Context: an optimization exercise on an open-source flow, tuned for small area, a short achievable clock period and few clock cycles. The choices shown serve that exercise and are no tape-out recipe.
Where RTL was checked, it was by simulation tests only, not by an equivalence proof against the original.
Not every run is shown, and edits may drop behaviour that the tests do not exercise.
For runs 2 to 9 and 11, only the layout was checked, not whether the RTL still works.

Fig. 1: run 1, port wiring
Scale: 4 px per micron.
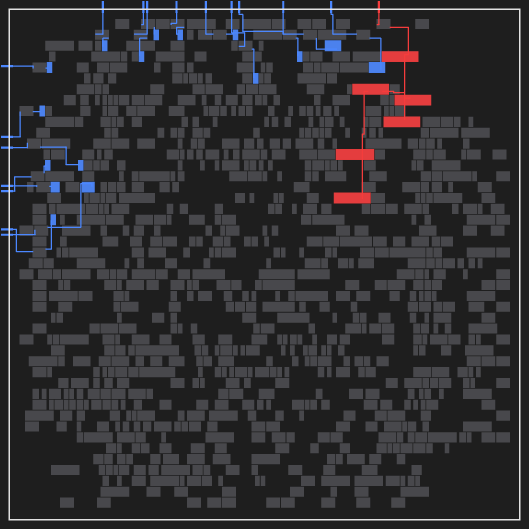
Fig. 2: run 1, pin map
Scale: 3 px per micron. Pins as bars across the die edge, other pins in gray.
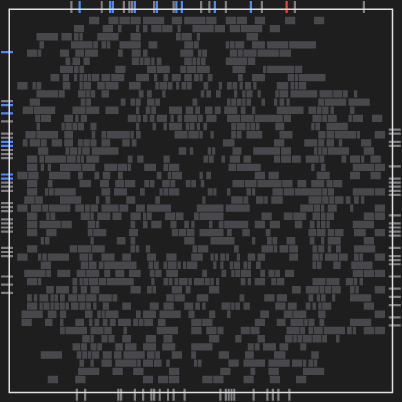
Fig. 3: run 1, the metal 3 layer
Scale: 4 px per micron.
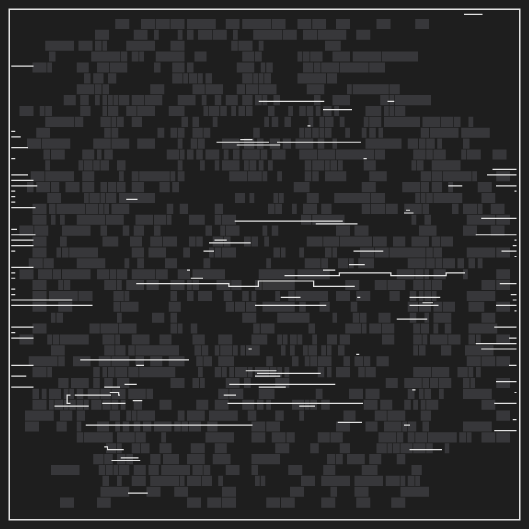
Fig. 4: run 1, signal routing as the flow saved it
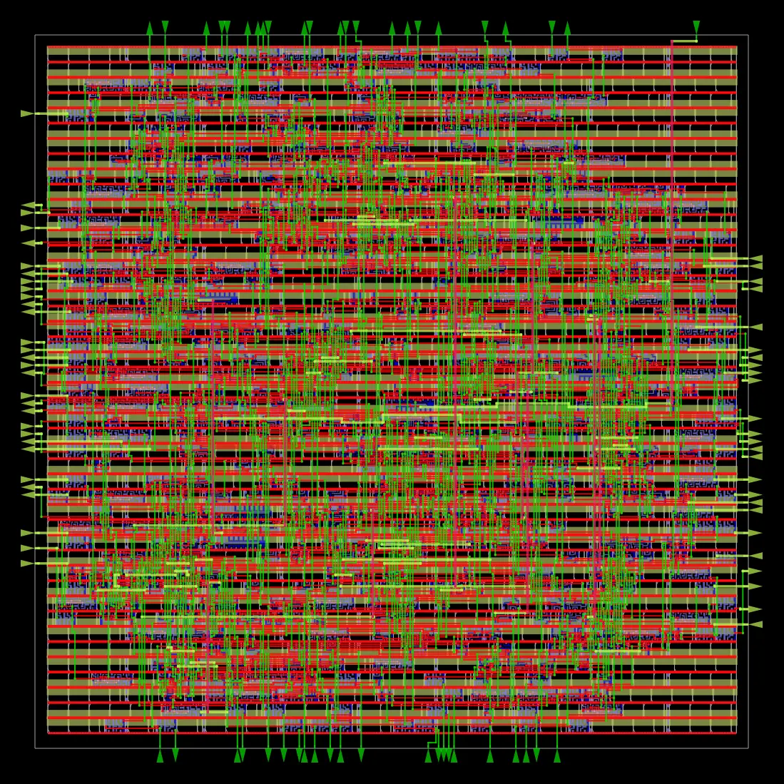
[flow/config.mk]
export PLATFORM = sky130hd
export DESIGN_NAME = cordic
export DESIGN_NICKNAME = cordic
export VERILOG_FILES = /design/flow/design.v
export SDC_FILE = /design/flow/constraint.sdc
export NUM_CORES = 4
export LEC_CHECK = 0
export CAP_MARGIN = 20
export CORE_MARGIN = 2
export CORE_UTILIZATION = 40
export SETUP_SLACK_MARGIN = 5
export SLEW_MARGIN = 20
[flow/constraint.sdc]
create_clock -name core_clock -period 10.0 [get_ports {clk}]
set_input_delay 2.0000 -clock core_clock [delete_from_list [all_inputs] [get_ports {clk}]]
set_output_delay 2.0000 -clock core_clock [all_outputs]
set_load 0.01 [all_outputs]
[flow/design.v]
module cordic (
    input  wire        clk,
    input  wire        rst_n,
    input  wire        start,
    input  wire [15:0] x_in,
    input  wire [15:0] y_in,
    input  wire [15:0] z_in,
    output reg         done,
    output wire [15:0] x_out,
    output wire [15:0] y_out,
    output wire [15:0] z_out
);
    reg signed [15:0] x, y;
    reg        [15:0] z;
    reg        [3:0]  iter;
    reg               busy;
    function [15:0] z_step;
        input [3:0] idx;
        input       neg;
        begin
            case ({neg, idx})
                5'b0_0000: z_step = 16'he000;   
                5'b0_0001: z_step = 16'hed1c;   
                5'b0_0010: z_step = 16'hf605;   
                5'b0_0011: z_step = 16'hfaef;   
                5'b0_0100: z_step = 16'hfd75;   
                5'b0_0101: z_step = 16'hfeba;   
                5'b0_0110: z_step = 16'hff5d;   
                5'b0_0111: z_step = 16'hffaf;   
                5'b0_1000: z_step = 16'hffd7;   
                5'b0_1001: z_step = 16'hffec;   
                5'b0_1010: z_step = 16'hfff6;   
                5'b0_1011: z_step = 16'hfffb;   
                5'b1_0000: z_step = 16'h2000;   
                5'b1_0001: z_step = 16'h12e4;   
                5'b1_0010: z_step = 16'h09fb;   
                5'b1_0011: z_step = 16'h0511;   
                5'b1_0100: z_step = 16'h028b;   
                5'b1_0101: z_step = 16'h0146;   
                5'b1_0110: z_step = 16'h00a3;   
                5'b1_0111: z_step = 16'h0051;   
                5'b1_1000: z_step = 16'h0029;   
                5'b1_1001: z_step = 16'h0014;   
                5'b1_1010: z_step = 16'h000a;   
                5'b1_1011: z_step = 16'h0005;   
                default: z_step = 16'h0000;
            endcase
        end
    endfunction
    wire        neg = z[15];
    wire [15:0] xs  = x >>> iter;
    wire [15:0] ys  = y >>> iter;
    wire [16:0] xa  = {x, 1'b1} + {(neg ? ys : ~ys), ~neg};
    wire [16:0] ya  = {y, 1'b1} + {(neg ? ~xs : xs), neg};
    wire [15:0] zn  = z + z_step(iter, neg);
    always @(posedge clk) begin
        if (start) begin
            x <= x_in;
            y <= y_in;
            z <= z_in;
        end else begin
            x <= xa[16:1];
            y <= ya[16:1];
            z <= zn;
        end
    end
    always @(posedge clk or negedge rst_n) begin
        if (!rst_n) begin
            iter <= 4'd0;
            busy <= 1'b0;
            done <= 1'b0;
        end else begin
            done <= busy && iter == 4'd11;
            if (start) begin
                iter <= 4'd0;
                busy <= 1'b1;
            end else begin
                iter <= iter + 4'd1;
                if (iter == 4'd11) busy <= 1'b0;
            end
        end
    end
    assign x_out = x;
    assign y_out = y;
    assign z_out = z;
endmodule
[flow/run.sh]
#!/bin/bash
# synth_recipe.tcl (not shown) runs the flow's synth.tcl, then flattens the netlist and writes it again
# the make line also repeats each setting of config.mk as NAME=value (left out here)
make -C /OpenROAD-flow-scripts/flow DESIGN_CONFIG=/design/flow/config.mk WORK_HOME=/design/flow/orfs CLKGATE_MAP_FILE= SYNTH_SCRIPT=/design/flow/synth_recipe.tcl finish
==> impl_results.md, run 1 <==
- Seq_cells: 54
- CP top delay family: compound AO/OA/AOI/OAI gates
- Cell Count Post-Placement: 1041
- Non-Clock Inverter Count: 23
- Biggest Area Class: multi-input gates
- Cells after Synth: 796
- Number of well taps: 188
- First-pass GRT wire length: 29970 microns
- Bufs w/o clock: 106
- Most frequent cell after synthesis: nand2_1
- Post-CTS Setup Bufs: 0
- Via-to-Cell Ratio: 5.675
- Worst path depth: 15
- End of the critical path: y[15]
- Clkbuf count: 6
- EDFF count, synth: 0
- Clk_skew: 7.286 ps
- Post-CTS resize count: 0
- Post-synthesis net count: 906
- Sequential Area: 1114 sq um
- Router iterations before antenna repair: 5
- Buf/Inv on CP: 1
- Reg-to-reg slack, setup: 5380 ps
- DP Area: 7136 sq um
- Detail Route met2 WL: 8397 microns
- Dominant synthesized flop cell: dfxtp_1
- Gr busiest metal: met2
- Worst stage delay on the critical path: 580 ps
- FILL cells: 1528
- Met1 WL: 9054 microns
- Mean Syn Cell Area: 7.633 sq um
- Fraction of standard cell area in multi-input logic: 0.6378
- Data buffer area share: 0.1426
- Startpoint types: flip-flop
- CTS tree: built
- Max Fclk: 0.2167 GHz
- Synth top area cells: dfxtp_1 16%, ha_1 12%, mux2i_1 6.9%
- Met3 wire length: 766 microns
- Seq/Total Area, Yosys: 0.1829
- Critical path peak fanout: 51
- Worst-margin pin slew: 913.6 ps
- Drc violations: 0
- Biggest regs: x (16), y (16), z (16)
- Post-synth top cells: 98 x nand2_1, 83 x o21ai_0, 72 x a21oi_1
- Met1 Use GR: 0.3260
- Setup-failing EPs final: 0
- Tmin final: 4615 ps
- Yosys reg bits: 54
- Max Used Layer: met4
- Clock buffer depth: 2
- Hold Fails Final Rpt: 0
- Post-route cell area: 7310 sq um
- Worst hold slack: 484.7 ps
- Multi-input gates: 670
- Worst Slack Setup Final: 5385 ps
- Largest net degree at the start of global routing: 63
- Final period util: 0.4615
- Reg-to-Reg Start: iter[1]
- Inserted Diodes: 0
- Synth cell types: 62
- Final Core Density: 0.4862
- Final slew viol count: 0
- Final TNS setup: 0 ps
- Fin cells: 1049
- Reg2reg end: y[15]
- Final GP Congestion: 0.9315
- Seq/total area: 0.1523
- Initial DRC count: 418
- Max Cap Violations: 0
- Headroom to the max-slew limit: 0.3903
- Post-synth top area cell: dfxtp_1
- Yosys Warn Count: 1
- Area Growth Syn to Fin: 20.30%
- Met2 Track Usage GR: 0.3659
- Outcome: no timing/DRC/antenna violations
- # nets final: 970
- Hold buffers post-CTS: 0
- Multi-input gate area: 4662 sq um
- Top-area cell type share of the netlist area: 0.1582
- Fraction of registers with async set/reset: 0.1111
- Most used cell, CP: a21oi_1
- Hpwl dp: 14180 microns
- H-tree levels: 2
- DP Worst Slack: 5399 ps
- Arr. time, crit path: 4800 ps
- Rows: 45
- Final ANT Viol Nets: 0
- Core footprint: 15030 sq um
- TritonCTS Buffers: 5
- Clock-cell share: 0.02277
- Required @ worst endpoint: 10190 ps
- Worst hold path type: flip-flop to flip-flop
- CTS Root Cell: clkbuf_16
- Crit-path cells: buf_6, mux2i_1, a21oi_1, a211oi_1, a21oi_1, xnor2_1, ha_1, a21o_1, a21o_1, a2111oi_0, o31ai_1, a221oi_1, a21oi_1, a31oi_1, o211ai_1
- Setup crit end kind: flip-flop
- Crit Path Category: flip-flop to flip-flop
- # clock sinks: 54
- R2R cell count: 15
- Layout cells sized above 1: 0.06156
- Total Die Area: 16190 sq um
- Worst-skew pair later-pin latency: 310 ps
- Reg clk slew, reported paths: 70 ps
- Crit. Startpoint: iter[1]
- Vias in the first global route: 5786
- Initial antenna violation count: 0
- Total congestion overflow: 0
- RSZ-0062 raised after global routing: yes
- Initial Utilization: 0.4042
- Critical path's slowest cell: a2111oi_0
- Post-Synthesis Cell Area: 6076 sq um
Testbench counts for the RTL of run 1, summed over its fixed seeds: cycles 12,488.
About Fig. 1:
color	port	bits	direction	edge	end cells	buffers	wire
blue	z_in	16	input	9 north, 7 west	16	16	235 microns
red	rst_n	1	input	north	6	1	68.1 microns
IO Pins: 100
port bufs: 99

About Fig. 2:
color	port	pins	direction	edge
red	rst_n	1	input	north
blue	z_in	16	input	9 north, 7 west
Die H: 127.2 microns
die extent in x: 127.2 microns

About Fig. 3:
share of all routed wire	4.1%
main direction	horizontal
nets with wire on the layer	100
WL final: 18640 microns
Global Route met3 Usage: 0.03015
via count: 5953

About Fig. 4:
Routed WL per cell: 17.77 microns
Total GRT Usage: 0.2302

## run 1: cell usage in the layout (no fill, tap or decap), drive strengths merged, types with 17 or more instances in the layout
master         count
o21ai             83
nor2              53
a211oi            17
mux2i             42
mux2              18
inv               22
a21oi             72
dfxtp             48
clkdlybuf4s50     98
ha                58
xor2              20
nand2             98
xnor2             47
## run 1: worst min-delay path by stage
stage	cells after the start	slack, ps	from	end
after global placement	2	460	busy	busy
final	2	480	busy	busy
after floorplan	2	440	busy	busy
after detailed placement	2	460	busy	busy
after global routing	2	540	busy	busy
after CTS	2	490	busy	busy
## run 1: kinds of logic after synthesis
family / Yosys count / share of synthesized area
AO/OA/AOI/OAI: 253 / 0.2525
AND/OR/NAND/NOR: 223 / 0.1627
buffers and inverters: 72 / 0.04983
multiplexers: 68 / 0.1328
XOR/XNOR: 67 / 0.09658
adder cells (fa/ha/maj): 59 / 0.1227
flip-flops: 54 / 0.1829
==> run 1 -> run 2 <==
--- a/flow/design.v
+++ b/flow/design.v
@@ -17,34 +17,24 @@
     function [15:0] z_step;
         input [3:0] idx;
         input       neg;
+        reg   [15:0] a;
         begin
-            case ({neg, idx})
-                5'b0_0000: z_step = 16'he000;   
-                5'b0_0001: z_step = 16'hed1c;   
-                5'b0_0010: z_step = 16'hf605;   
-                5'b0_0011: z_step = 16'hfaef;   
-                5'b0_0100: z_step = 16'hfd75;   
-                5'b0_0101: z_step = 16'hfeba;   
-                5'b0_0110: z_step = 16'hff5d;   
-                5'b0_0111: z_step = 16'hffaf;   
-                5'b0_1000: z_step = 16'hffd7;   
-                5'b0_1001: z_step = 16'hffec;   
-                5'b0_1010: z_step = 16'hfff6;   
-                5'b0_1011: z_step = 16'hfffb;   
-                5'b1_0000: z_step = 16'h2000;   
-                5'b1_0001: z_step = 16'h12e4;   
-                5'b1_0010: z_step = 16'h09fb;   
-                5'b1_0011: z_step = 16'h0511;   
-                5'b1_0100: z_step = 16'h028b;   
-                5'b1_0101: z_step = 16'h0146;   
-                5'b1_0110: z_step = 16'h00a3;   
-                5'b1_0111: z_step = 16'h0051;   
-                5'b1_1000: z_step = 16'h0029;   
-                5'b1_1001: z_step = 16'h0014;   
-                5'b1_1010: z_step = 16'h000a;   
-                5'b1_1011: z_step = 16'h0005;   
-                default: z_step = 16'h0000;
+            case (idx)
+                4'd0:  a = 16'd8192;
+                4'd1:  a = 16'd4836;
+                4'd2:  a = 16'd2555;
+                4'd3:  a = 16'd1297;
+                4'd4:  a = 16'd651;
+                4'd5:  a = 16'd326;
+                4'd6:  a = 16'd163;
+                4'd7:  a = 16'd81;
+                4'd8:  a = 16'd41;
+                4'd9:  a = 16'd20;
+                4'd10: a = 16'd10;
+                4'd11: a = 16'd5;
+                default: a = 16'd0;
             endcase
+            z_step = neg ? a : (~a + 16'd1);
         end
     endfunction
     wire        neg = z[15];
--- a/flow/config.mk
+++ b/flow/config.mk
@@ -8,5 +8,4 @@
 export CAP_MARGIN = 20
 export CORE_MARGIN = 2
 export CORE_UTILIZATION = 40
-export SETUP_SLACK_MARGIN = 5
 export SLEW_MARGIN = 20
Fig. 5: run 2, port wiring
Scale: 4 px per micron.
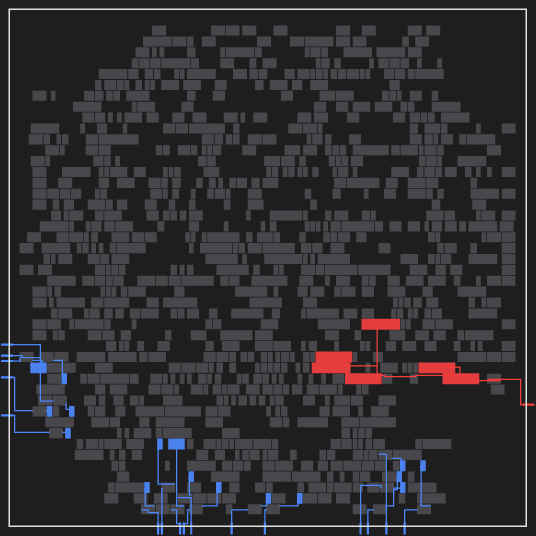
color	port	bits	direction	edge	end cells	buffers	wire
blue	z_in	16	input	11 south, 5 west	16	16	262 microns
red	rst_n	1	input	east	6	1	78.1 microns

Fig. 6: run 2, the metal 3 layer
Scale: 4 px per micron.
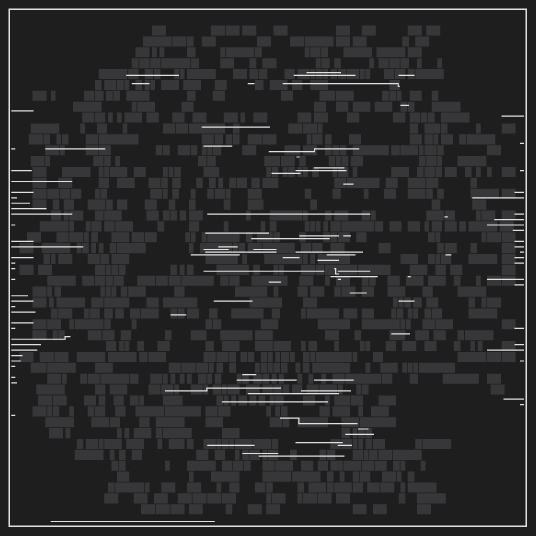
share of all routed wire	5.0%
wire length on this layer	888 microns
longest straight run	40.7 microns
WL final: 17910 microns
via count: 5902
Global Route met3 Usage: 0.03451

Fig. 7: run 2, signal routing as the flow saved it
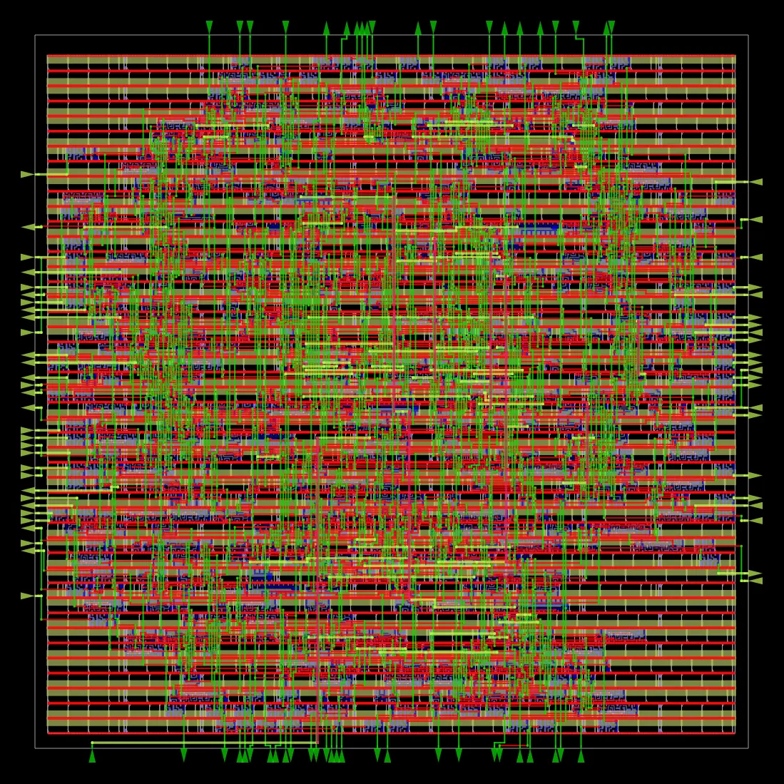
met3 wire length: 887 microns
Routed WL per cell: 17.24 microns

==> impl_results.md, run 2 <==
- Total GRT Usage: 0.2162 (-0.01403)
- Setup-failing EPs final: 0 (unchanged)
- Reg-to-reg slack, setup: 4910 ps (-470 ps)
- Xor and xnor area share after synthesis: 0.1039 (+0.007289)
- Drc violations: 0 (unchanged)
- Most frequent cell after synthesis: nand2_1
- Final slew viol count: 0 (unchanged)
- Vias in the first global route: 5678 (-1.9%)
- Seq/Total Area, Yosys: 0.1781 (-0.004804)
- Final period util: 0.5088 (+0.04721)
- Worst hold slack: 482.1 ps (-2.616 ps)
- Min-delay src: busy
- Buf/Inv on CP: 2 (+1)
- Layout cells sized above 1: 0.06933 (+0.007774)
- Required @ worst endpoint: 10190 ps (about the same)
- Yosys reg bits: 54 (unchanged)
- DP Worst Slack: 5005 ps (-394.1 ps)
- Post-Synthesis Cell Area: 6240 sq um (+2.7%)
- Post-route cell area: 7381 sq um (+0.98%)
- Met1 Use GR: 0.3066 (-0.01945)
- Reg clk slew, reported paths: 80 ps (about the same)
- Mean Syn Cell Area: 7.959 sq um (+4.3%)
- Total Die Area: 16610 sq um (+2.6%)
- Post-synth top cells: 99 x nand2_1, 71 x o21ai_0, 69 x a21oi_1
- Initial Utilization: 0.4105 (+0.006291)
- Cells after Synth: 784 (-1.5%)
- Headroom to the max-slew limit: 0.3405 (-0.04982)
- Fraction of registers with async set/reset: 0.1111 (unchanged)
- TritonCTS Buffers: 5 (unchanged)
- Critical path peak fanout: 40 (-22%)
- Most used cell, CP: nor2b_1
- Router iterations before antenna repair: 5 (unchanged)
- Tmin final: 5088 ps (+472.1 ps)
- Fin cells: 1039 (-0.95%)
- Initial DRC count: 319 (-24%)
- Hold Fails Final Rpt: 0 (unchanged)
- # clock sinks: 54 (unchanged)
- Outcome: no timing/DRC/antenna violations
- Synth Area in Compound Gates: 0.2330 (-0.01947)
- First-pass GRT wire length: 28700 microns (-4.2%)
- Via-to-Cell Ratio: 5.680 (about the same)
- Die H: 128.9 microns (+1.3%)
- CTS Root Cell: clkbuf_16
- Cell Count Post-Placement: 1031 (-0.96%)
- Biggest regs: x (16), y (16), z (16)
- Largest net degree at the start of global routing: 57 (-9.5%)
- Commonest non-fill, non-tap cells in the layout: 99 x nand2_1, 98 x clkdlybuf4s50_1, 71 x o21ai_0
- Port bufs: 99 (unchanged)
- Main combinational cell family by area after synthesis: compound AO/OA/AOI/OAI gates
- Max Fclk: 0.1966 GHz (-9.3%)
- R2R cell count: 19 (+4)
- Post-synthesis net count: 891 (-1.7%)
- Inserted Diodes: 0 (unchanged)
- Clk_skew: 7.773 ps (+0.4869 ps)
- Area Growth Syn to Fin: 18.29%
- Post-CTS Setup Bufs: 0 (unchanged)
- Reg2reg end: z[15]
- Crit Path Category: flip-flop to flip-flop
- Post-synthesis adder-cell area fraction: 0.1135 (-0.009240)
- Total congestion overflow: 0 (unchanged)
- Gr busiest metal: met2
- Synth cell types: 68 (+9.7%)
- H-tree levels: 2 (unchanged)
- WHS Endpoint: busy
- CTS tree: built
- Hold buffers post-CTS: 0 (unchanged)
- Critical path's slowest cell: a211oi_1
- Synth top area cells: dfxtp_1 15%, ha_1 11%, xnor2_1 7.4%
- Post-synth top area cell: dfxtp_1
- Worst-margin pin slew: 989.3 ps (+75.73 ps)
- Worst Slack Setup Final: 4912 ps (-472.1 ps)
- Die extent in x: 128.9 microns (+1.3%)
- FILL cells: 1515 (-0.85%)
- Most common cell after layout, fill and taps aside: nand2_1
- Simple-gate share of the synthesized area: 0.1759 (+0.01317)
- Clock buffer depth: 2 (unchanged)
- Crit-path cells: buf_4, inv_2, ha_1, nor2b_1, o31a_1, nor4bb_1, nor2b_1, nor2b_1, nand2b_1, and2_1, mux2_2, ha_1, and3_1, a31o_2, a211oi_1, o31ai_1, a21oi_1, xnor2_1, o21ai_0
- Initial antenna violation count: 0 (unchanged)
- DP Area: 7224 sq um (+1.2%)
- Post-CTS resize count: 0 (unchanged)
- RSZ-0062 raised after global routing: no
- EDFF count, synth: 0 (unchanged)
- Rows: 45 (unchanged)
- Worst stage delay on the critical path: 400 ps (-180 ps)
- Final Core Density: 0.4855 (-0.0007120)
- Hpwl dp: 13420 microns (-5.3%)
- # nets final: 957 (-1.3%)
- Setup crit end kind: flip-flop
- Arr. time, crit path: 5280 ps (+480 ps)
- IO Pins: 100 (unchanged)
- Core footprint: 15200 sq um (+1.1%)
- Reg-to-Reg Start: iter[1]
- Worst hold path type: flip-flop to flip-flop
-- run 2: how the worst max path moves through the flow --
stage / from / end / cells past startpoint
after global routing: iter[2] / z[14] / 16
after global placement: iter[1] / z[14] / 19
after floorplan: iter[1] / z[15] / 21
final: iter[1] / z[15] / 19
after CTS: iter[1] / z[15] / 19
after detailed placement: iter[1] / z[15] / 19
-- run 2: worst register-to-register path, delay by kind of cell, from the launching register on --
kind | cells | cell delay (ps)
AO/OA/AOI/OAI | 6 | 1360
AND/OR/NAND/NOR | 7 | 1430
adder cells (fa/ha/maj) | 2 | 740
multiplexers | 1 | 310
buffers and inverters | 2 | 630
XOR/XNOR | 1 | 120
flip-flops | 1 | 370
-- run 2: layout make-up --
type | instances | area share
Clock buffer | 6 | 0.01882
Tap cell | 188 | 0.03187
Timing Repair Buffer | 105 | 0.1397
Sequential cell | 54 | 0.1510
Clock inverter | 2 | 0.002373
Inverter | 24 | 0.01221
Multi-Input combinational cell | 660 | 0.6440
-- run 2: metal layers --
layer / wire [microns] / vias up / part of all wire
li1: - / 2945 / -
met4: 256 / 0 / 0.014
met3: 887 / 20 / 0.050
met2: 8007 / 168 / 0.45
met1: 8757 / 2769 / 0.49
met5: 0 / - / 0
==> run 2 -> run 3 <==
--- a/flow/config.mk
+++ b/flow/config.mk
@@ -8,4 +8,5 @@
 export CAP_MARGIN = 20
 export CORE_MARGIN = 2
 export CORE_UTILIZATION = 40
+export SETUP_SLACK_MARGIN = 5
 export SLEW_MARGIN = 20
Fig. 8: run 3, port wiring
Scale: 4 px per micron.
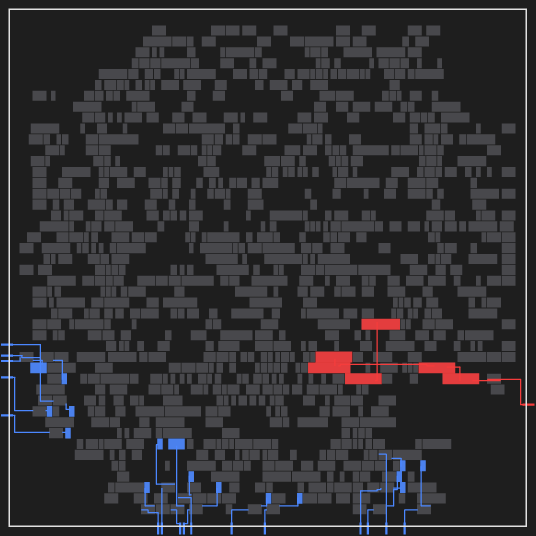
color	port	bits	direction	edge	end cells	buffers	wire
blue	z_in	16	input	11 south, 5 west	16	16	261 microns
red	rst_n	1	input	east	6	1	70.2 microns

Fig. 9: run 3, pin map
Scale: 3 px per micron. Pins as bars across the die edge, other pins in gray.
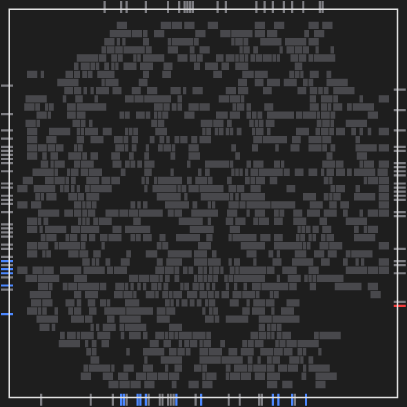
color	port	pins	direction	edge
blue	z_in	16	input	11 south, 5 west
red	rst_n	1	input	east
all pins by edge	31 west, 27 south, 22 east, 20 north
die extent in x: 128.9 microns
Die H: 128.9 microns

Fig. 10: run 3, signal routing as the flow saved it
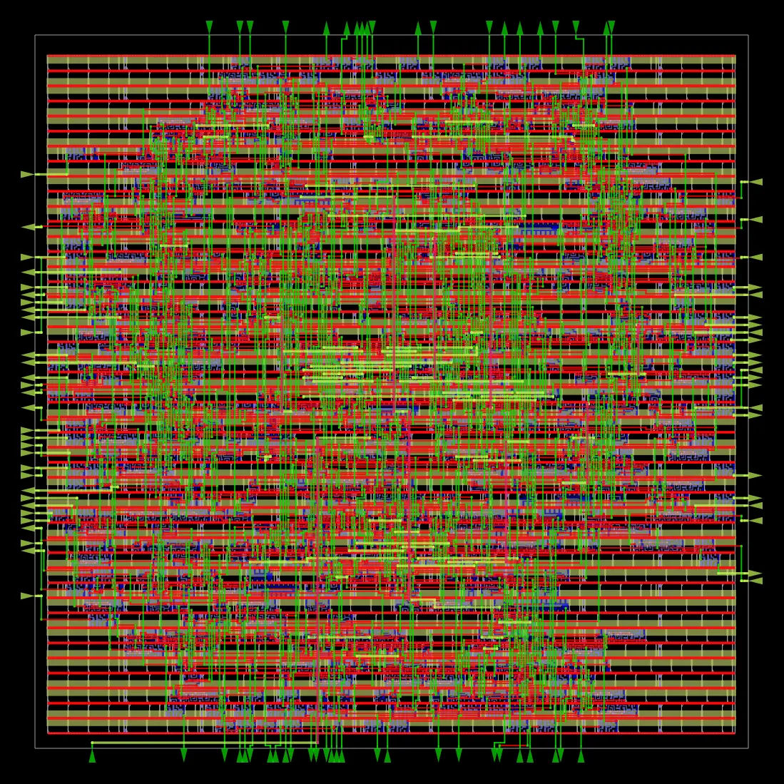
Routed WL per cell: 17.32 microns
met1 WL: 8694 microns
via count: 5916
Total GRT Usage: 0.2162
Max Used Layer: met4

==> impl_results.md, run 3 <==
- Bufs w/o clock: 105 (unchanged)
- Most common cell after layout, fill and taps aside: nand2_1
- Total Die Area: 16610 sq um (unchanged)
- DP Area: 7224 sq um (unchanged)
- Arr. time, crit path: 4840 ps (-440 ps)
- Synth top area cells: dfxtp_1 15%, ha_1 11%, xnor2_1 7.4%
- Worst-margin pin slew: 795.9 ps (-193.4 ps)
- Critical path peak fanout: 40 (unchanged)
- Inserted Diodes: 0 (unchanged)
- H-tree levels: 2 (unchanged)
- Hold Fails Final Rpt: 0 (unchanged)
- IO Pins: 100 (unchanged)
- Router iterations before antenna repair: 5 (unchanged)
- Initial antenna violation count: 0 (unchanged)
- Final slew viol count: 0 (unchanged)
- Seq/total area: 0.1504 (-0.0006301)
- Yosys reg bits: 54 (unchanged)
- Final Core Density: 0.4886 (+0.003128)
- Cells after Synth: 784 (unchanged)
- Total congestion overflow: 0 (unchanged)
- Biggest Area Class: multi-input gates
- Data buffer area share: 0.1413 (+0.001633)
- Fraction of registers with async set/reset: 0.1111 (unchanged)
- Port bufs: 99 (unchanged)
- Initial Utilization: 0.4105 (unchanged)
- Post-synth top area cell: dfxtp_1
- Cell Count Post-Placement: 1031 (unchanged)
- Commonest non-fill, non-tap cells in the layout: 99 x nand2_1, 98 x clkdlybuf4s50_1, 71 x o21ai_0
- Synth cell types: 68 (unchanged)
- Number of well taps: 188 (unchanged)
- Simple-gate share of the synthesized area: 0.1759 (unchanged)
- Most frequent cell after synthesis: nand2_1
- Drc violations: 0 (unchanged)
- Post-synthesis adder-cell area fraction: 0.1135 (unchanged)
- CTS Root Cell: clkbuf_16
- Post-CTS Setup Bufs: 0 (unchanged)
- Xor and xnor area share after synthesis: 0.1039 (unchanged)
- Worst hold slack: 480.0 ps (-2.123 ps)
- Synth Area in Compound Gates: 0.2330 (unchanged)
- EDFF count, synth: 0 (unchanged)
- Post-Synthesis Cell Area: 6240 sq um (unchanged)
- Largest net degree at the start of global routing: 57 (unchanged)
- Crit Path Category: flip-flop to flip-flop
- Main combinational cell family by area after synthesis: compound AO/OA/AOI/OAI gates
- Reg clk slew, reported paths: 80 ps (about the same)
- FILL cells: 1518 (+0.20%)
- Clock-cell share: 0.02105 (-0.0001356)
- Post-CTS resize count: 1 (+1)
- Worst Slack Setup Final: 5349 ps (+436.4 ps)
- # nets final: 958 (+0.10%)
- Fraction of standard cell area in multi-input logic: 0.6416 (-0.002437)
- Rows: 45 (unchanged)
- Seq/Total Area, Yosys: 0.1781 (unchanged)
- Non-Clock Inverter Count: 25 (+4.2%)
- Hold buffers post-CTS: 0 (unchanged)
- Multi-input gates: 660 (unchanged)
- DP Worst Slack: 5005 ps (unchanged)
- Outcome: no timing/DRC/antenna violations
- Clk_skew: 7.898 ps (+0.1250 ps)
- Post-route cell area: 7428 sq um (+0.64%)
- # clock sinks: 54 (unchanged)
- CTS tree: built
- Post-synthesis net count: 891 (unchanged)
- Clock buffer depth: 2 (unchanged)
- Worst hold path type: flip-flop to flip-flop
- Initial DRC count: 288 (-9.7%)
==> run 3: final timing paths <==
path / depth (start not counted) / start / slack [ps] / endpoint
max in group asynchronous: 1 / rst_n / 7820 / iter[2]
min reg2reg: 2 / busy / 480 / busy
max reg2reg: 19 / iter[1] / 5350 / z[15]
max: 19 / iter[1] / 5350 / z[15]
min: 2 / busy / 480 / busy
min in group asynchronous: 1 / rst_n / 1930 / done
==> run 3: worst max-delay path: stages, from the launching register on <==
cell and delay (ps):
dfrtp_1 370, clkbuf_8 250, inv_6 210, ha_2 290, nor2b_1 60, o31a_1 310
nor4bb_1 360, nor2b_1 200, nor2b_1 190, nand2b_1 130, and2_1 270, mux2_2 310
ha_1 350, and3_1 190, a31o_2 260, a211oi_2 280, o31ai_1 110, a21oi_1 180
xnor2_1 120, o21ai_0 80
==> run 3: routing by layer <==
| layer | global-route usage | up-vias | wire length, microns |
|---|---|---|---|
| met5 | 0 | - | 0 |
| met4 | 0.04987 | 0 | 242 |
| met3 | 0.03451 | 20 | 912 |
| met2 | 0.3461 | 174 | 8163 |
| met1 | 0.3066 | 2765 | 8694 |
| li1 | - | 2957 | - |
==> run 3 -> run 4 <==
==> flow/design.v (replaced) <==
/*verilator lint_off EOFNEWLINE*/
/*verilator lint_off WIDTHEXPAND*/
module cordic #(
    parameter WIDTH = 16,                
    parameter ITERATIONS = 12,           
    parameter MODE = 0                   
)(
    input wire clk,
    input wire rst_n,
    input wire start,                    
    input wire [WIDTH-1:0] x_in,         
    input wire [WIDTH-1:0] y_in,         
    input wire [WIDTH-1:0] z_in,         
    output reg done,                     
    output reg [WIDTH-1:0] x_out,        
    output reg [WIDTH-1:0] y_out,        
    output reg [WIDTH-1:0] z_out         
);
    localparam IDLE = 2'd0;
    localparam SETUP = 2'd1;
    localparam ITERATE = 2'd2;
    localparam DONE = 2'd3;
    reg [1:0] state, next_state;
    reg signed [WIDTH-1:0] x, y;
    reg [WIDTH-1:0] z;
    reg signed [WIDTH-1:0] x_next, y_next;
    reg [WIDTH-1:0] z_next;
    reg [$clog2(ITERATIONS)-1:0] iteration;
    function [WIDTH-1:0] atan_table;
        input [3:0] idx;
        begin
            case (idx)
                4'd0:  atan_table = 16'd8192;    
                4'd1:  atan_table = 16'd4836;    
                4'd2:  atan_table = 16'd2555;    
                4'd3:  atan_table = 16'd1297;    
                4'd4:  atan_table = 16'd651;     
                4'd5:  atan_table = 16'd326;     
                4'd6:  atan_table = 16'd163;     
                4'd7:  atan_table = 16'd81;      
                4'd8:  atan_table = 16'd41;      
                4'd9:  atan_table = 16'd20;      
                4'd10: atan_table = 16'd10;      
                4'd11: atan_table = 16'd5;       
                default: atan_table = 16'd0;
            endcase
        end
    endfunction
    always @(posedge clk or negedge rst_n) begin
        if (!rst_n) begin
            state <= IDLE;
            x <= 0;
            y <= 0;
            z <= 0;
            iteration <= 0;
            done <= 1'b0;
            x_out <= 0;
            y_out <= 0;
            z_out <= 0;
        end else begin
            state <= next_state;
            case (state)
                IDLE: begin
                    done <= 1'b0;
                end
                SETUP: begin
                    x <= x_in;
                    y <= y_in;
                    z <= z_in;
                    iteration <= 0;
                end
                ITERATE: begin
                    x <= x_next;
                    y <= y_next;
                    z <= z_next;
                    iteration <= iteration + 1;
                end
                DONE: begin
                    done <= 1'b1;
                    x_out <= x;
                    y_out <= y;
                    z_out <= z;
                end
            endcase
        end
    end
    always @(*) begin
        next_state = state;
        case (state)
            IDLE: begin
                if (start) begin
                    next_state = SETUP;
                end
            end
            SETUP: begin
                next_state = ITERATE;
            end
            ITERATE: begin
                if (iteration == ITERATIONS - 1) begin
                    next_state = DONE;
                end
            end
            DONE: begin
                next_state = IDLE;
            end
        endcase
    end
    wire [WIDTH-1:0] shift_x = x >>> iteration;
    wire [WIDTH-1:0] shift_y = y >>> iteration;
    always @(*) begin
        x_next = x;
        y_next = y;
        z_next = z;
        if (state == ITERATE) begin
            if (MODE == 0) begin
                if (z[WIDTH-1] == 1'b0) begin   
                    x_next = x - shift_y;
                    y_next = y + shift_x;
                    z_next = z - atan_table(iteration);
                end else begin   
                    x_next = x + shift_y;
                    y_next = y - shift_x;
                    z_next = z + atan_table(iteration);
                end
            end else begin
                if (y[WIDTH-1] == 1'b0) begin   
                    x_next = x + shift_y;
                    y_next = y - shift_x;
                    z_next = z + atan_table(iteration);
                end else begin   
                    x_next = x - shift_y;
                    y_next = y + shift_x;
                    z_next = z - atan_table(iteration);
                end
            end
        end
    end
endmodule
/*verilator lint_on EOFNEWLINE*/
/*verilator lint_on WIDTHEXPAND*/ 
--- a/flow/config.mk
+++ b/flow/config.mk
@@ -8,5 +8,4 @@
 export CAP_MARGIN = 20
 export CORE_MARGIN = 2
 export CORE_UTILIZATION = 40
-export SETUP_SLACK_MARGIN = 5
 export SLEW_MARGIN = 20
Fig. 11: run 4, port wiring
Scale: 3 px per micron.
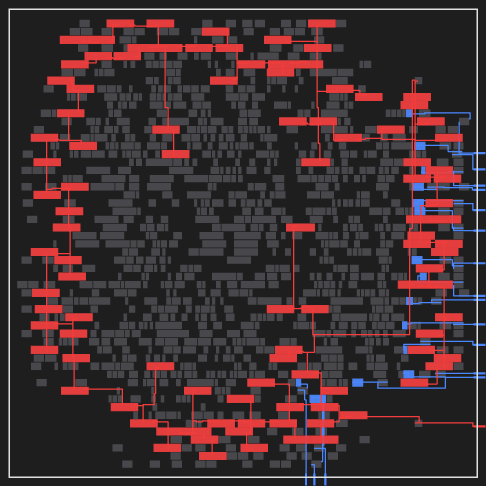
color	port	bits	direction	edge	end cells	buffers	wire
blue	z_in	16	input	13 east, 3 south	16	16	492 microns
red	rst_n	1	input	east	103	2	1020 microns

Fig. 12: run 4, the metal 3 layer
Scale: 4 px per micron.
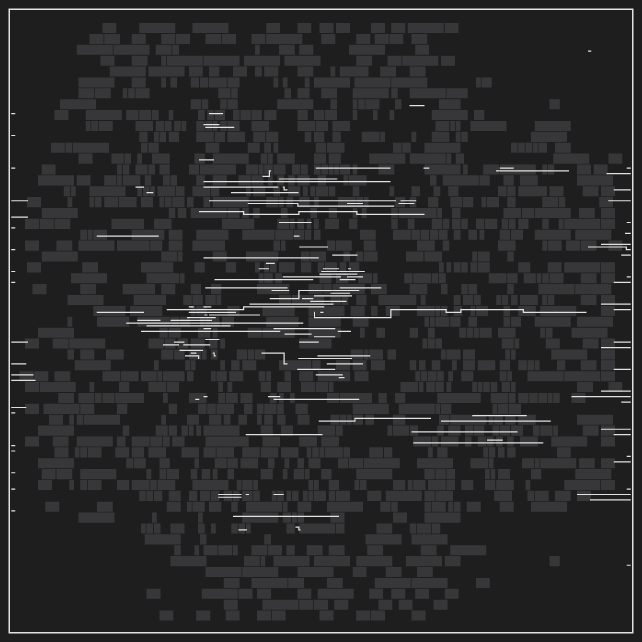
main direction	horizontal
share of all routed wire	5.5%
Global Route met3 Usage: 0.03008
via count: 7737
WL final: 24330 microns

Fig. 13: run 4, selected gate families
Scale: 4 px per micron.
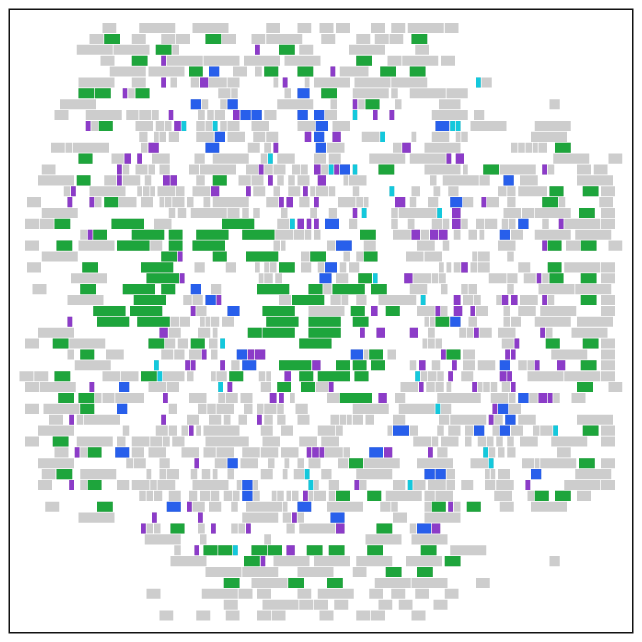
color	family	cells
purple	NOR gates	139
blue	AND-OR and OR-AND gates	51
cyan	inverters	29
green	multiplexers	139
fraction of standard cell area in multi-input logic: 0.5857
fin cells: 1343
most common cell after layout, fill and taps aside: a21oi_1

==> impl_results.md, run 4 <==
- Met2 Track Usage GR: 0.3552 (+0.009153)
- Reg clk slew, reported paths: 70 ps (about the same)
- Initial Utilization: 0.4066 (-0.003856)
- Max Fclk: 0.1929 GHz
- Reg-to-Reg Start: iteration[0]
- Total Die Area: 24170 sq um (+45%)
- Met1 WL: 10880 microns (+25%)
- Router iterations before antenna repair: 5 (unchanged)
- IO Pins: 100 (unchanged)
- Tmin final: 5185 ps
- Worst stage delay on the critical path: 620 ps (+250 ps)
- Total congestion overflow: 0 (unchanged)
- Worst hold path type: flip-flop to flip-flop
- Post-route cell area: 10680 sq um (+44%)
- Yosys reg bits: 103 (+91%)
- Most frequent cell after synthesis: a21oi_1
- Post-synth top area cell: dfrtp_1
- Port bufs: 99 (unchanged)
- Yosys Warn Count: 1
- WHS Endpoint: z_out[2]
- Rows: 55 (+22%)
- Reg-to-reg slack, setup: 4810 ps (-530 ps)
- First-pass GRT wire length: 40020 microns
- Hold Path Depth: 1 (-1)
- Layout cells sized above 1: 0.1219
- Hold buffers post-CTS: 0 (unchanged)
- EDFF count, synth: 0 (unchanged)
- Seq/Total Area, Yosys: 0.2808 (+0.1028)
- Initial DRC count: 528 (+83%)
- Met1 Use GR: 0.2713 (-0.03523)
- Final GP Congestion: 0.9060
- Synth cell types: 70 (+2.9%)
- Hold Fails Final Rpt: 0 (unchanged)
- # nets final: 1175 (+23%)
- Setup crit end kind: flip-flop
- CP top delay family: compound AO/OA/AOI/OAI gates
- Inserted Diodes: 0 (unchanged)
- Crit Path Category: flip-flop to flip-flop
- Arr. time, crit path: 5410 ps (+570 ps)
- Final Core Density: 0.4732 (-0.01542)
- Max Used Layer: met4
- Die extent in x: 155.5 microns (+21%)
- Vias in the first global route: 7674
- Cell Count Post-Placement: 1329 (+29%)
- Post-Synthesis Cell Area: 9178 sq um (+47%)
- Post-CTS resize count: 0 (-1)
- Synth top area cells: dfrtp_1 28%, ha_1 9.0%, mux2_2 7.0%
- CTS Root Cell: clkbuf_16
- Top-area cell type share of the netlist area: 0.2808
- Required @ worst endpoint: 10220 ps
- Gr busiest metal: met2
- Routed WL per cell: 18.12 microns (+4.6%)
- Die H: 155.5 microns (+21%)
- DP Area: 10380 sq um (+44%)
- Final slew viol count: 0 (unchanged)
- DP Worst Slack: 4841 ps (-164.2 ps)
- Crit-path cells: buf_4, mux4_2, mux4_2, a311o_1, nor2_2, and2_1, nor2_1, xnor2_1, ha_1, a2111oi_0, o31ai_1, o41ai_1, o21ai_0, xnor2_1, o21ai_0
- # clock sinks: 103 (+91%)
- Commonest non-fill, non-tap cells in the layout: 104 x a21oi_1, 101 x dfrtp_1, 98 x clkdlybuf4s50_1
- Final period util: 0.5185
- Critical path's slowest cell: mux4_2
- Worst Slack Setup Final: 4815 ps (-533.8 ps)
- Post-synthesis net count: 1113 (+25%)
- Met3 wire length: 1347 microns (+48%)
- Core footprint: 22570 sq um
- R2R cell count: 15 (-4)
- Largest net degree at the start of global routing: 85 (+49%)
- Final ANT Viol Nets: 0
- Outcome: no timing/DRC/antenna violations
- CTS tree: built
- Initial antenna violation count: 0 (unchanged)
- Min-delay src: z_out[2]
- Total GRT Usage: 0.2057 (-0.01053)
- Post-CTS Setup Bufs: 0 (unchanged)
- Drc violations: 0 (unchanged)
- RSZ-0062 raised after global routing: no
- Clk_skew: 7.218 ps (-0.6798 ps)
- Post-synth top cells: 104 x a21oi_1, 103 x dfrtp_1, 92 x nor2_1
- Via-to-Cell Ratio: 5.761
- Worst path depth: 15 (-4)
- H-tree levels: 3 (+1)
- Reg2reg end: y[14]
- Setup-failing EPs final: 0
- Buf/Inv on CP: 1 (-1)
- TritonCTS Buffers: 9
- Max Cap Violations: 0
- Cells after Synth: 993 (+27%)
- Clock buffer depth: 2 (unchanged)
- Mean Syn Cell Area: 9.242 sq um
- Detail Route met2 WL: 11780 microns (+44%)
- Hpwl dp: 17570 microns
- Worst-margin pin slew: 851.2 ps (+55.32 ps)
- Worst hold slack: 503.9 ps (+23.89 ps)
- Headroom to the max-slew limit: 0.4325
- Fraction of registers with async set/reset: 1.000 (+0.8889)
- Final TNS setup: 0 ps
- Dominant synthesized flop cell: dfrtp_1
- Critical path peak fanout: 31 (-23%)
[run 4: cell count changes after synthesis, sizes merged, moves of 32 or more]
cell | before | now
nor2 | 61 | 93
mux2 | 11 | 60
dfxtp | 48 | 0
o21ai | 72 | 36
dfrtp | 6 | 103
nand2 | 99 | 50
a21oi | 70 | 104
[run 4: how the worst max path moves through the flow]
stage,start,to
final,iteration[0],y[14]
after global routing,iteration[0],y[14]
after CTS,iteration[0],y[14]
after detailed placement,iteration[0],y[14]
after global placement,iteration[0],y[14]
after floorplan,iteration[0],x[14]
[run 4: kinds of logic after synthesis]
| family | Yosys count | share of synthesized area |
|---|---|---|
| and+or+nand+nor | 262 | 0.1376 |
| muxes | 139 | 0.1980 |
| adders and majority gates | 69 | 0.09652 |
| DFF | 103 | 0.2808 |
| buffers and inverters | 89 | 0.03940 |
| xor gates and xnor gates | 68 | 0.06490 |
| AOI/OAI and AO/OA | 263 | 0.1828 |
[run 4: area by class of cell]
type	count	area [sq um]
clock inverter	4	72.57
sequential	103	2580
clock buffer	10	229.0
fill	2157	11890
tap	285	356.6
timing repair buffer	111	1079
inverter	29	108.9
multi-input combinational	801	6256
## Run 5: files that changed since run 4, shown whole
==> flow/design.v <==
module cordic (
    input  wire        clk,
    input  wire        rst_n,
    input  wire        start,
    input  wire [15:0] x_in,
    input  wire [15:0] y_in,
    input  wire [15:0] z_in,
    output reg         done,
    output wire [15:0] x_out,
    output wire [15:0] y_out,
    output wire [15:0] z_out
);
    reg [15:0] x, y, z;
    reg [3:0] step;      
    reg        busy;
    function [15:0] add16;
        input [15:0] a, b;
        input ci;
        reg [15:0] p, g, pp, gg;
        begin
            p = a ^ b;
            g = a & b;
            gg = g; pp = p;
            gg[0] = g[0] | (p[0] & ci);
            gg[15] = gg[15] | (pp[15] & gg[14]); pp[15] = pp[15] & pp[14];
            gg[13] = gg[13] | (pp[13] & gg[12]); pp[13] = pp[13] & pp[12];
            gg[11] = gg[11] | (pp[11] & gg[10]); pp[11] = pp[11] & pp[10];
            gg[9] = gg[9] | (pp[9] & gg[8]); pp[9] = pp[9] & pp[8];
            gg[7] = gg[7] | (pp[7] & gg[6]); pp[7] = pp[7] & pp[6];
            gg[5] = gg[5] | (pp[5] & gg[4]); pp[5] = pp[5] & pp[4];
            gg[3] = gg[3] | (pp[3] & gg[2]); pp[3] = pp[3] & pp[2];
            gg[1] = gg[1] | (pp[1] & gg[0]); pp[1] = pp[1] & pp[0];
            gg[15] = gg[15] | (pp[15] & gg[13]); pp[15] = pp[15] & pp[13];
            gg[11] = gg[11] | (pp[11] & gg[9]); pp[11] = pp[11] & pp[9];
            gg[7] = gg[7] | (pp[7] & gg[5]); pp[7] = pp[7] & pp[5];
            gg[3] = gg[3] | (pp[3] & gg[1]); pp[3] = pp[3] & pp[1];
            gg[15] = gg[15] | (pp[15] & gg[11]); pp[15] = pp[15] & pp[11];
            gg[7] = gg[7] | (pp[7] & gg[3]); pp[7] = pp[7] & pp[3];
            gg[15] = gg[15] | (pp[15] & gg[7]); pp[15] = pp[15] & pp[7];
            gg[11] = gg[11] | (pp[11] & gg[7]); pp[11] = pp[11] & pp[7];
            gg[13] = gg[13] | (pp[13] & gg[11]); pp[13] = pp[13] & pp[11];
            gg[9] = gg[9] | (pp[9] & gg[7]); pp[9] = pp[9] & pp[7];
            gg[5] = gg[5] | (pp[5] & gg[3]); pp[5] = pp[5] & pp[3];
            gg[14] = gg[14] | (pp[14] & gg[13]); pp[14] = pp[14] & pp[13];
            gg[12] = gg[12] | (pp[12] & gg[11]); pp[12] = pp[12] & pp[11];
            gg[10] = gg[10] | (pp[10] & gg[9]); pp[10] = pp[10] & pp[9];
            gg[8] = gg[8] | (pp[8] & gg[7]); pp[8] = pp[8] & pp[7];
            gg[6] = gg[6] | (pp[6] & gg[5]); pp[6] = pp[6] & pp[5];
            gg[4] = gg[4] | (pp[4] & gg[3]); pp[4] = pp[4] & pp[3];
            gg[2] = gg[2] | (pp[2] & gg[1]); pp[2] = pp[2] & pp[1];
            add16 = p ^ {gg[14:0], ci};
        end
    endfunction
    function [15:0] zadd0;
        input [3:0] s;
        input neg;
        begin
            case ({neg, s})
                {1'b0, 4'd0}: zadd0 = 16'he000;   
                {1'b1, 4'd0}: zadd0 = 16'h2000;   
                {1'b0, 4'd1}: zadd0 = 16'hed1c;   
                {1'b1, 4'd1}: zadd0 = 16'h12e4;   
                {1'b0, 4'd2}: zadd0 = 16'hf605;   
                {1'b1, 4'd2}: zadd0 = 16'h09fb;   
                {1'b0, 4'd3}: zadd0 = 16'hfaef;   
                {1'b1, 4'd3}: zadd0 = 16'h0511;   
                {1'b0, 4'd4}: zadd0 = 16'hfd75;   
                {1'b1, 4'd4}: zadd0 = 16'h028b;   
                {1'b0, 4'd5}: zadd0 = 16'hfeba;   
                {1'b1, 4'd5}: zadd0 = 16'h0146;   
                {1'b0, 4'd6}: zadd0 = 16'hff5d;   
                {1'b1, 4'd6}: zadd0 = 16'h00a3;   
                {1'b0, 4'd7}: zadd0 = 16'hffaf;   
                {1'b1, 4'd7}: zadd0 = 16'h0051;   
                {1'b0, 4'd8}: zadd0 = 16'hffd7;   
                {1'b1, 4'd8}: zadd0 = 16'h0029;   
                {1'b0, 4'd9}: zadd0 = 16'hffec;   
                {1'b1, 4'd9}: zadd0 = 16'h0014;   
                {1'b0, 4'd10}: zadd0 = 16'hfff6;   
                {1'b1, 4'd10}: zadd0 = 16'h000a;   
                {1'b0, 4'd11}: zadd0 = 16'hfffb;   
                {1'b1, 4'd11}: zadd0 = 16'h0005;   
                default: zadd0 = 16'h0000;
            endcase
        end
    endfunction
    function [15:0] sh0;
        input [15:0] v;
        input [3:0] s;
        begin
            case (s)
                4'd0: sh0 = $signed(v) >>> 0;
                4'd1: sh0 = $signed(v) >>> 1;
                4'd2: sh0 = $signed(v) >>> 2;
                4'd3: sh0 = $signed(v) >>> 3;
                4'd4: sh0 = $signed(v) >>> 4;
                4'd5: sh0 = $signed(v) >>> 5;
                4'd6: sh0 = $signed(v) >>> 6;
                4'd7: sh0 = $signed(v) >>> 7;
                4'd8: sh0 = $signed(v) >>> 8;
                4'd9: sh0 = $signed(v) >>> 9;
                4'd10: sh0 = $signed(v) >>> 10;
                default: sh0 = $signed(v) >>> 11;
            endcase
        end
    endfunction
    wire [15:0] x0 = x, y0 = y, z0 = z;
    wire        n0 = z0[15];
    wire [15:0] xs0 = sh0(x0, step);
    wire [15:0] ys0 = sh0(y0, step);
    wire [15:0] x1 = add16(x0, n0 ? ys0 : ~ys0, ~n0);
    wire [15:0] y1 = add16(y0, n0 ? ~xs0 : xs0, n0);
    wire [15:0] z1 = add16(z0, zadd0(step, n0), 1'b0);
    always @(posedge clk) begin
        if (start) begin
            x <= x_in;
            y <= y_in;
            z <= z_in;
        end else begin
            x <= x1;
            y <= y1;
            z <= z1;
        end
    end
    always @(posedge clk or negedge rst_n) begin
        if (!rst_n) begin
            step <= 4'd0;
            busy <= 1'b0;
            done <= 1'b0;
        end else begin
            done <= busy && step == 4'd11;
            if (start) begin
                step <= 4'd0;
                busy <= 1'b1;
            end else begin
                step <= (step == 4'd11) ? 4'd0 : step + 4'd1;
                if (step == 4'd11) busy <= 1'b0;
            end
        end
    end
    assign x_out = x;
    assign y_out = y;
    assign z_out = z;
endmodule
==> flow/config.mk <==
export PLATFORM = sky130hd
export DESIGN_NAME = cordic
export DESIGN_NICKNAME = cordic
export VERILOG_FILES = /design/flow/design.v
export SDC_FILE = /design/flow/constraint.sdc
export NUM_CORES = 4
export LEC_CHECK = 0
export CAP_MARGIN = 20
export CORE_MARGIN = 2
export CORE_UTILIZATION = 40
export SETUP_SLACK_MARGIN = 5
export SLEW_MARGIN = 20
Fig. 14: run 5, port wiring
Scale: 4 px per micron.
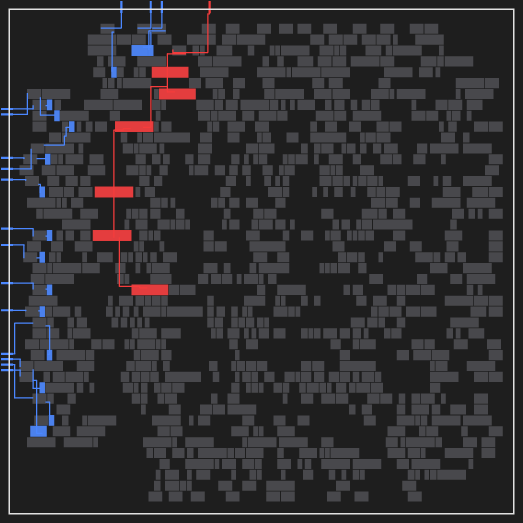
color	port	bits	direction	edge	end cells	buffers	wire
red	rst_n	1	input	north	6	1	103 microns
blue	z_in	16	input	13 west, 3 north	16	16	200 microns

Fig. 15: run 5, selected gate families
Scale: 4 px per micron.
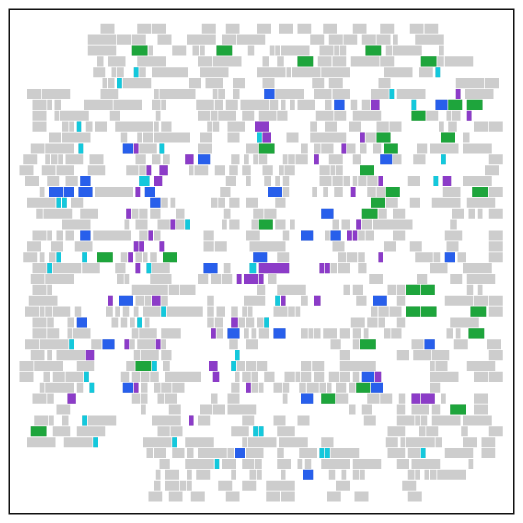
fraction of standard cell area in multi-input logic: 0.6204
most common cell after layout, fill and taps aside: clkdlybuf4s50_1
fin cells: 987

Fig. 16: run 5, pin map
Scale: 3 px per micron. Pins as bars across the die edge, other pins in gray.
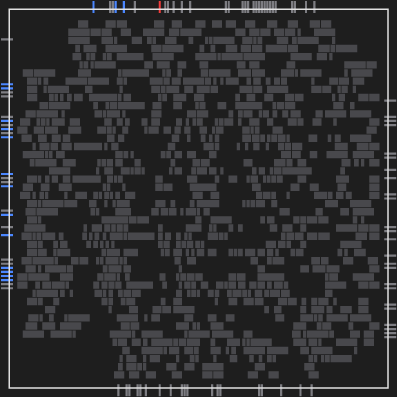
die extent in x: 125.7 microns
Die H: 125.7 microns

==> impl_results.md, run 5 <==
- Detail Route met2 WL: 9111 microns (-23%)
- Inserted Diodes: 0 (unchanged)
- EDFF count, synth: 0 (unchanged)
- Final slew viol count: 0 (unchanged)
- Post-synth top cells: 92 x nand2_1, 60 x o21ai_0, 50 x a21oi_1
- Worst-margin pin slew: 856.2 ps (+4.971 ps)
- Drc violations: 0 (unchanged)
- Critical path peak fanout: 51 (+65%)
- Routed WL per cell: 20.07 microns (+11%)
- Top-area cell type share of the netlist area: 0.1621 (-0.1187)
- Met3 wire length: 1392 microns (+3.3%)
- RSZ-0062 raised after global routing: yes
- Outcome: no timing/DRC/antenna violations
- Max Fclk: 0.2126 GHz (+10%)
- Synth top area cells: dfxtp_1 16%, ha_1 9.5%, fa_1 8.1%
- Initial antenna violation count: 0 (unchanged)
- Post-synthesis adder-cell area fraction: 0.1761 (+0.07954)
- Mean Syn Cell Area: 7.924 sq um (-14%)
- Reg-to-reg slack, setup: 5300 ps (+480 ps)
- Hpwl dp: 14280 microns (-19%)
- CP top delay family: compound AO/OA/AOI/OAI gates
- Gr busiest metal: met2
- Hold Fails Final Rpt: 0 (unchanged)
- Post-synth top area cell: dfxtp_1
- Setup crit end kind: flip-flop
- Required @ worst endpoint: 10210 ps (about the same)
- Final period util: 0.4703 (-0.04824)
- Multiplexer share of the synthesized area: 0.05763 (-0.1403)
- Biggest regs: x (16), y (16), z (16)
- Dominant synthesized flop cell: dfxtp_1
- Met1 WL: 8482 microns (-22%)
- IO Pins: 100 (unchanged)
- Yosys Warn Count: 1 (unchanged)
- Final ANT Viol Nets: 0 (unchanged)
- Setup-failing EPs final: 0 (unchanged)
- Worst Slack Setup Final: 5297 ps (+482.4 ps)
- Worst hold slack: 483.7 ps (-20.12 ps)
- Layout cells sized above 1: 0.06849 (-0.05344)
- Via count: 5967 (-23%)
- Headroom to the max-slew limit: 0.4292 (-0.003315)
- Final GP Congestion: 0.9345 (+3.1%)
- Clk_skew: 6.967 ps (-0.2512 ps)
- Yosys reg bits: 54 (-48%)
- Post-route cell area: 7149 sq um (-33%)
- Initial Utilization: 0.4094 (+0.002754)
- CTS Root Cell: clkbuf_16
- Synth Area in Compound Gates: 0.2873 (+0.1045)
- # clock sinks: 54 (-48%)
- Core footprint: 14480 sq um (-36%)
- Post-synthesis net count: 868 (-22%)
- # nets final: 922 (-22%)
- Worst hold path type: flip-flop to flip-flop
- Main combinational cell family by area after synthesis: compound AO/OA/AOI/OAI gates
- Max Used Layer: met4
- Initial DRC count: 547 (+3.6%)
- Commonest non-fill, non-tap cells in the layout: 98 x clkdlybuf4s50_1, 92 x nand2_1, 60 x o21ai_0
- Fraction of registers with async set/reset: 0.1111 (-0.8889)
- Final Core Density: 0.4938 (+0.02055)
- Xor and xnor area share after synthesis: 0.08128 (+0.01638)
- Cell Count Post-Placement: 977 (-26%)
- Final TNS setup: 0 ps (unchanged)
- Global Route met3 Usage: 0.05183 (+0.02174)
- Reg clk slew, reported paths: 80 ps (about the same)
- Simple-gate share of the synthesized area: 0.1366 (-0.0009753)
- Worst-skew pair later-pin latency: 310 ps
- Rows: 44 (-20%)
- Total congestion overflow: 0 (unchanged)
- Vias in the first global route: 5935 (-23%)
- Port bufs: 99 (unchanged)
- Worst stage delay on the critical path: 510 ps (-110 ps)
- First-pass GRT wire length: 31710 microns (-21%)
- Crit-path cells: inv_1, ha_1, clkbuf_8, a222oi_1, o21ai_1, a221o_1, mux2i_1, xnor2_1, ha_1, nor2b_1, o2111ai_1, nand2_1, a31oi_1, o21ai_0, fa_1, mux2_2
- CTS tree: built
- DP Worst Slack: 4749 ps (-91.37 ps)
- Tmin final: 4703 ps (-482.4 ps)
- WL final: 19810 microns (-19%)
- Total GRT Usage: 0.2486 (+0.04291)
- Clock buffer depth: 2 (unchanged)
- Arr. time, crit path: 4910 ps (-500 ps)
- Cells after Synth: 748 (-25%)
- Total Die Area: 15810 sq um (-35%)
- Post-Synthesis Cell Area: 5927 sq um (-35%)
- DP Area: 6919 sq um (-33%)
- Crit Path Category: flip-flop to flip-flop
- H-tree levels: 2 (-1)
- TritonCTS Buffers: 5 (-4)
- Via-to-Cell Ratio: 6.046 (+4.9%)
- Buf/Inv on CP: 2 (+1)
- Critical path's slowest cell: dfrtp_2
- Most frequent cell after synthesis: nand2_1
- Met2 Track Usage GR: 0.4102 (+0.05493)
- Largest net degree at the start of global routing: 78 (-8.2%)
- Met1 Use GR: 0.3170 (+0.04566)
- Max Cap Violations: 0 (unchanged)
- Seq/Total Area, Yosys: 0.1875 (-0.09338)
- Synth cell types: 62 (-11%)
- Router iterations before antenna repair: 5 (unchanged)
- Hold buffers post-CTS: 0 (unchanged)
run 5: area by class of cell:
cell class | instances | area (sq um)
Timing Repair Buffer | 109 | 1071
Sequential cell | 54 | 1115
Clock buffer | 5 | 125.1
Timing Repair inverter | 1 | 5.005
Multi-Input combinational cell | 593 | 4436
Inverter | 38 | 146.4
Clock inverter | 3 | 21.27
Tap cell | 184 | 230.2
Fill cell | 1421 | 7330
run 5: path summary, 6_finish.rpt:
kind,from,depth (start not counted),to
worst max-delay path,step[0],16,y[10]
worst min-delay path,busy,2,busy
worst max register to register,step[0],16,y[10]
worst min register to register,busy,2,busy
max in group asynchronous,rst_n,1,step[3]
min in group asynchronous,rst_n,1,done
run 5: repair_timing:
item,4_1_cts,5_1_grt
pin swaps,0,2
gates cloned,0,1
buffers inserted,0,1
gates resized for setup,6,10
setup endpoints to repair,11,12
==> run 5 -> run 6 <==
==> flow/flow/run.sh (new file) <==
#!/bin/bash
# Standard layout, with the port buffers made from the smallest buffer cell.
set -euo pipefail
export BUFFER_PORTS_ARGS="-buffer_cell sky130_fd_sc_hd__buf_1"
bash standard.sh finish > standard.log 2>&1
==> flow/standard.sh (new file) <==
#!/bin/bash
# synth_recipe.tcl (not shown) runs the flow's synth.tcl, then flattens the netlist and writes it again
# the make line also repeats each setting of config.mk as NAME=value (left out here)
make -C /OpenROAD-flow-scripts/flow DESIGN_CONFIG=/design/flow/config.mk WORK_HOME=/design/flow/orfs CLKGATE_MAP_FILE= SYNTH_SCRIPT=/design/flow/synth_recipe.tcl "${@:-finish}"
removed: flow/run.sh
Fig. 17: run 6, signal routing as the flow saved it
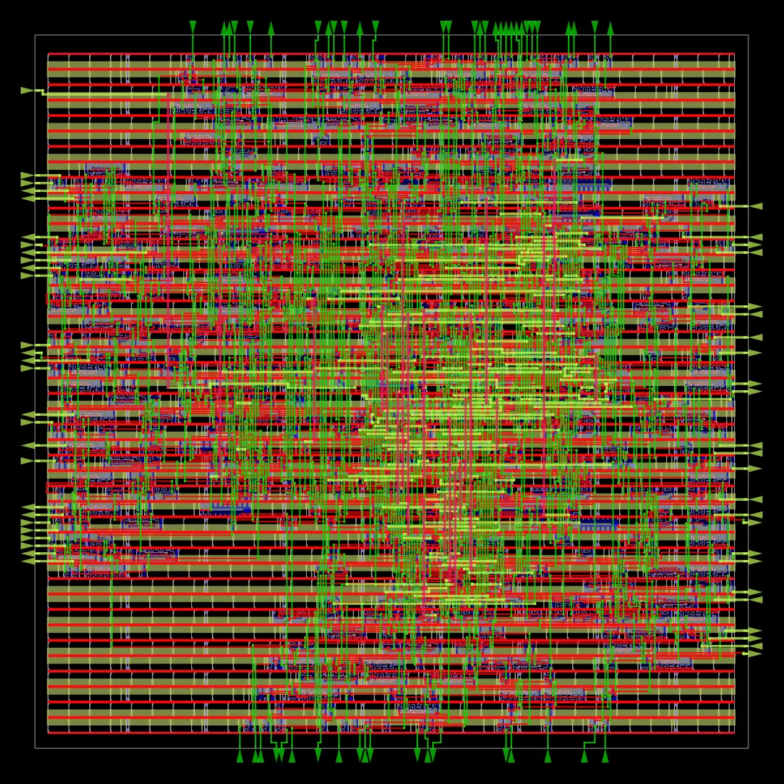
met1 WL: 7937 microns
WL final: 18260 microns
Routed WL per cell: 18.47 microns
Detail Route met2 WL: 8251 microns
Total GRT Usage: 0.2300

Fig. 18: run 6, pin map
Scale: 3 px per micron. Pins as bars across the die edge, other pins in gray.
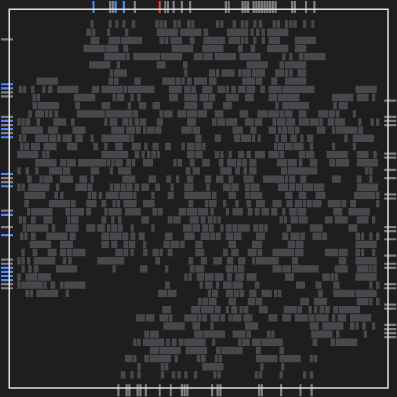
color	port	pins	direction	edge
red	rst_n	1	input	north
blue	z_in	16	input	13 west, 3 north

Fig. 19: run 6, port wiring
Scale: 4 px per micron.
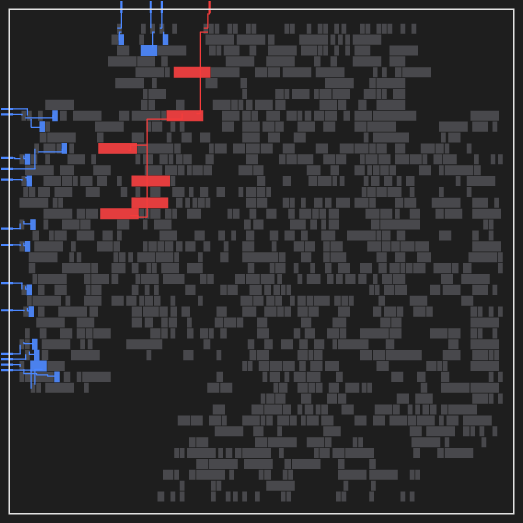
color	port	bits	direction	edge	end cells	buffers	wire
red	rst_n	1	input	north	6	1	73.8 microns
blue	z_in	16	input	13 west, 3 north	16	16	127 microns

==> impl_results.md, run 6 <==
- Outcome: no timing/DRC/antenna violations
- Cell Count Post-Placement: 977 (unchanged)
- Synth cell types: 62 (unchanged)
- Biggest Area Class: multi-input gates
- Total congestion overflow: 0 (unchanged)
- Via count: 5840 (-2.1%)
- IO Pins: 100 (unchanged)
- Initial Utilization: 0.4094 (unchanged)
- DP Area: 6306 sq um (-8.9%)
- Worst-margin pin slew: 812.4 ps (-43.75 ps)
- Worst-skew pair later-pin latency: 310 ps (about the same)
- Hold buffers post-CTS: 0 (unchanged)
- Initial antenna violation count: 0 (unchanged)
- Seq/Total Area, Yosys: 0.1875 (unchanged)
- Seq/total area: 0.1701 (+0.01414)
- Max Fclk: 0.2121 GHz (-0.23%)
- Setup-failing EPs final: 0 (unchanged)
- Router iterations before antenna repair: 6 (+1)
- Drc violations: 0 (unchanged)
- Most common cell after layout, fill and taps aside: buf_1
- Worst hold path type: flip-flop to flip-flop
- RSZ-0062 raised after global routing: no
- FILL cells: 1513 (+6.5%)
- Die extent in x: 125.7 microns (unchanged)
- Fraction of registers with async set/reset: 0.1111 (unchanged)
- Layout cells sized above 1: 0.06460 (-0.003897)
- Final Core Density: 0.4527 (-0.04105)
- Critical path peak fanout: 45 (-12%)
- Biggest regs: x (16), y (16), z (16)
- DP Worst Slack: 4937 ps (+187.6 ps)
- Total Die Area: 15810 sq um (unchanged)
- Final slew viol count: 0 (unchanged)
- Data buffer area share: 0.07425 (-0.07556)
- Post-Synthesis Cell Area: 5927 sq um (unchanged)
- Area Growth Syn to Fin: 10.60%
- CP top delay family: compound AO/OA/AOI/OAI gates
- TritonCTS Buffers: 5 (unchanged)
- EDFF count, synth: 0 (unchanged)
- Vias in the first global route: 5573 (-6.1%)
- Yosys reg bits: 54 (unchanged)
- Largest net degree at the start of global routing: 78 (unchanged)
- Post-synth top area cell: dfxtp_1
- Worst path depth: 14 (-2)
- Multi-input gate area: 4410 sq um (-0.56%)
- Initial DRC count: 584 (+6.8%)
- R2R cell count: 14 (-2)
- Post-CTS Setup Bufs: 0 (unchanged)
- Headroom to the max-slew limit: 0.4584 (+0.02916)
- Most frequent cell after synthesis: nand2_1
- Final TNS setup: 0 ps (unchanged)
- First-pass GRT wire length: 29490 microns (-7.0%)
- Crit Path Category: flip-flop to flip-flop
- Clock-cell share: 0.02596 (+0.005483)
- Die H: 125.7 microns (unchanged)
- Yosys Warn Count: 1 (unchanged)
- Final ANT Viol Nets: 0 (unchanged)
- Final period util: 0.4714 (+0.001104)
- Buf/Inv on CP: 1 (-1)
- Clkbuf count: 5 (unchanged)
- Final GP Congestion: 0.8942 (-4.3%)
- Post-CTS resize count: 3 (-3)
- Clock buffer depth: 2 (unchanged)
- Setup crit end kind: flip-flop
- Core footprint: 14480 sq um (unchanged)
- Max Cap Violations: 0 (unchanged)
- Critical path's slowest cell: dfrtp_2
- Synth top area cells: dfxtp_1 16%, ha_1 9.5%, fa_1 8.1%
- CTS Root Cell: clkbuf_16
- Bufs w/o clock: 112 (+2.8%)
- Hold Fails Final Rpt: 0 (unchanged)
- Worst Slack Setup Final: 5286 ps (-11.04 ps)
- Seq_cells: 54 (unchanged)
- Cells after Synth: 748 (unchanged)
- Crit-path cells: buf_4, or2_1, o2bb2ai_1, o41ai_4, mux2i_1, fa_1, nor2b_1, o2111ai_1, a211oi_1, nor3_2, o21a_1, fa_1, xnor2_1, o21ai_0
- Reg-to-reg slack, setup: 5290 ps (about the same)
- Reg clk slew, reported paths: 70 ps (about the same)
- CTS tree: built
- Multi-input gates: 593 (unchanged)
- Via-to-Cell Ratio: 5.905 (-2.3%)
- Sequential Area: 1115 sq um (unchanged)
- Rows: 44 (unchanged)
- Hold Path Depth: 2 (unchanged)
- Tmin final: 4714 ps (+11.04 ps)
- Fraction of standard cell area in multi-input logic: 0.6728 (+0.05243)
- H-tree levels: 2 (unchanged)
- Worst stage delay on the critical path: 740 ps (+230 ps)
- Inserted Diodes: 0 (unchanged)
- Worst hold slack: 492.2 ps (+8.449 ps)
- Non-Clock Inverter Count: 38 (-2.6%)
- Top-area cell type share of the netlist area: 0.1621 (unchanged)
- Fin cells: 989 (+0.20%)
- Arr. time, crit path: 4890 ps (-20 ps)
- Startpoint types: flip-flop
- Post-route cell area: 6555 sq um (-8.3%)
- Dominant synthesized flop cell: dfxtp_1
- Post-synthesis net count: 868 (unchanged)
- Clk_skew: 6.243 ps (-0.7236 ps)
- Number of well taps: 184 (unchanged)
- Port bufs: 99 (unchanged)
- # clock sinks: 54 (unchanged)
- Hpwl dp: 12980 microns (-9.1%)
- Most used cell, CP: fa_1
- # nets final: 924 (+0.22%)
- Post-synth top cells: 92 x nand2_1, 60 x o21ai_0, 50 x a21oi_1
- Mean Syn Cell Area: 7.924 sq um (unchanged)
- Required @ worst endpoint: 10180 ps (-30 ps)
- Commonest non-fill, non-tap cells in the layout: 98 x buf_1, 92 x nand2_1, 60 x o21ai_0
## run 6: cell counts after synthesis
Identical to the previous run, type by type.
## run 6: worst min-delay path, cell delays in order, from the launching register on
cell	delay [ps]
dfrtp_1	350
nand2_1	50
nand2_1	50
## run 6: final timing paths
check / start / end
setup / recovery: step[3] / y[15]
hold / removal: busy / busy
setup reg to reg: step[3] / y[15]
hold reg to reg: busy / busy
max in group asynchronous: rst_n / step[0]
min in group asynchronous: rst_n / done
## run 6: kinds of logic after synthesis
kind of cell,after synthesis,synth area share
AO/OA/AOI/OAI,257,0.2873
XOR/XNOR,55,0.08127
adder cells (fa/ha/maj),69,0.1761
buffers and inverters,101,0.07368
flip-flops,54,0.1875
multiplexers,32,0.05763
AND/OR/NAND/NOR,180,0.1366
## run 6: metal layers
layer  global-route usage  up-vias  wire length, microns
met5                    0        -                     0
met4              0.09542        0                   575
met3              0.03653       46                  1500
met2               0.3612      285                  8251
met1               0.3151     2689                  7937
li1                     -     2820                     -
==> run 6 -> run 7 <==
==> flow/flow/run.sh (replaced) <==
#!/bin/bash
# Standard layout, with the port buffers made from the smallest buffer cell
# and timing repair aimed at a setup slack of 7 ns.
set -euo pipefail
export BUFFER_PORTS_ARGS="-buffer_cell sky130_fd_sc_hd__buf_1"
bash standard.sh SETUP_SLACK_MARGIN=7 finish > standard.log 2>&1
--- a/flow/config.mk
+++ b/flow/config.mk
@@ -8,5 +8,4 @@
 export CAP_MARGIN = 20
 export CORE_MARGIN = 2
 export CORE_UTILIZATION = 40
-export SETUP_SLACK_MARGIN = 5
 export SLEW_MARGIN = 20
Fig. 20: run 7, selected gate families
Scale: 4 px per micron.
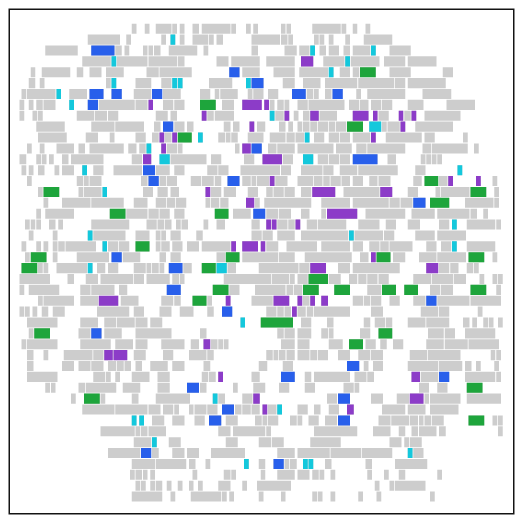
fraction of standard cell area in multi-input logic: 0.6052
fin cells: 1081
most common cell after layout, fill and taps aside: buf_1

Fig. 21: run 7, signal routing as the flow saved it
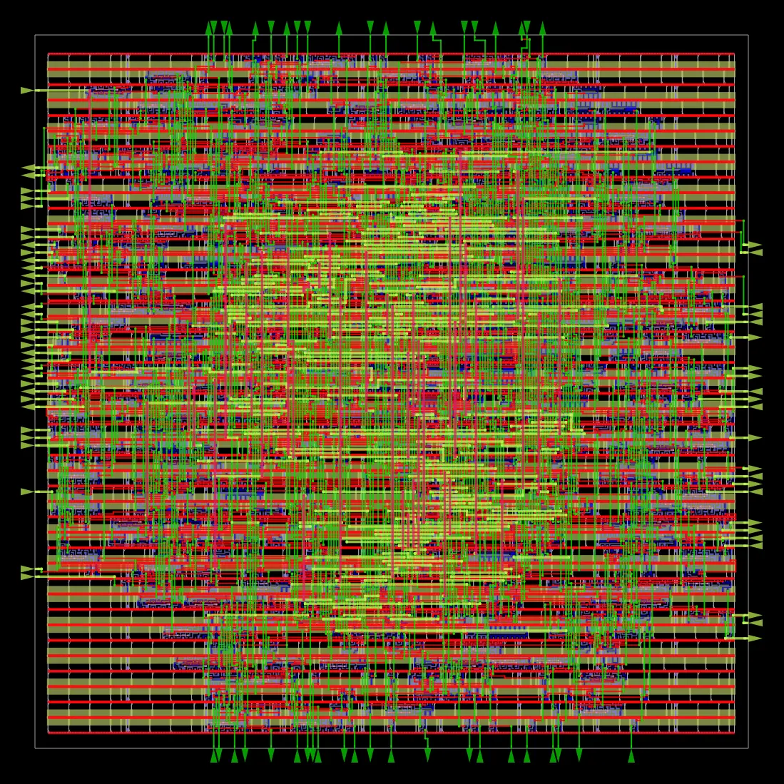
WL final: 23840 microns
Detail Route met2 WL: 10480 microns

Fig. 22: run 7, the metal 3 layer
Scale: 4 px per micron.
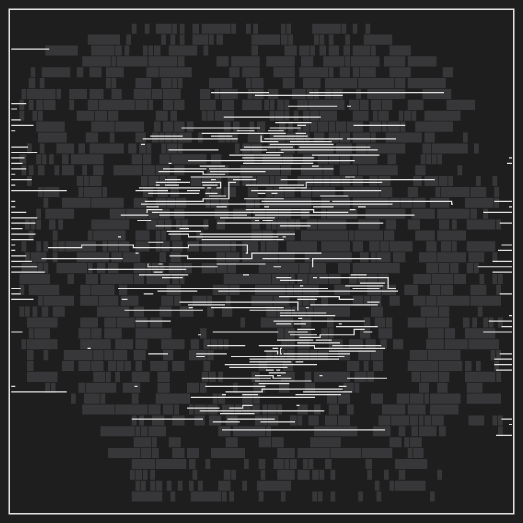
via count: 6617
Global Route met3 Usage: 0.07179

==> impl_results.md, run 7 <==
- Final TNS setup: 0 ps (unchanged)
- Via-to-Cell Ratio: 6.121 (+3.7%)
- Biggest regs: x (16), y (16), z (16)
- Multiplexer share of the synthesized area: 0.05763 (unchanged)
- Final ANT Viol Nets: 0 (unchanged)
- Rows: 44 (unchanged)
- Cells after Synth: 748 (unchanged)
- DP Worst Slack: 5381 ps (+443.6 ps)
- H-tree levels: 2 (unchanged)
- Final Core Density: 0.5678 (+0.1150)
- Clk_skew: 6.185 ps (-0.05790 ps)
- Commonest non-fill, non-tap cells in the layout: 97 x buf_1, 88 x nand2_1, 75 x buf_4
- Hold Fails Final Rpt: 0 (unchanged)
- Port bufs: 99 (unchanged)
- Area Growth Syn to Fin: 38.70%
- Reg2reg end: y[15]
- Hold buffers post-CTS: 0 (unchanged)
- Post-Synthesis Cell Area: 5927 sq um (unchanged)
- Max Fclk: 0.2389 GHz (+13%)
- Setup-failing EPs final: 0 (unchanged)
- Most frequent cell after synthesis: nand2_1
- Main combinational cell family by area after synthesis: compound AO/OA/AOI/OAI gates
- # nets final: 1016 (+10%)
- Core footprint: 14480 sq um (unchanged)
- Outcome: no timing/DRC/antenna violations
- Die extent in x: 125.7 microns (unchanged)
- Worst-skew pair later-pin latency: 310 ps (about the same)
- Synth Area in Compound Gates: 0.2873 (unchanged)
- Total Die Area: 15810 sq um (unchanged)
- Dominant synthesized flop cell: dfxtp_1
- Drc violations: 0 (unchanged)
- Yosys reg bits: 54 (unchanged)
- Cell Count Post-Placement: 974 (-0.31%)
- Initial antenna violation count: 0 (unchanged)
- Vias in the first global route: 6365 (+14%)
- Final GP Congestion: 0.9242 (+3.4%)
- Post-synthesis net count: 868 (unchanged)
- Mean Syn Cell Area: 7.924 sq um (unchanged)
- Worst hold path type: flip-flop to flip-flop
- Max Cap Violations: 0 (unchanged)
- Fraction of registers with async set/reset: 0.1111 (unchanged)
- End of the critical path: y[15]
- Top-area cell type share of the netlist area: 0.1621 (unchanged)
- Startpoint types: flip-flop
- Post-synth top cells: 92 x nand2_1, 60 x o21ai_0, 50 x a21oi_1
- Critical path's slowest cell: dfrtp_2
- Router iterations before antenna repair: 9 (+3)
- Die H: 125.7 microns (unchanged)
- Routed WL per cell: 22.05 microns (+19%)
- Crit Path Category: flip-flop to flip-flop
- Initial DRC count: 853 (+46%)
- Yosys Warn Count: 1 (unchanged)
- DP Area: 6540 sq um (+3.7%)
- Crit. Startpoint: step[0]
- Total GRT Usage: 0.2880 (+0.05800)
- Final slew viol count: 0 (unchanged)
- Simple-gate share of the synthesized area: 0.1366 (unchanged)
- WHS Endpoint: busy
- Largest net degree at the start of global routing: 84 (+7.7%)
- Synth cell types: 62 (unchanged)
- EDFF count, synth: 0 (unchanged)
- Post-synth top area cell: dfxtp_1
- Worst-margin pin slew: 748.3 ps (-64.12 ps)
run 7: cell counts after synthesis:
Identical to the previous run, type by type.
run 7: area by class of cell:
type | instances | area (sq um)
multi-input cells | 593 | 4975
fillers | 1317 | 6259
repair inverters | 1 | 7.507
clock inverters | 3 | 40.04
repair buffers | 203 | 1523
well taps | 184 | 230.2
inverters | 38 | 155.1
clock buffers | 5 | 125.1
flip-flops and latches | 54 | 1165
run 7: metal layers:
| metal | up-vias | GRT usage | wire [microns] |
|---|---|---|---|
| li1 | 3002 | - | - |
| met1 | 3092 | 0.4019 | 9770 |
| met2 | 431 | 0.4347 | 10480 |
| met3 | 92 | 0.07179 | 2629 |
| met4 | 0 | 0.09869 | 955 |
| met5 | - | 0 | 0 |
run 7: what timing repair did:
action                     CTS  global route
setup endpoints to repair   73            54
setup buffers               61            28
pin swaps                   34            17
cloned                       8             2
gates resized for setup     99            43
==> run 7 -> run 8 <==
==> flow/flow/run.sh (replaced) <==
#!/bin/bash
# Standard layout, with the port buffers made from the smallest buffer cell
# and timing repair aimed at a setup slack of 6 ns.
set -euo pipefail
export BUFFER_PORTS_ARGS="-buffer_cell sky130_fd_sc_hd__buf_1"
bash standard.sh SETUP_SLACK_MARGIN=6 finish > standard.log 2>&1
Fig. 23: run 8, the metal 3 layer
Scale: 4 px per micron.
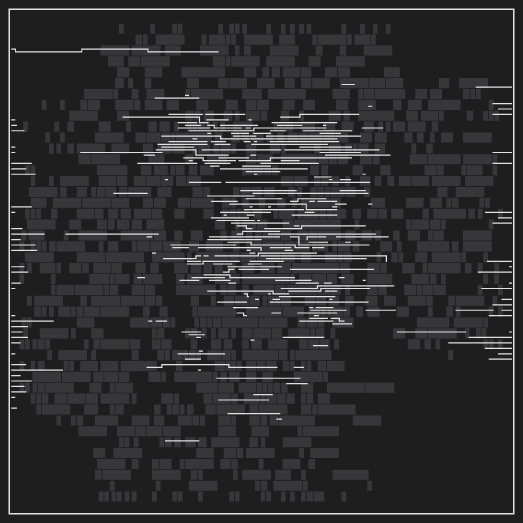
WL final: 20420 microns
via count: 6293
Global Route met3 Usage: 0.05183

Fig. 24: run 8, pin map
Scale: 3 px per micron. Pins as bars across the die edge, other pins in gray.
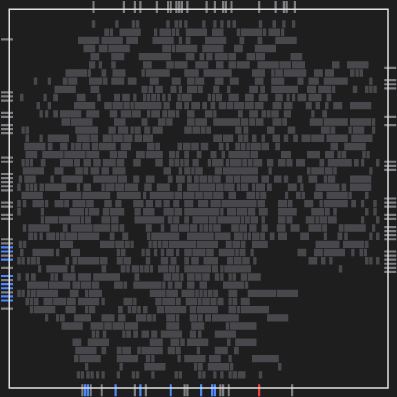
color	port	pins	direction	edge
red	rst_n	1	input	south
blue	z_in	16	input	8 south, 8 west
all pins by edge	35 west, 24 east, 21 north, 20 south

Fig. 25: run 8, port wiring
Scale: 4 px per micron.
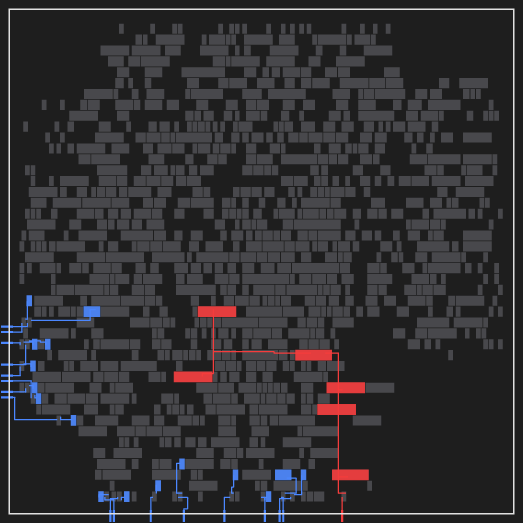
color	port	bits	direction	edge	end cells	buffers	wire
blue	z_in	16	input	8 south, 8 west	16	16	176 microns
red	rst_n	1	input	south	6	1	91.0 microns

==> impl_results.md, run 8 <==
- Setup-failing EPs final: 0 (unchanged)
- Reg-to-Reg Start: step[0]
- Cell Count Post-Placement: 974 (unchanged)
- Post-CTS resize count: 58 (-41%)
- Met3 wire length: 1989 microns (-24%)
- Initial antenna violation count: 0 (unchanged)
- Rows: 44 (unchanged)
- Core footprint: 14480 sq um (unchanged)
- Synth cell types: 62 (unchanged)
- Initial DRC count: 677 (-21%)
- Hpwl dp: 12640 microns
- Multiplexer share of the synthesized area: 0.05763 (unchanged)
- Final TNS setup: 0 ps (unchanged)
- Main combinational cell family by area after synthesis: compound AO/OA/AOI/OAI gates
- Routed WL per cell: 19.54 microns (-11%)
- Simple-gate share of the synthesized area: 0.1366 (unchanged)
- H-tree levels: 2 (unchanged)
- Mean Syn Cell Area: 7.924 sq um (unchanged)
- Fraction of registers with async set/reset: 0.1111 (unchanged)
- Post-synth top cells: 92 x nand2_1, 60 x o21ai_0, 50 x a21oi_1
- Most frequent cell after synthesis: nand2_1
- Total Die Area: 15810 sq um (unchanged)
- Synth top area cells: dfxtp_1 16%, ha_1 9.5%, fa_1 8.1%
- Gr busiest metal: met2
- Hold buffers post-CTS: 0 (unchanged)
- Startpoint types: flip-flop
- Die H: 125.7 microns (unchanged)
- Outcome: no timing/DRC/antenna violations
- Clk_skew: 6.865 ps (+0.6794 ps)
- Port bufs: 99 (unchanged)
- Die extent in x: 125.7 microns (unchanged)
- Post-Synthesis Cell Area: 5927 sq um (unchanged)
- Biggest regs: x (16), y (16), z (16)
- Detail Route met2 WL: 8593 microns (-18%)
- Tmin final: 4164 ps
- Dominant synthesized flop cell: dfxtp_1
- Crit Path Category: flip-flop to flip-flop
- Max Used Layer: met4
- Drc violations: 0 (unchanged)
- Yosys Warn Count: 1 (unchanged)
- FILL cells: 1388 (+5.4%)
- Fin cells: 1045 (-3.3%)
- Met1 WL: 8952 microns (-8.4%)
- Worst-skew pair later-pin latency: 310 ps (about the same)
- Hold Fails Final Rpt: 0 (unchanged)
- Critical path's slowest cell: dfrtp_2
- Final GP Congestion: 0.9241 (about the same)
- Worst-margin pin slew: 751.3 ps (+3.011 ps)
- Max Cap Violations: 0 (unchanged)
- Max Fclk: 0.2401 GHz (+0.51%)
- Most common cell after layout, fill and taps aside: buf_1
- # clock sinks: 54
- Post-CTS Setup Bufs: 39 (-36%)
- Met1 Use GR: 0.3490 (-0.05291)
- Router iterations before antenna repair: 7 (-2)
- Synth Area in Compound Gates: 0.2873 (unchanged)
- Met2 Track Usage GR: 0.3714 (-0.06328)
- Setup crit end kind: flip-flop
- Yosys reg bits: 54 (unchanged)
- Worst hold path type: flip-flop to flip-flop
- Via-to-Cell Ratio: 6.022 (-1.6%)
- Final ANT Viol Nets: 0 (unchanged)
- Total GRT Usage: 0.2499 (-0.03808)
- EDFF count, synth: 0 (unchanged)
- Commonest non-fill, non-tap cells in the layout: 98 x buf_1, 89 x nand2_1, 54 x o21ai_0
- Cells after Synth: 748 (unchanged)
- Largest net degree at the start of global routing: 84 (unchanged)
- # nets final: 980 (-3.5%)
- Area Growth Syn to Fin: 26.22%
- Post-synthesis net count: 868 (unchanged)
- Final slew viol count: 0 (unchanged)
- Crit. Startpoint: step[0]
==> run 8: worst paths after layout <==
check / end / slack [ps] / cells after the start
min in group asynchronous: done / 1580 / 1
worst max register to register: y[15] / 5840 / 18
worst min-delay path: busy / 480 / 2
worst max-delay path: y[15] / 5840 / 18
max in group asynchronous: step[3] / 8120 / 1
worst min register to register: busy / 480 / 2
==> run 8: stage by stage <==
step | instance area [sq um] | utilization | setup slack [ps]
2_1_floorplan | 5967 | - | 5998
3_3_place_gp | 6312 | 0.4360 | 4935
3_5_place_dp | 6312 | 0.4360 | 4790
4_1_cts | 7151 | 0.4939 | 5971
5_1_grt | 7481 | 0.5167 | 5704
6_report | 7481 | 0.5167 | 5836
==> run 8: layout make-up <==
cell class / instances / area, sq um / area share
clock inverter: 3 / 43.79 / 0.005854
multi-input combinational: 593 / 4715 / 0.6302
clock buffer: 5 / 125.1 / 0.01673
inverter: 38 / 153.9 / 0.02057
timing repair buffer: 167 / 1092 / 0.1460
sequential: 54 / 1116 / 0.1492
tap: 184 / 230.2 / 0.03077
timing repair inverter: 1 / 5.005 / 0.0006690
==> run 9: a larger rewrite; changed files in full <==
==> flow/design.v <==
module cordic (
    input  wire        clk,
    input  wire        rst_n,
    input  wire        start,
    input  wire [15:0] x_in,
    input  wire [15:0] y_in,
    input  wire [15:0] z_in,
    output reg         done,
    output wire [15:0] x_out,
    output wire [15:0] y_out,
    output wire [15:0] z_out
);
    reg [15:0] x, y, z;
    reg        busy;
    reg [3:0]  it;            
    wire [3:0] i_x = it, i_y = it, i_z = it;
    function [15:0] add16;
        input [15:0] a, b;
        input ci;
        reg [15:0] p, g, pp, gg;
        begin
            p = a ^ b;
            g = a & b;
            gg = g; pp = p;
            gg[0] = g[0] | (p[0] & ci);
            gg[15] = gg[15] | (pp[15] & gg[14]); pp[15] = pp[15] & pp[14];
            gg[13] = gg[13] | (pp[13] & gg[12]); pp[13] = pp[13] & pp[12];
            gg[11] = gg[11] | (pp[11] & gg[10]); pp[11] = pp[11] & pp[10];
            gg[9] = gg[9] | (pp[9] & gg[8]); pp[9] = pp[9] & pp[8];
            gg[7] = gg[7] | (pp[7] & gg[6]); pp[7] = pp[7] & pp[6];
            gg[5] = gg[5] | (pp[5] & gg[4]); pp[5] = pp[5] & pp[4];
            gg[3] = gg[3] | (pp[3] & gg[2]); pp[3] = pp[3] & pp[2];
            gg[1] = gg[1] | (pp[1] & gg[0]); pp[1] = pp[1] & pp[0];
            gg[15] = gg[15] | (pp[15] & gg[13]); pp[15] = pp[15] & pp[13];
            gg[11] = gg[11] | (pp[11] & gg[9]); pp[11] = pp[11] & pp[9];
            gg[7] = gg[7] | (pp[7] & gg[5]); pp[7] = pp[7] & pp[5];
            gg[3] = gg[3] | (pp[3] & gg[1]); pp[3] = pp[3] & pp[1];
            gg[15] = gg[15] | (pp[15] & gg[11]); pp[15] = pp[15] & pp[11];
            gg[7] = gg[7] | (pp[7] & gg[3]); pp[7] = pp[7] & pp[3];
            gg[15] = gg[15] | (pp[15] & gg[7]); pp[15] = pp[15] & pp[7];
            gg[11] = gg[11] | (pp[11] & gg[7]); pp[11] = pp[11] & pp[7];
            gg[13] = gg[13] | (pp[13] & gg[11]); pp[13] = pp[13] & pp[11];
            gg[9] = gg[9] | (pp[9] & gg[7]); pp[9] = pp[9] & pp[7];
            gg[5] = gg[5] | (pp[5] & gg[3]); pp[5] = pp[5] & pp[3];
            gg[14] = gg[14] | (pp[14] & gg[13]); pp[14] = pp[14] & pp[13];
            gg[12] = gg[12] | (pp[12] & gg[11]); pp[12] = pp[12] & pp[11];
            gg[10] = gg[10] | (pp[10] & gg[9]); pp[10] = pp[10] & pp[9];
            gg[8] = gg[8] | (pp[8] & gg[7]); pp[8] = pp[8] & pp[7];
            gg[6] = gg[6] | (pp[6] & gg[5]); pp[6] = pp[6] & pp[5];
            gg[4] = gg[4] | (pp[4] & gg[3]); pp[4] = pp[4] & pp[3];
            gg[2] = gg[2] | (pp[2] & gg[1]); pp[2] = pp[2] & pp[1];
            add16 = p ^ {gg[14:0], ci};
        end
    endfunction
    function [15:0] zadd;
        input [3:0] i;
        input neg;
        begin
            case ({neg, i})
                {1'b0, 4'd0}: zadd = 16'he000;   
                {1'b1, 4'd0}: zadd = 16'h2000;   
                {1'b0, 4'd1}: zadd = 16'hed1c;   
                {1'b1, 4'd1}: zadd = 16'h12e4;   
                {1'b0, 4'd2}: zadd = 16'hf605;   
                {1'b1, 4'd2}: zadd = 16'h09fb;   
                {1'b0, 4'd3}: zadd = 16'hfaef;   
                {1'b1, 4'd3}: zadd = 16'h0511;   
                {1'b0, 4'd4}: zadd = 16'hfd75;   
                {1'b1, 4'd4}: zadd = 16'h028b;   
                {1'b0, 4'd5}: zadd = 16'hfeba;   
                {1'b1, 4'd5}: zadd = 16'h0146;   
                {1'b0, 4'd6}: zadd = 16'hff5d;   
                {1'b1, 4'd6}: zadd = 16'h00a3;   
                {1'b0, 4'd7}: zadd = 16'hffaf;   
                {1'b1, 4'd7}: zadd = 16'h0051;   
                {1'b0, 4'd8}: zadd = 16'hffd7;   
                {1'b1, 4'd8}: zadd = 16'h0029;   
                {1'b0, 4'd9}: zadd = 16'hffec;   
                {1'b1, 4'd9}: zadd = 16'h0014;   
                {1'b0, 4'd10}: zadd = 16'hfff6;   
                {1'b1, 4'd10}: zadd = 16'h000a;   
                {1'b0, 4'd11}: zadd = 16'hfffb;   
                {1'b1, 4'd11}: zadd = 16'h0005;   
                default: zadd = 16'h0000;
            endcase
        end
    endfunction
    function [15:0] shr;
        input [15:0] v;
        input [3:0] s;
        begin
            shr = $signed(v) >>> s;
        end
    endfunction
    wire        neg = z[15];
    wire [15:0] xs  = shr(x, i_x);
    wire [15:0] ys  = shr(y, i_y);
    wire [15:0] xn  = add16(x, neg ? ys : ~ys, ~neg);
    wire [15:0] yn  = add16(y, neg ? ~xs : xs, neg);
    wire [15:0] zn  = add16(z, zadd(i_z, neg), 1'b0);
    always @(posedge clk) begin
        if (start) begin
            x <= x_in;
            y <= y_in;
            z <= z_in;
        end else begin
            x <= xn;
            y <= yn;
            z <= zn;
        end
    end
    always @(posedge clk) begin
        if (start) it <= 4'd0;
        else       it <= it + 4'd1;
    end
    wire last = it == 4'd11;
    always @(posedge clk or negedge rst_n) begin
        if (!rst_n) begin
            busy <= 1'b0;
            done <= 1'b0;
        end else begin
            done <= busy && last;
            if (start)     busy <= 1'b1;
            else if (last) busy <= 1'b0;
        end
    end
    assign x_out = x;
    assign y_out = y;
    assign z_out = z;
endmodule
==> flow/flow/run.sh <==
#!/bin/bash
# Standard layout, with the port buffers made from the smallest buffer cell
# and timing repair aimed at a setup slack of 5 ns.
set -euo pipefail
export BUFFER_PORTS_ARGS="-buffer_cell sky130_fd_sc_hd__buf_1"
bash standard.sh SETUP_SLACK_MARGIN=5 finish > standard.log 2>&1
Fig. 26: run 9, the metal 3 layer
Scale: 4 px per micron.
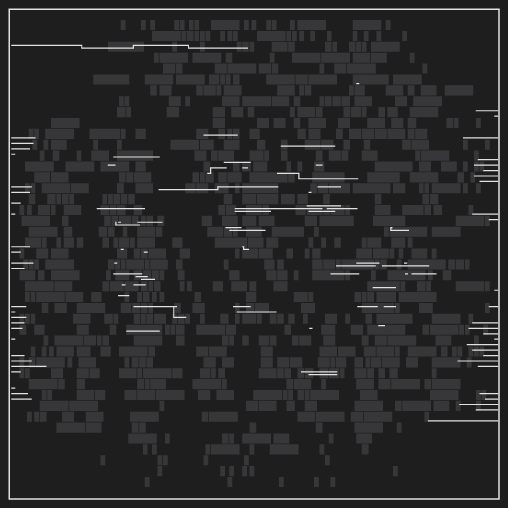
longest straight run	21.6 microns
nets with wire on the layer	80
share of all routed wire	4.0%
main direction	horizontal
wire length on this layer	616 microns
via count: 5004
Global Route met3 Usage: 0.02903
WL final: 15310 microns

Fig. 27: run 9, port wiring
Scale: 4 px per micron.
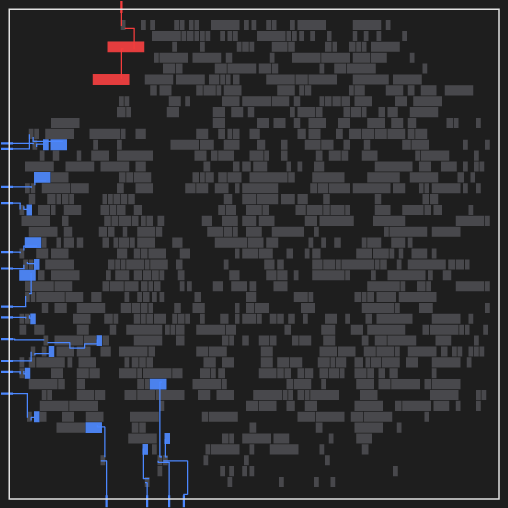
color	port	bits	direction	edge	end cells	buffers	wire
red	rst_n	1	input	north	2	1	19.0 microns
blue	z_in	16	input	12 west, 4 south	16	16	203 microns

Fig. 28: run 9, pin map
Scale: 3 px per micron. Pins as bars across the die edge, other pins in gray.
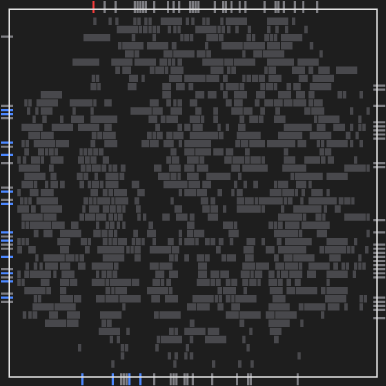
Die H: 122.1 microns
die extent in x: 122.1 microns

==> impl_results.md, run 9 <==
- IO Pins: 100
- Final TNS setup: 0 ps (unchanged)
- Post-synth top area cell: dfxtp_1
- Routed WL per cell: 17.22 microns (-12%)
- Rows: 43 (-2.3%)
- Clkbuf count: 7 (+2)
- Yosys reg bits: 54 (unchanged)
- Worst hold slack: 482.3 ps
- Headroom to the max-slew limit: 0.3210
- Worst-skew pair later-pin latency: 310 ps (about the same)
- Top-area cell type share of the netlist area: 0.1866
- Fraction of registers with async set/reset: 0.03704 (-0.07407)
- Hold buffers post-CTS: 0 (unchanged)
- Gr busiest metal: met2
- Biggest regs: x (16), y (16), z (16)
- Seq/total area: 0.1776 (+0.02843)
- Number of well taps: 180 (-2.2%)
- Bufs w/o clock: 105 (-37%)
- Commonest non-fill, non-tap cells in the layout: 98 x buf_1, 83 x nand2_1, 78 x o21ai_0
- Multi-input gate area: 4178 sq um (-11%)
- Data buffer area share: 0.06772 (-0.07829)
- CTS tree: built
- Met1 Use GR: 0.2725 (-0.07651)
- Final ANT Viol Nets: 0 (unchanged)
- Fraction of standard cell area in multi-input logic: 0.6770 (+0.04680)
- Setup crit end kind: flip-flop
- Dominant synthesized flop cell: dfxtp_1
- Tmin final: 4645 ps (+480.9 ps)
- Simple-gate share of the synthesized area: 0.1178 (-0.01882)
- Post-CTS resize count: 0 (-100%)
- Met3 wire length: 616 microns (-69%)
- Total congestion overflow: 0
- Worst Slack Setup Final: 5355 ps (-480.9 ps)
- Arr. time, crit path: 4850 ps
- Drc violations: 0 (unchanged)
- Worst-margin pin slew: 1017 ps (+266.0 ps)
- Vias in the first global route: 4917
- Post-route cell area: 6171 sq um (-18%)
- Fin cells: 889 (-15%)
- TritonCTS Buffers: 5
- Synth top area cells: dfxtp_1 19%, ha_1 10%, fa_1 8.6%
- Core footprint: 13770 sq um (-4.9%)
- Total Die Area: 14900 sq um (-5.7%)
- Layout cells sized above 1: 0.09168
- Post-Synthesis Cell Area: 5578 sq um (-5.9%)
- Final Core Density: 0.4480 (-0.06864)
- Seq/Total Area, Yosys: 0.1956
- Met1 WL: 6966 microns (-22%)
- Clock-cell share: 0.02393 (+0.001346)
- Area Growth Syn to Fin: 10.63%
- First-pass GRT wire length: 24630 microns
- H-tree levels: 2 (unchanged)
- Crit Path Category: flip-flop to flip-flop
- Main combinational cell family by area after synthesis: adder cells
- Port bufs: 99 (unchanged)
- # clock sinks: 54 (unchanged)
- Seq_cells: 54 (unchanged)
- Required @ worst endpoint: 10210 ps
- Hpwl dp: 11290 microns (-11%)
- Non-Clock Inverter Count: 26 (-33%)
- DP Worst Slack: 5292 ps (+502.0 ps)
- RSZ-0062 raised after global routing: no
- Max Fclk: 0.2153 GHz (-10%)
- Post-synth top cells: 83 x nand2_1, 78 x o21ai_0, 52 x dfxtp_1
- Sequential Area: 1096 sq um (-1.8%)
- FILL cells: 1407 (+1.4%)
- Final period util: 0.4645
- Reg clk slew, reported paths: 70 ps
- Synth Area in Compound Gates: 0.1842 (-0.1031)
- Post-synthesis net count: 759 (-13%)
- Worst hold path type: flip-flop to flip-flop
- Router iterations before antenna repair: 4 (-3)
- Clk_skew: 6.562 ps (-0.3029 ps)
- Cell Count Post-Placement: 880 (-9.7%)
- Inserted Diodes: 0
- Initial Utilization: 0.4050
- Clock buffer depth: 2
- Initial DRC count: 333 (-51%)
- Yosys Warn Count: 1 (unchanged)
- EDFF count, synth: 0 (unchanged)
- Largest net degree at the start of global routing: 84 (unchanged)
- Most frequent cell after synthesis: nand2_1
- Mean Syn Cell Area: 8.729 sq um (+10%)
- Final slew viol count: 0 (unchanged)
- Post-CTS Setup Bufs: 0 (-100%)
- Final GP Congestion: 0.9055 (-2.0%)
- CTS Root Cell: clkbuf_16
- Biggest Area Class: multi-input gates
- Total GRT Usage: 0.2088 (-0.04114)
- Max Cap Violations: 0 (unchanged)
- DP Area: 6008 sq um (-4.8%)
- Initial antenna violation count: 0 (unchanged)
- Setup-failing EPs final: 0 (unchanged)
- Outcome: no timing/DRC/antenna violations
- Multiplexer share of the synthesized area: 0.1752 (+0.1176)
- Via-to-Cell Ratio: 5.629 (-6.5%)
- Most common cell after layout, fill and taps aside: buf_1
- Cells after Synth: 639 (-15%)
- Max Used Layer: met4
- Hold Fails Final Rpt: 0 (unchanged)
- Detail Route met2 WL: 7497 microns (-13%)
- Multi-input gates: 516 (-13%)
- # nets final: 828 (-16%)
- Met2 Track Usage GR: 0.3603 (-0.01105)
- Post-synthesis adder-cell area fraction: 0.1871
- Xor and xnor area share after synthesis: 0.08479
- Synth cell types: 55 (-11%)
- Startpoint types: flip-flop
- Critical path peak fanout: 55
==> run 9: changes by cell type in the layout (fill, tap and decap cells not counted), moves of 9 or more <==
cell / change
a22oi_1: -26
buf_4: -44
inv_1: -11
mux2_2: +14
mux4_2: +9
o21ai_0: +24
o22ai_1: -13
==> run 9: worst max-delay path: stages, from the launching register on <==
cell and delay, ps:
dfxtp_2 320, buf_4 480, clkinvlp_2 840, mux2_2 530
mux2_2 280, xnor2_1 130, ha_1 210, a21o_1 170
a21oi_1 180, nand2_1 130, a31oi_1 300, o21ai_0 210
fa_1 470, mux2_2 260
==> run 9: final timing paths <==
check                      startpoint     to  slack, ps  cells past startpoint
setup / recovery                it[2]  x[10]       5350                     13
hold / removal                   busy   busy        480                      2
setup reg to reg                it[2]  x[10]       5350                     13
hold reg to reg                  busy   busy        480                      2
max in group asynchronous       rst_n   busy       8410                      1
min in group asynchronous       rst_n   done       1460                      1
==> run 9 -> run 10 <==
--- a/flow/design.v
+++ b/flow/design.v
@@ -85,11 +85,11 @@
             endcase
         end
     endfunction
-    function [15:0] shr;
-        input [15:0] v;
+    function signed [15:0] shr;
+        input signed [15:0] v;
         input [3:0] s;
         begin
-            shr = $signed(v) >>> s;
+            shr = v >>> s;
         end
     endfunction
     wire        neg = z[15];
Fig. 29: run 10, selected gate families
Scale: 4 px per micron.
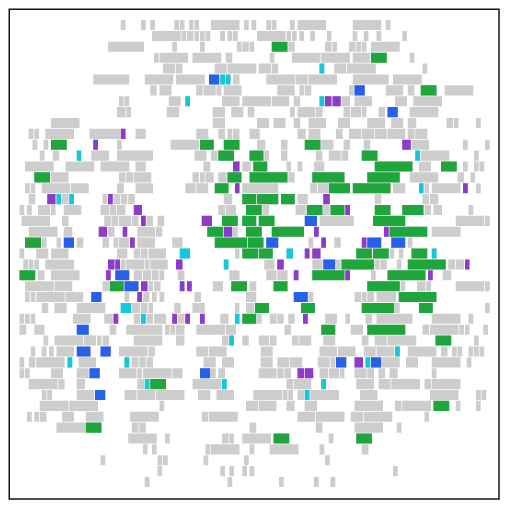
fraction of standard cell area in multi-input logic: 0.6770
fin cells: 889

Fig. 30: run 10, signal routing as the flow saved it
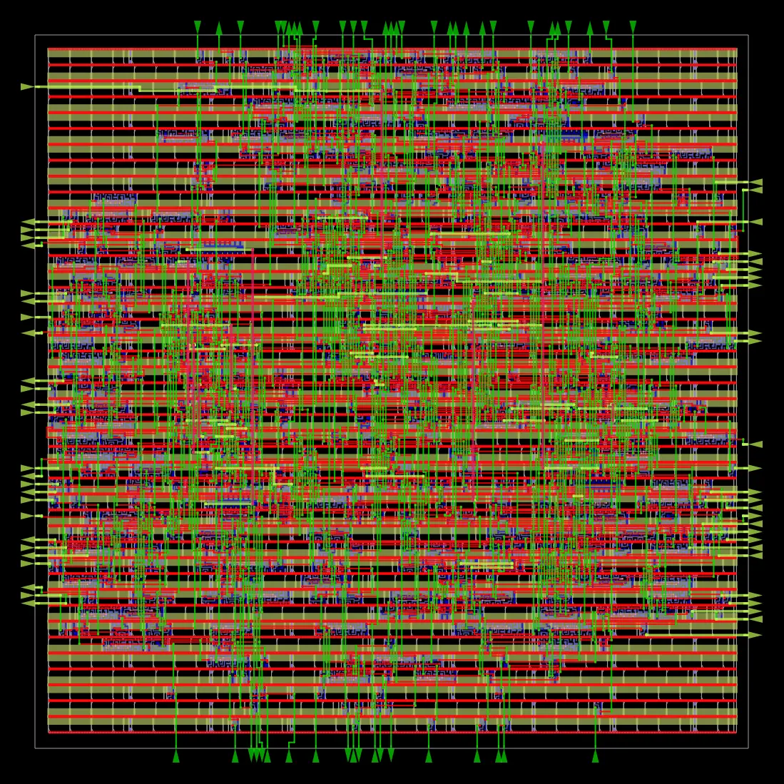
met1 WL: 6966 microns
Total GRT Usage: 0.2088
met3 wire length: 616 microns
Routed WL per cell: 17.22 microns
Detail Route met2 WL: 7497 microns

==> impl_results.md, run 10 <==
- Outcome: no timing/DRC/antenna violations
- DP Worst Slack: 5292 ps (unchanged)
- Final ANT Viol Nets: 0 (unchanged)
- Biggest regs: x (16), y (16), z (16)
- Crit Path Category: flip-flop to flip-flop
- Most frequent cell after synthesis: nand2_1
- Sequential Area: 1096 sq um (unchanged)
- Worst stage delay on the critical path: 840 ps (about the same)
- Initial Utilization: 0.4050 (unchanged)
- Largest net degree at the start of global routing: 84 (unchanged)
- First-pass GRT wire length: 24630 microns (unchanged)
- Setup-failing EPs final: 0 (unchanged)
- Layout cells sized above 1: 0.09168 (unchanged)
- TritonCTS Buffers: 5 (unchanged)
- Simple-gate share of the synthesized area: 0.1178 (unchanged)
- Critical path peak fanout: 55 (unchanged)
- RSZ-0062 raised after global routing: no
- Inserted Diodes: 0 (unchanged)
- Worst Slack Setup Final: 5355 ps (unchanged)
- WL final: 15310 microns (unchanged)
- Via count: 5004 (unchanged)
- IO Pins: 100 (unchanged)
- Max Cap Violations: 0 (unchanged)
- Clk_skew: 6.562 ps (unchanged)
- Tmin final: 4645 ps (unchanged)
- Hold Path Depth: 2 (unchanged)
- Router iterations before antenna repair: 4 (unchanged)
- Headroom to the max-slew limit: 0.3210 (unchanged)
- Port bufs: 99 (unchanged)
- Hold Fails Final Rpt: 0 (unchanged)
- Worst hold slack: 482.3 ps (unchanged)
- EDFF count, synth: 0 (unchanged)
- Worst-margin pin slew: 1017 ps (unchanged)
- Seq/Total Area, Yosys: 0.1956 (unchanged)
- Post-CTS Setup Bufs: 0 (unchanged)
- Post-synthesis net count: 759 (unchanged)
- Required @ worst endpoint: 10210 ps (about the same)
- Die H: 122.1 microns (unchanged)
- Setup crit end kind: flip-flop
- # clock sinks: 54 (unchanged)
- Area Growth Syn to Fin: 10.63% (unchanged)
- DP Area: 6008 sq um (unchanged)
- Fraction of registers with async set/reset: 0.03704 (unchanged)
- Clock buffer depth: 2 (unchanged)
- Startpoint types: flip-flop
- Post-synth top area cell: dfxtp_1
- Drc violations: 0 (unchanged)
- Reg clk slew, reported paths: 70 ps (about the same)
- Xor and xnor area share after synthesis: 0.08479 (unchanged)
- Via-to-Cell Ratio: 5.629 (unchanged)
- Most used cell, CP: mux2_2
- # nets final: 828 (unchanged)
- CTS Root Cell: clkbuf_16
- Post-route cell area: 6171 sq um (unchanged)
- Worst-skew pair later-pin latency: 310 ps (about the same)
- Post-Synthesis Cell Area: 5578 sq um (unchanged)
- Total congestion overflow: 0 (unchanged)
- Final TNS setup: 0 ps (unchanged)
- Die extent in x: 122.1 microns (unchanged)
- Synth Area in Compound Gates: 0.1842 (unchanged)
- Final period util: 0.4645 (unchanged)
- Final Core Density: 0.4480 (unchanged)
- Final GP Congestion: 0.9055 (unchanged)
- FILL cells: 1407 (unchanged)
- Arr. time, crit path: 4850 ps (about the same)
- Total Die Area: 14900 sq um (unchanged)
- Dominant synthesized flop cell: dfxtp_1
- Yosys reg bits: 54 (unchanged)
- Buf/Inv on CP: 2 (unchanged)
- Hpwl dp: 11290 microns (unchanged)
- Most common cell after layout, fill and taps aside: buf_1
- Core footprint: 13770 sq um (unchanged)
- Post-synthesis adder-cell area fraction: 0.1871 (unchanged)
- Cells after Synth: 639 (unchanged)
- Max Fclk: 0.2153 GHz (unchanged)
- Worst path depth: 13 (unchanged)
- Initial antenna violation count: 0 (unchanged)
- Crit-path cells: buf_4, clkinvlp_2, mux2_2, mux2_2, xnor2_1, ha_1, a21o_1, a21oi_1, nand2_1, a31oi_1, o21ai_0, fa_1, mux2_2
- Vias in the first global route: 4917 (unchanged)
- Cell Count Post-Placement: 880 (unchanged)
- Hold buffers post-CTS: 0 (unchanged)
- R2R cell count: 13 (unchanged)
- Final slew viol count: 0 (unchanged)
- Worst hold path type: flip-flop to flip-flop
- Main combinational cell family by area after synthesis: adder cells
- CP top delay family: buffers and inverters
- Top-area cell type share of the netlist area: 0.1866 (unchanged)
- Yosys Warn Count: 1 (unchanged)
- Mean Syn Cell Area: 8.729 sq um (unchanged)
- Post-synth top cells: 83 x nand2_1, 78 x o21ai_0, 52 x dfxtp_1
- Initial DRC count: 333 (unchanged)
- Synth cell types: 55 (unchanged)
- CTS tree: built
- Post-CTS resize count: 0 (unchanged)
- Critical path's slowest cell: clkinvlp_2
- Commonest non-fill, non-tap cells in the layout: 98 x buf_1, 83 x nand2_1, 78 x o21ai_0
- Multi-input gate area: 4178 sq um (unchanged)
- H-tree levels: 2 (unchanged)
- Multiplexer share of the synthesized area: 0.1752 (unchanged)
- Rows: 43 (unchanged)
- Synth top area cells: dfxtp_1 19%, ha_1 10%, fa_1 8.6%
Testbench counts for the RTL of run 10, summed over its fixed seeds: cycles 12,488.
[run 10: per-layer routing]
| layer | up-vias | GRT usage | wire length [microns] |
|---|---|---|---|
| li1 | 2412 | - | - |
| met1 | 2432 | 0.2725 | 6966 |
| met2 | 140 | 0.3603 | 7497 |
| met3 | 20 | 0.02903 | 616 |
| met4 | 0 | 0.05819 | 228 |
| met5 | - | 0 | 0 |
[run 10: area by class of cell]
cell class,count,share of cell area
multi-input cells,516,0.6770
flip-flops and latches,54,0.1776
repair buffers,105,0.06772
well taps,180,0.03650
clock buffers,7,0.02311
inverters,25,0.01642
clock inverters,1,0.0008110
repair inverters,1,0.0008110
[run 10: final timing paths]
check                      endpoint   from  slack, ps
hold reg to reg                busy   busy        480
setup reg to reg              x[10]  it[2]       5350
min in group asynchronous      done  rst_n       1460
max in group asynchronous      busy  rst_n       8410
setup / recovery              x[10]  it[2]       5350
hold / removal                 busy   busy        480
==> run 10 -> run 11 <==
--- a/flow/design.v
+++ b/flow/design.v
@@ -85,11 +85,11 @@
             endcase
         end
     endfunction
-    function signed [15:0] shr;
-        input signed [15:0] v;
+    function [15:0] shr;
+        input [15:0] v;
         input [3:0] s;
         begin
-            shr = v >>> s;
+            shr = $signed(v) >>> s;
         end
     endfunction
     wire        neg = z[15];
==> flow/flow/run.sh (replaced) <==
#!/bin/bash
# Standard layout, with the port buffers made from the smallest buffer cell
# and timing repair aimed at a setup slack of 0 ns.
set -euo pipefail
export BUFFER_PORTS_ARGS="-buffer_cell sky130_fd_sc_hd__buf_1"
bash standard.sh SETUP_SLACK_MARGIN=0 finish > standard.log 2>&1
Fig. 31: run 11, selected gate families
Scale: 4 px per micron.
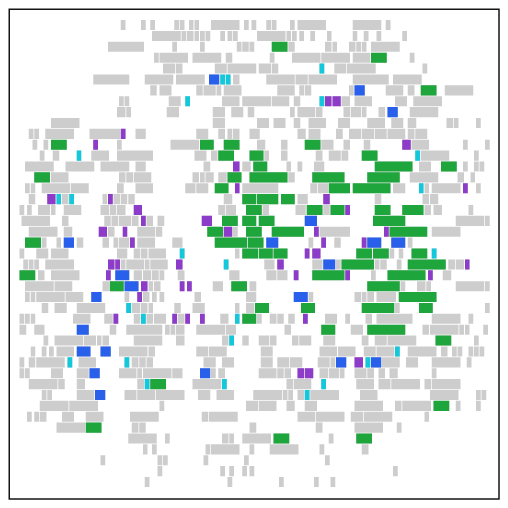
color	family	cells
green	multiplexers	68
blue	AND-OR and OR-AND gates	21
cyan	inverters	25
purple	NOR gates	46
fraction of standard cell area in multi-input logic: 0.6787
fin cells: 888

Fig. 32: run 11, pin map
Scale: 3 px per micron. Pins as bars across the die edge, other pins in gray.
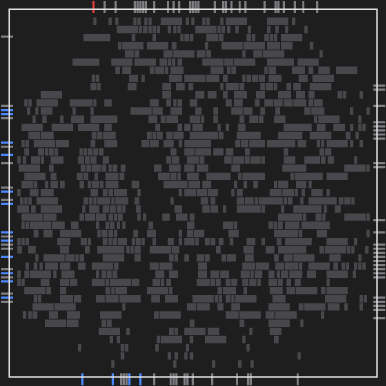
color	port	pins	direction	edge
blue	z_in	16	input	12 west, 4 south
red	rst_n	1	input	north
all pins by edge	29 north, 26 west, 26 east, 19 south

Fig. 33: run 11, signal routing as the flow saved it
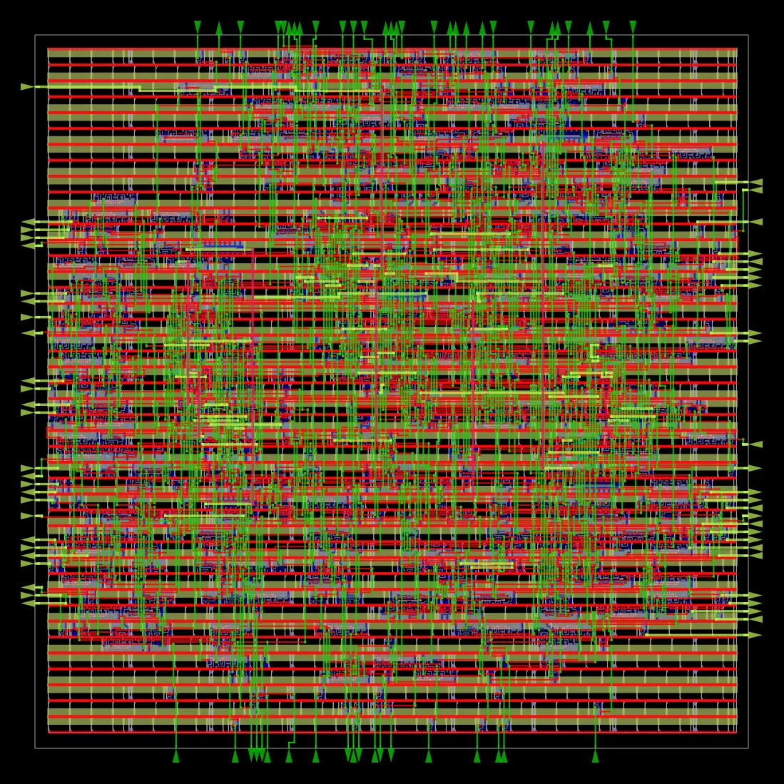
via count: 4960
met3 wire length: 657 microns
Detail Route met2 WL: 7531 microns
WL final: 15180 microns

==> impl_results.md, run 11 <==
- Outcome: no timing/DRC/antenna violations
- Clock buffer depth: 2 (unchanged)
- H-tree levels: 2 (unchanged)
- Rows: 43 (unchanged)
- Post-CTS resize count: 0 (unchanged)
- Final period util: 0.4673 (+0.002832)
- Met2 Track Usage GR: 0.3603 (unchanged)
- Arr. time, crit path: 4880 ps (+30 ps)
- Post-synth top area cell: dfxtp_1
- Initial Utilization: 0.4050 (unchanged)
- DP Worst Slack: 5292 ps (unchanged)
- Worst hold slack: 482.2 ps (-0.04500 ps)
- Worst-margin pin slew: 1021 ps (+3.207 ps)
- Setup crit end kind: flip-flop
- Synth top area cells: dfxtp_1 19%, ha_1 10%, fa_1 8.6%
- # clock sinks: 54 (unchanged)
- Dominant synthesized flop cell: dfxtp_1
- Final ANT Viol Nets: 0 (unchanged)
- Hold Path Depth: 2 (unchanged)
- Mean Syn Cell Area: 8.729 sq um (unchanged)
- Most used cell, CP: mux2_2
- FILL cells: 1408 (+0.071%)
- Worst hold path type: flip-flop to flip-flop
- Drc violations: 0 (unchanged)
- CP top delay family: multiplexers
- Most common cell after layout, fill and taps aside: buf_1
- Worst stage delay on the critical path: 750 ps (-90 ps)
- Total Die Area: 14900 sq um (unchanged)
- Inserted Diodes: 0 (unchanged)
- Tmin final: 4673 ps (+28.32 ps)
- Fraction of registers with async set/reset: 0.03704 (unchanged)
- Core footprint: 13770 sq um (unchanged)
- TritonCTS Buffers: 5 (unchanged)
- Max Used Layer: met4
- Met1 WL: 6765 microns (-2.9%)
- Reg clk slew, reported paths: 70 ps (about the same)
- Required @ worst endpoint: 10210 ps (about the same)
- Multi-input gate area: 4178 sq um (unchanged)
- Gr busiest metal: met2
- Worst Slack Setup Final: 5327 ps (-28.32 ps)
- Total GRT Usage: 0.2088 (unchanged)
- Yosys Warn Count: 1 (unchanged)
- Sequential Area: 1094 sq um (-0.23%)
- Seq/Total Area, Yosys: 0.1956 (unchanged)
- Post-Synthesis Cell Area: 5578 sq um (unchanged)
- Setup-failing EPs final: 0 (unchanged)
- Post-synth top cells: 83 x nand2_1, 78 x o21ai_0, 52 x dfxtp_1
- Hold Fails Final Rpt: 0 (unchanged)
- CTS Root Cell: clkbuf_16
- Via-to-Cell Ratio: 5.586 (-0.77%)
- Post-CTS Setup Bufs: 0 (unchanged)
- First-pass GRT wire length: 24630 microns (unchanged)
- Final slew viol count: 0 (unchanged)
- Global Route met3 Usage: 0.02903 (unchanged)
- Final Core Density: 0.4469 (-0.001090)
- Headroom to the max-slew limit: 0.3189 (-0.002140)
- Initial DRC count: 298 (-11%)
- Post-synthesis net count: 759 (unchanged)
- Total congestion overflow: 0 (unchanged)
- Hold buffers post-CTS: 0 (unchanged)
- Yosys reg bits: 54 (unchanged)
- Most frequent cell after synthesis: nand2_1
- IO Pins: 100 (unchanged)
- RSZ-0062 raised after global routing: no
- Max Cap Violations: 0 (unchanged)
- Area Growth Syn to Fin: 10.36%
- Synth cell types: 55 (unchanged)
- Die H: 122.1 microns (unchanged)
- CTS tree: built
- Crit Path Category: flip-flop to flip-flop
- Die extent in x: 122.1 microns (unchanged)
- Top-area cell type share of the netlist area: 0.1866 (unchanged)
- Startpoint types: flip-flop
- Buf/Inv on CP: 1 (-1)
- EDFF count, synth: 0 (unchanged)
- Met1 Use GR: 0.2725 (unchanged)
- Cells after Synth: 639 (unchanged)
- R2R cell count: 13 (unchanged)
- # nets final: 827 (-0.12%)
- Critical path's slowest cell: dfxtp_2
- Clk_skew: 7.464 ps (+0.9024 ps)
- DP Area: 6008 sq um (unchanged)
- Critical path peak fanout: 29 (-47%)
- Commonest non-fill, non-tap cells in the layout: 98 x buf_1, 83 x nand2_1, 78 x o21ai_0
- Worst path depth: 13 (unchanged)
- Crit-path cells: buf_4, mux4_1, mux2_2, mux2_4, xnor2_1, ha_1, nor2b_1, o2111ai_1, nand2_1, a31oi_1, o21ai_0, fa_1, mux2_2
- Port bufs: 99 (unchanged)
- Largest net degree at the start of global routing: 84 (unchanged)
- Worst-skew pair later-pin latency: 310 ps (about the same)
- Final TNS setup: 0 ps (unchanged)
- Hpwl dp: 11290 microns (unchanged)
- Layout cells sized above 1: 0.08757 (-0.004108)
- Router iterations before antenna repair: 5 (+1)
- Initial antenna violation count: 0 (unchanged)
- Vias in the first global route: 4917 (unchanged)
- Post-route cell area: 6156 sq um (-0.24%)
- Max Fclk: 0.2140 GHz (-0.61%)
- Final GP Congestion: 0.9055 (unchanged)
- Cell Count Post-Placement: 880 (unchanged)
- Biggest regs: x (16), y (16), z (16)
- Routed WL per cell: 17.09 microns (-0.73%)
run 11: cell type report:
type	count	share of cell area
clock buffers	7	0.02317
clock inverters	1	0.0008130
inverters	25	0.01524
multi-input cells	516	0.6787
flip-flops and latches	54	0.1776
well taps	180	0.03659
repair buffers	105	0.06789
run 11: kinds of logic (layout without fill, tap and decap cells):
family | after synthesis | after routing | share of synthesized area
muxes | 68 | 68 | 0.1752
adders and majority gates | 69 | 69 | 0.1871
buffers and inverters | 69 | 138 | 0.05540
and+or+nand+nor | 150 | 150 | 0.1178
AOI/OAI and AO/OA | 175 | 175 | 0.1842
xor gates and xnor gates | 54 | 54 | 0.08479
DFF | 54 | 54 | 0.1956
run 11: path summary, 6_finish.rpt:
| check | startpoint | endpoint | slack, ps |
|---|---|---|---|
| worst min-delay path | busy | busy | 480 |
| worst min register to register | busy | busy | 480 |
| max in group asynchronous | rst_n | busy | 8410 |
| worst max-delay path | it[0] | x[10] | 5330 |
| worst max register to register | it[0] | x[10] | 5330 |
| min in group asynchronous | rst_n | done | 1460 |

## Gallery

Selected gate families.
Scale: 4 px per micron.
(a)
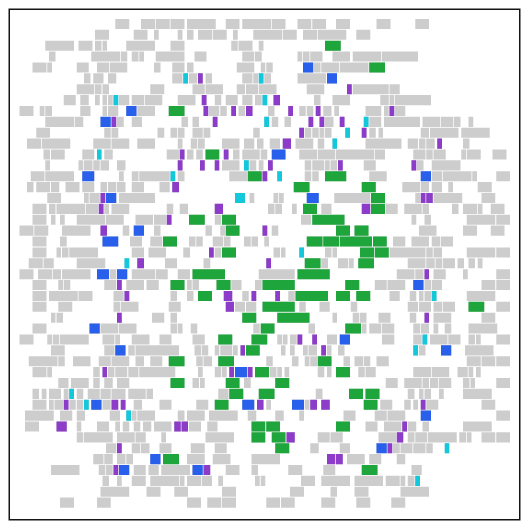
(b)
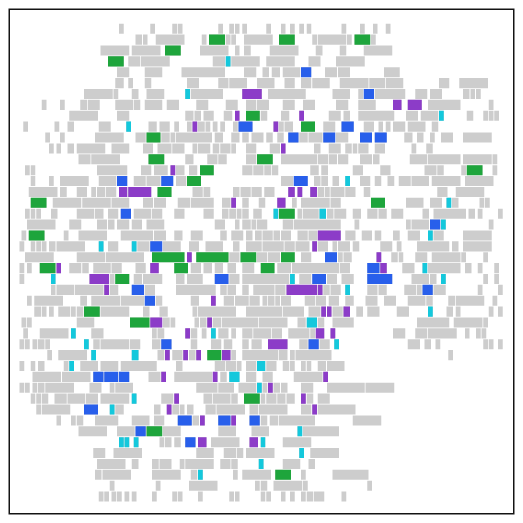
(c)
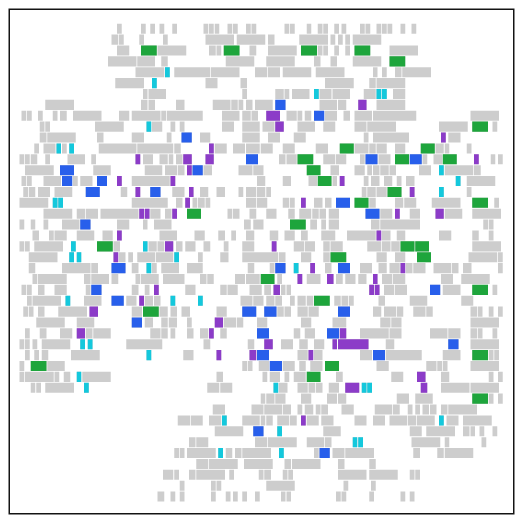
(d)
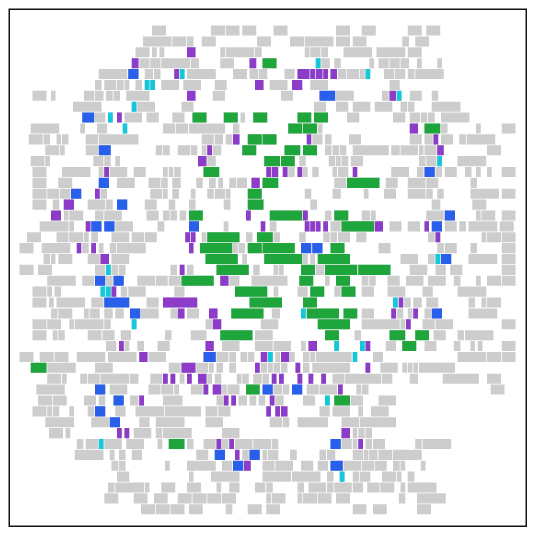
- (b) = run 8
- (d) = run 2
- (c) = run 6
- (a) = run 1


==> layout pictures side by side <==
Pin map.
picture 1
Scale: 2 px per micron. Pins as bars across the die edge, other pins in gray.
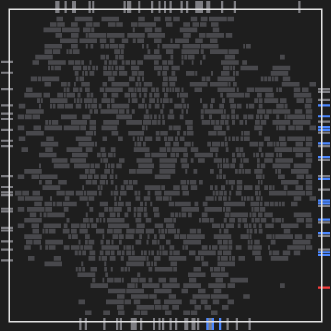
picture 2
Scale: 3 px per micron. Pins as bars across the die edge, other pins in gray.
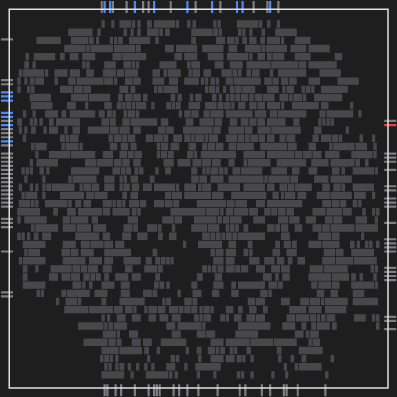
picture 3
Scale: 3 px per micron. Pins as bars across the die edge, other pins in gray.
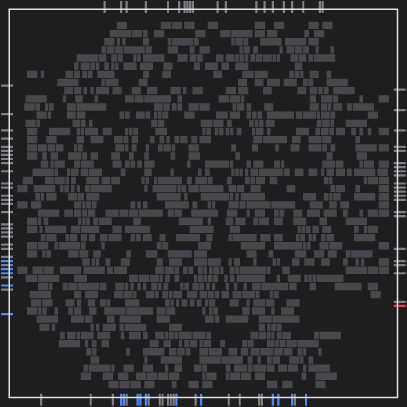
picture 2 -> run 7
picture 1 -> run 4
picture 3 -> run 2

Key to picture 1:
color	port	pins	direction	edge
red	rst_n	1	input	east
blue	z_in	16	input	13 east, 3 south
all pins by edge	27 south, 27 east, 26 north, 20 west

-- afterwards: timing with drivers on the ports --
The flow's constraints put no driver on any port. The routed layouts listed below were extracted and timed again, unchanged, in two steps.
Step 1 (the two cells are an assumption about what drives the block):
set clk [get_ports {clk}]
set_driving_cell -lib_cell sky130_fd_sc_hd__clkbuf_16 $clk
set_driving_cell -lib_cell sky130_fd_sc_hd__buf_2 [delete_from_list [all_inputs] $clk]
Step 2 adds t to the input delays and takes it off the output delays; t is the mean of the earliest and latest rising clock arrival at the registers after step 1. Input paths then give back, and output paths get back, about the clock's delay inside the block.
Three values: ideal ports, drivers, drivers and shift; two values: the first two.
run	t (ns)	slack for setup (ns)	hold WS [ns]	worst setup path after step 2	slew at the worst register clock pin (ns)
run 1	0.349	5.385 / 5.385 / 5.385	0.485 / 0.485 / 0.485	register to register	0.08 / 0.08
run 2	0.350	4.912 / 4.912 / 4.912	0.482 / 0.482 / 0.482	register to register	0.08 / 0.08
run 3	0.350	5.349 / 5.349 / 5.349	0.480 / 0.480 / 0.480	register to register	0.08 / 0.08
run 4	0.402	4.815 / 4.815 / 4.815	0.504 / 0.504 / 0.504	register to register	0.07 / 0.07
run 5	0.347	5.297 / 5.297 / 5.297	0.484 / 0.484 / 0.484	register to register	0.08 / 0.08
run 6	0.351	5.286 / 5.286 / 5.286	0.492 / 0.492 / 0.492	register to register	0.07 / 0.07
run 7	0.350	5.814 / 5.814 / 5.814	0.485 / 0.485 / 0.485	register to register	0.08 / 0.08
run 8	0.356	5.836 / 5.836 / 5.836	0.475 / 0.475 / 0.475	register to register	0.08 / 0.08
run 9	0.346	5.355 / 5.355 / 5.355	0.482 / 0.482 / 0.482	register to register	0.07 / 0.07
run 10	0.346	5.355 / 5.355 / 5.355	0.482 / 0.482 / 0.482	register to register	0.07 / 0.07
run 11	0.347	5.327 / 5.327 / 5.327	0.482 / 0.482 / 0.482	register to register	0.07 / 0.07
After both steps every run listed still meets setup and hold.
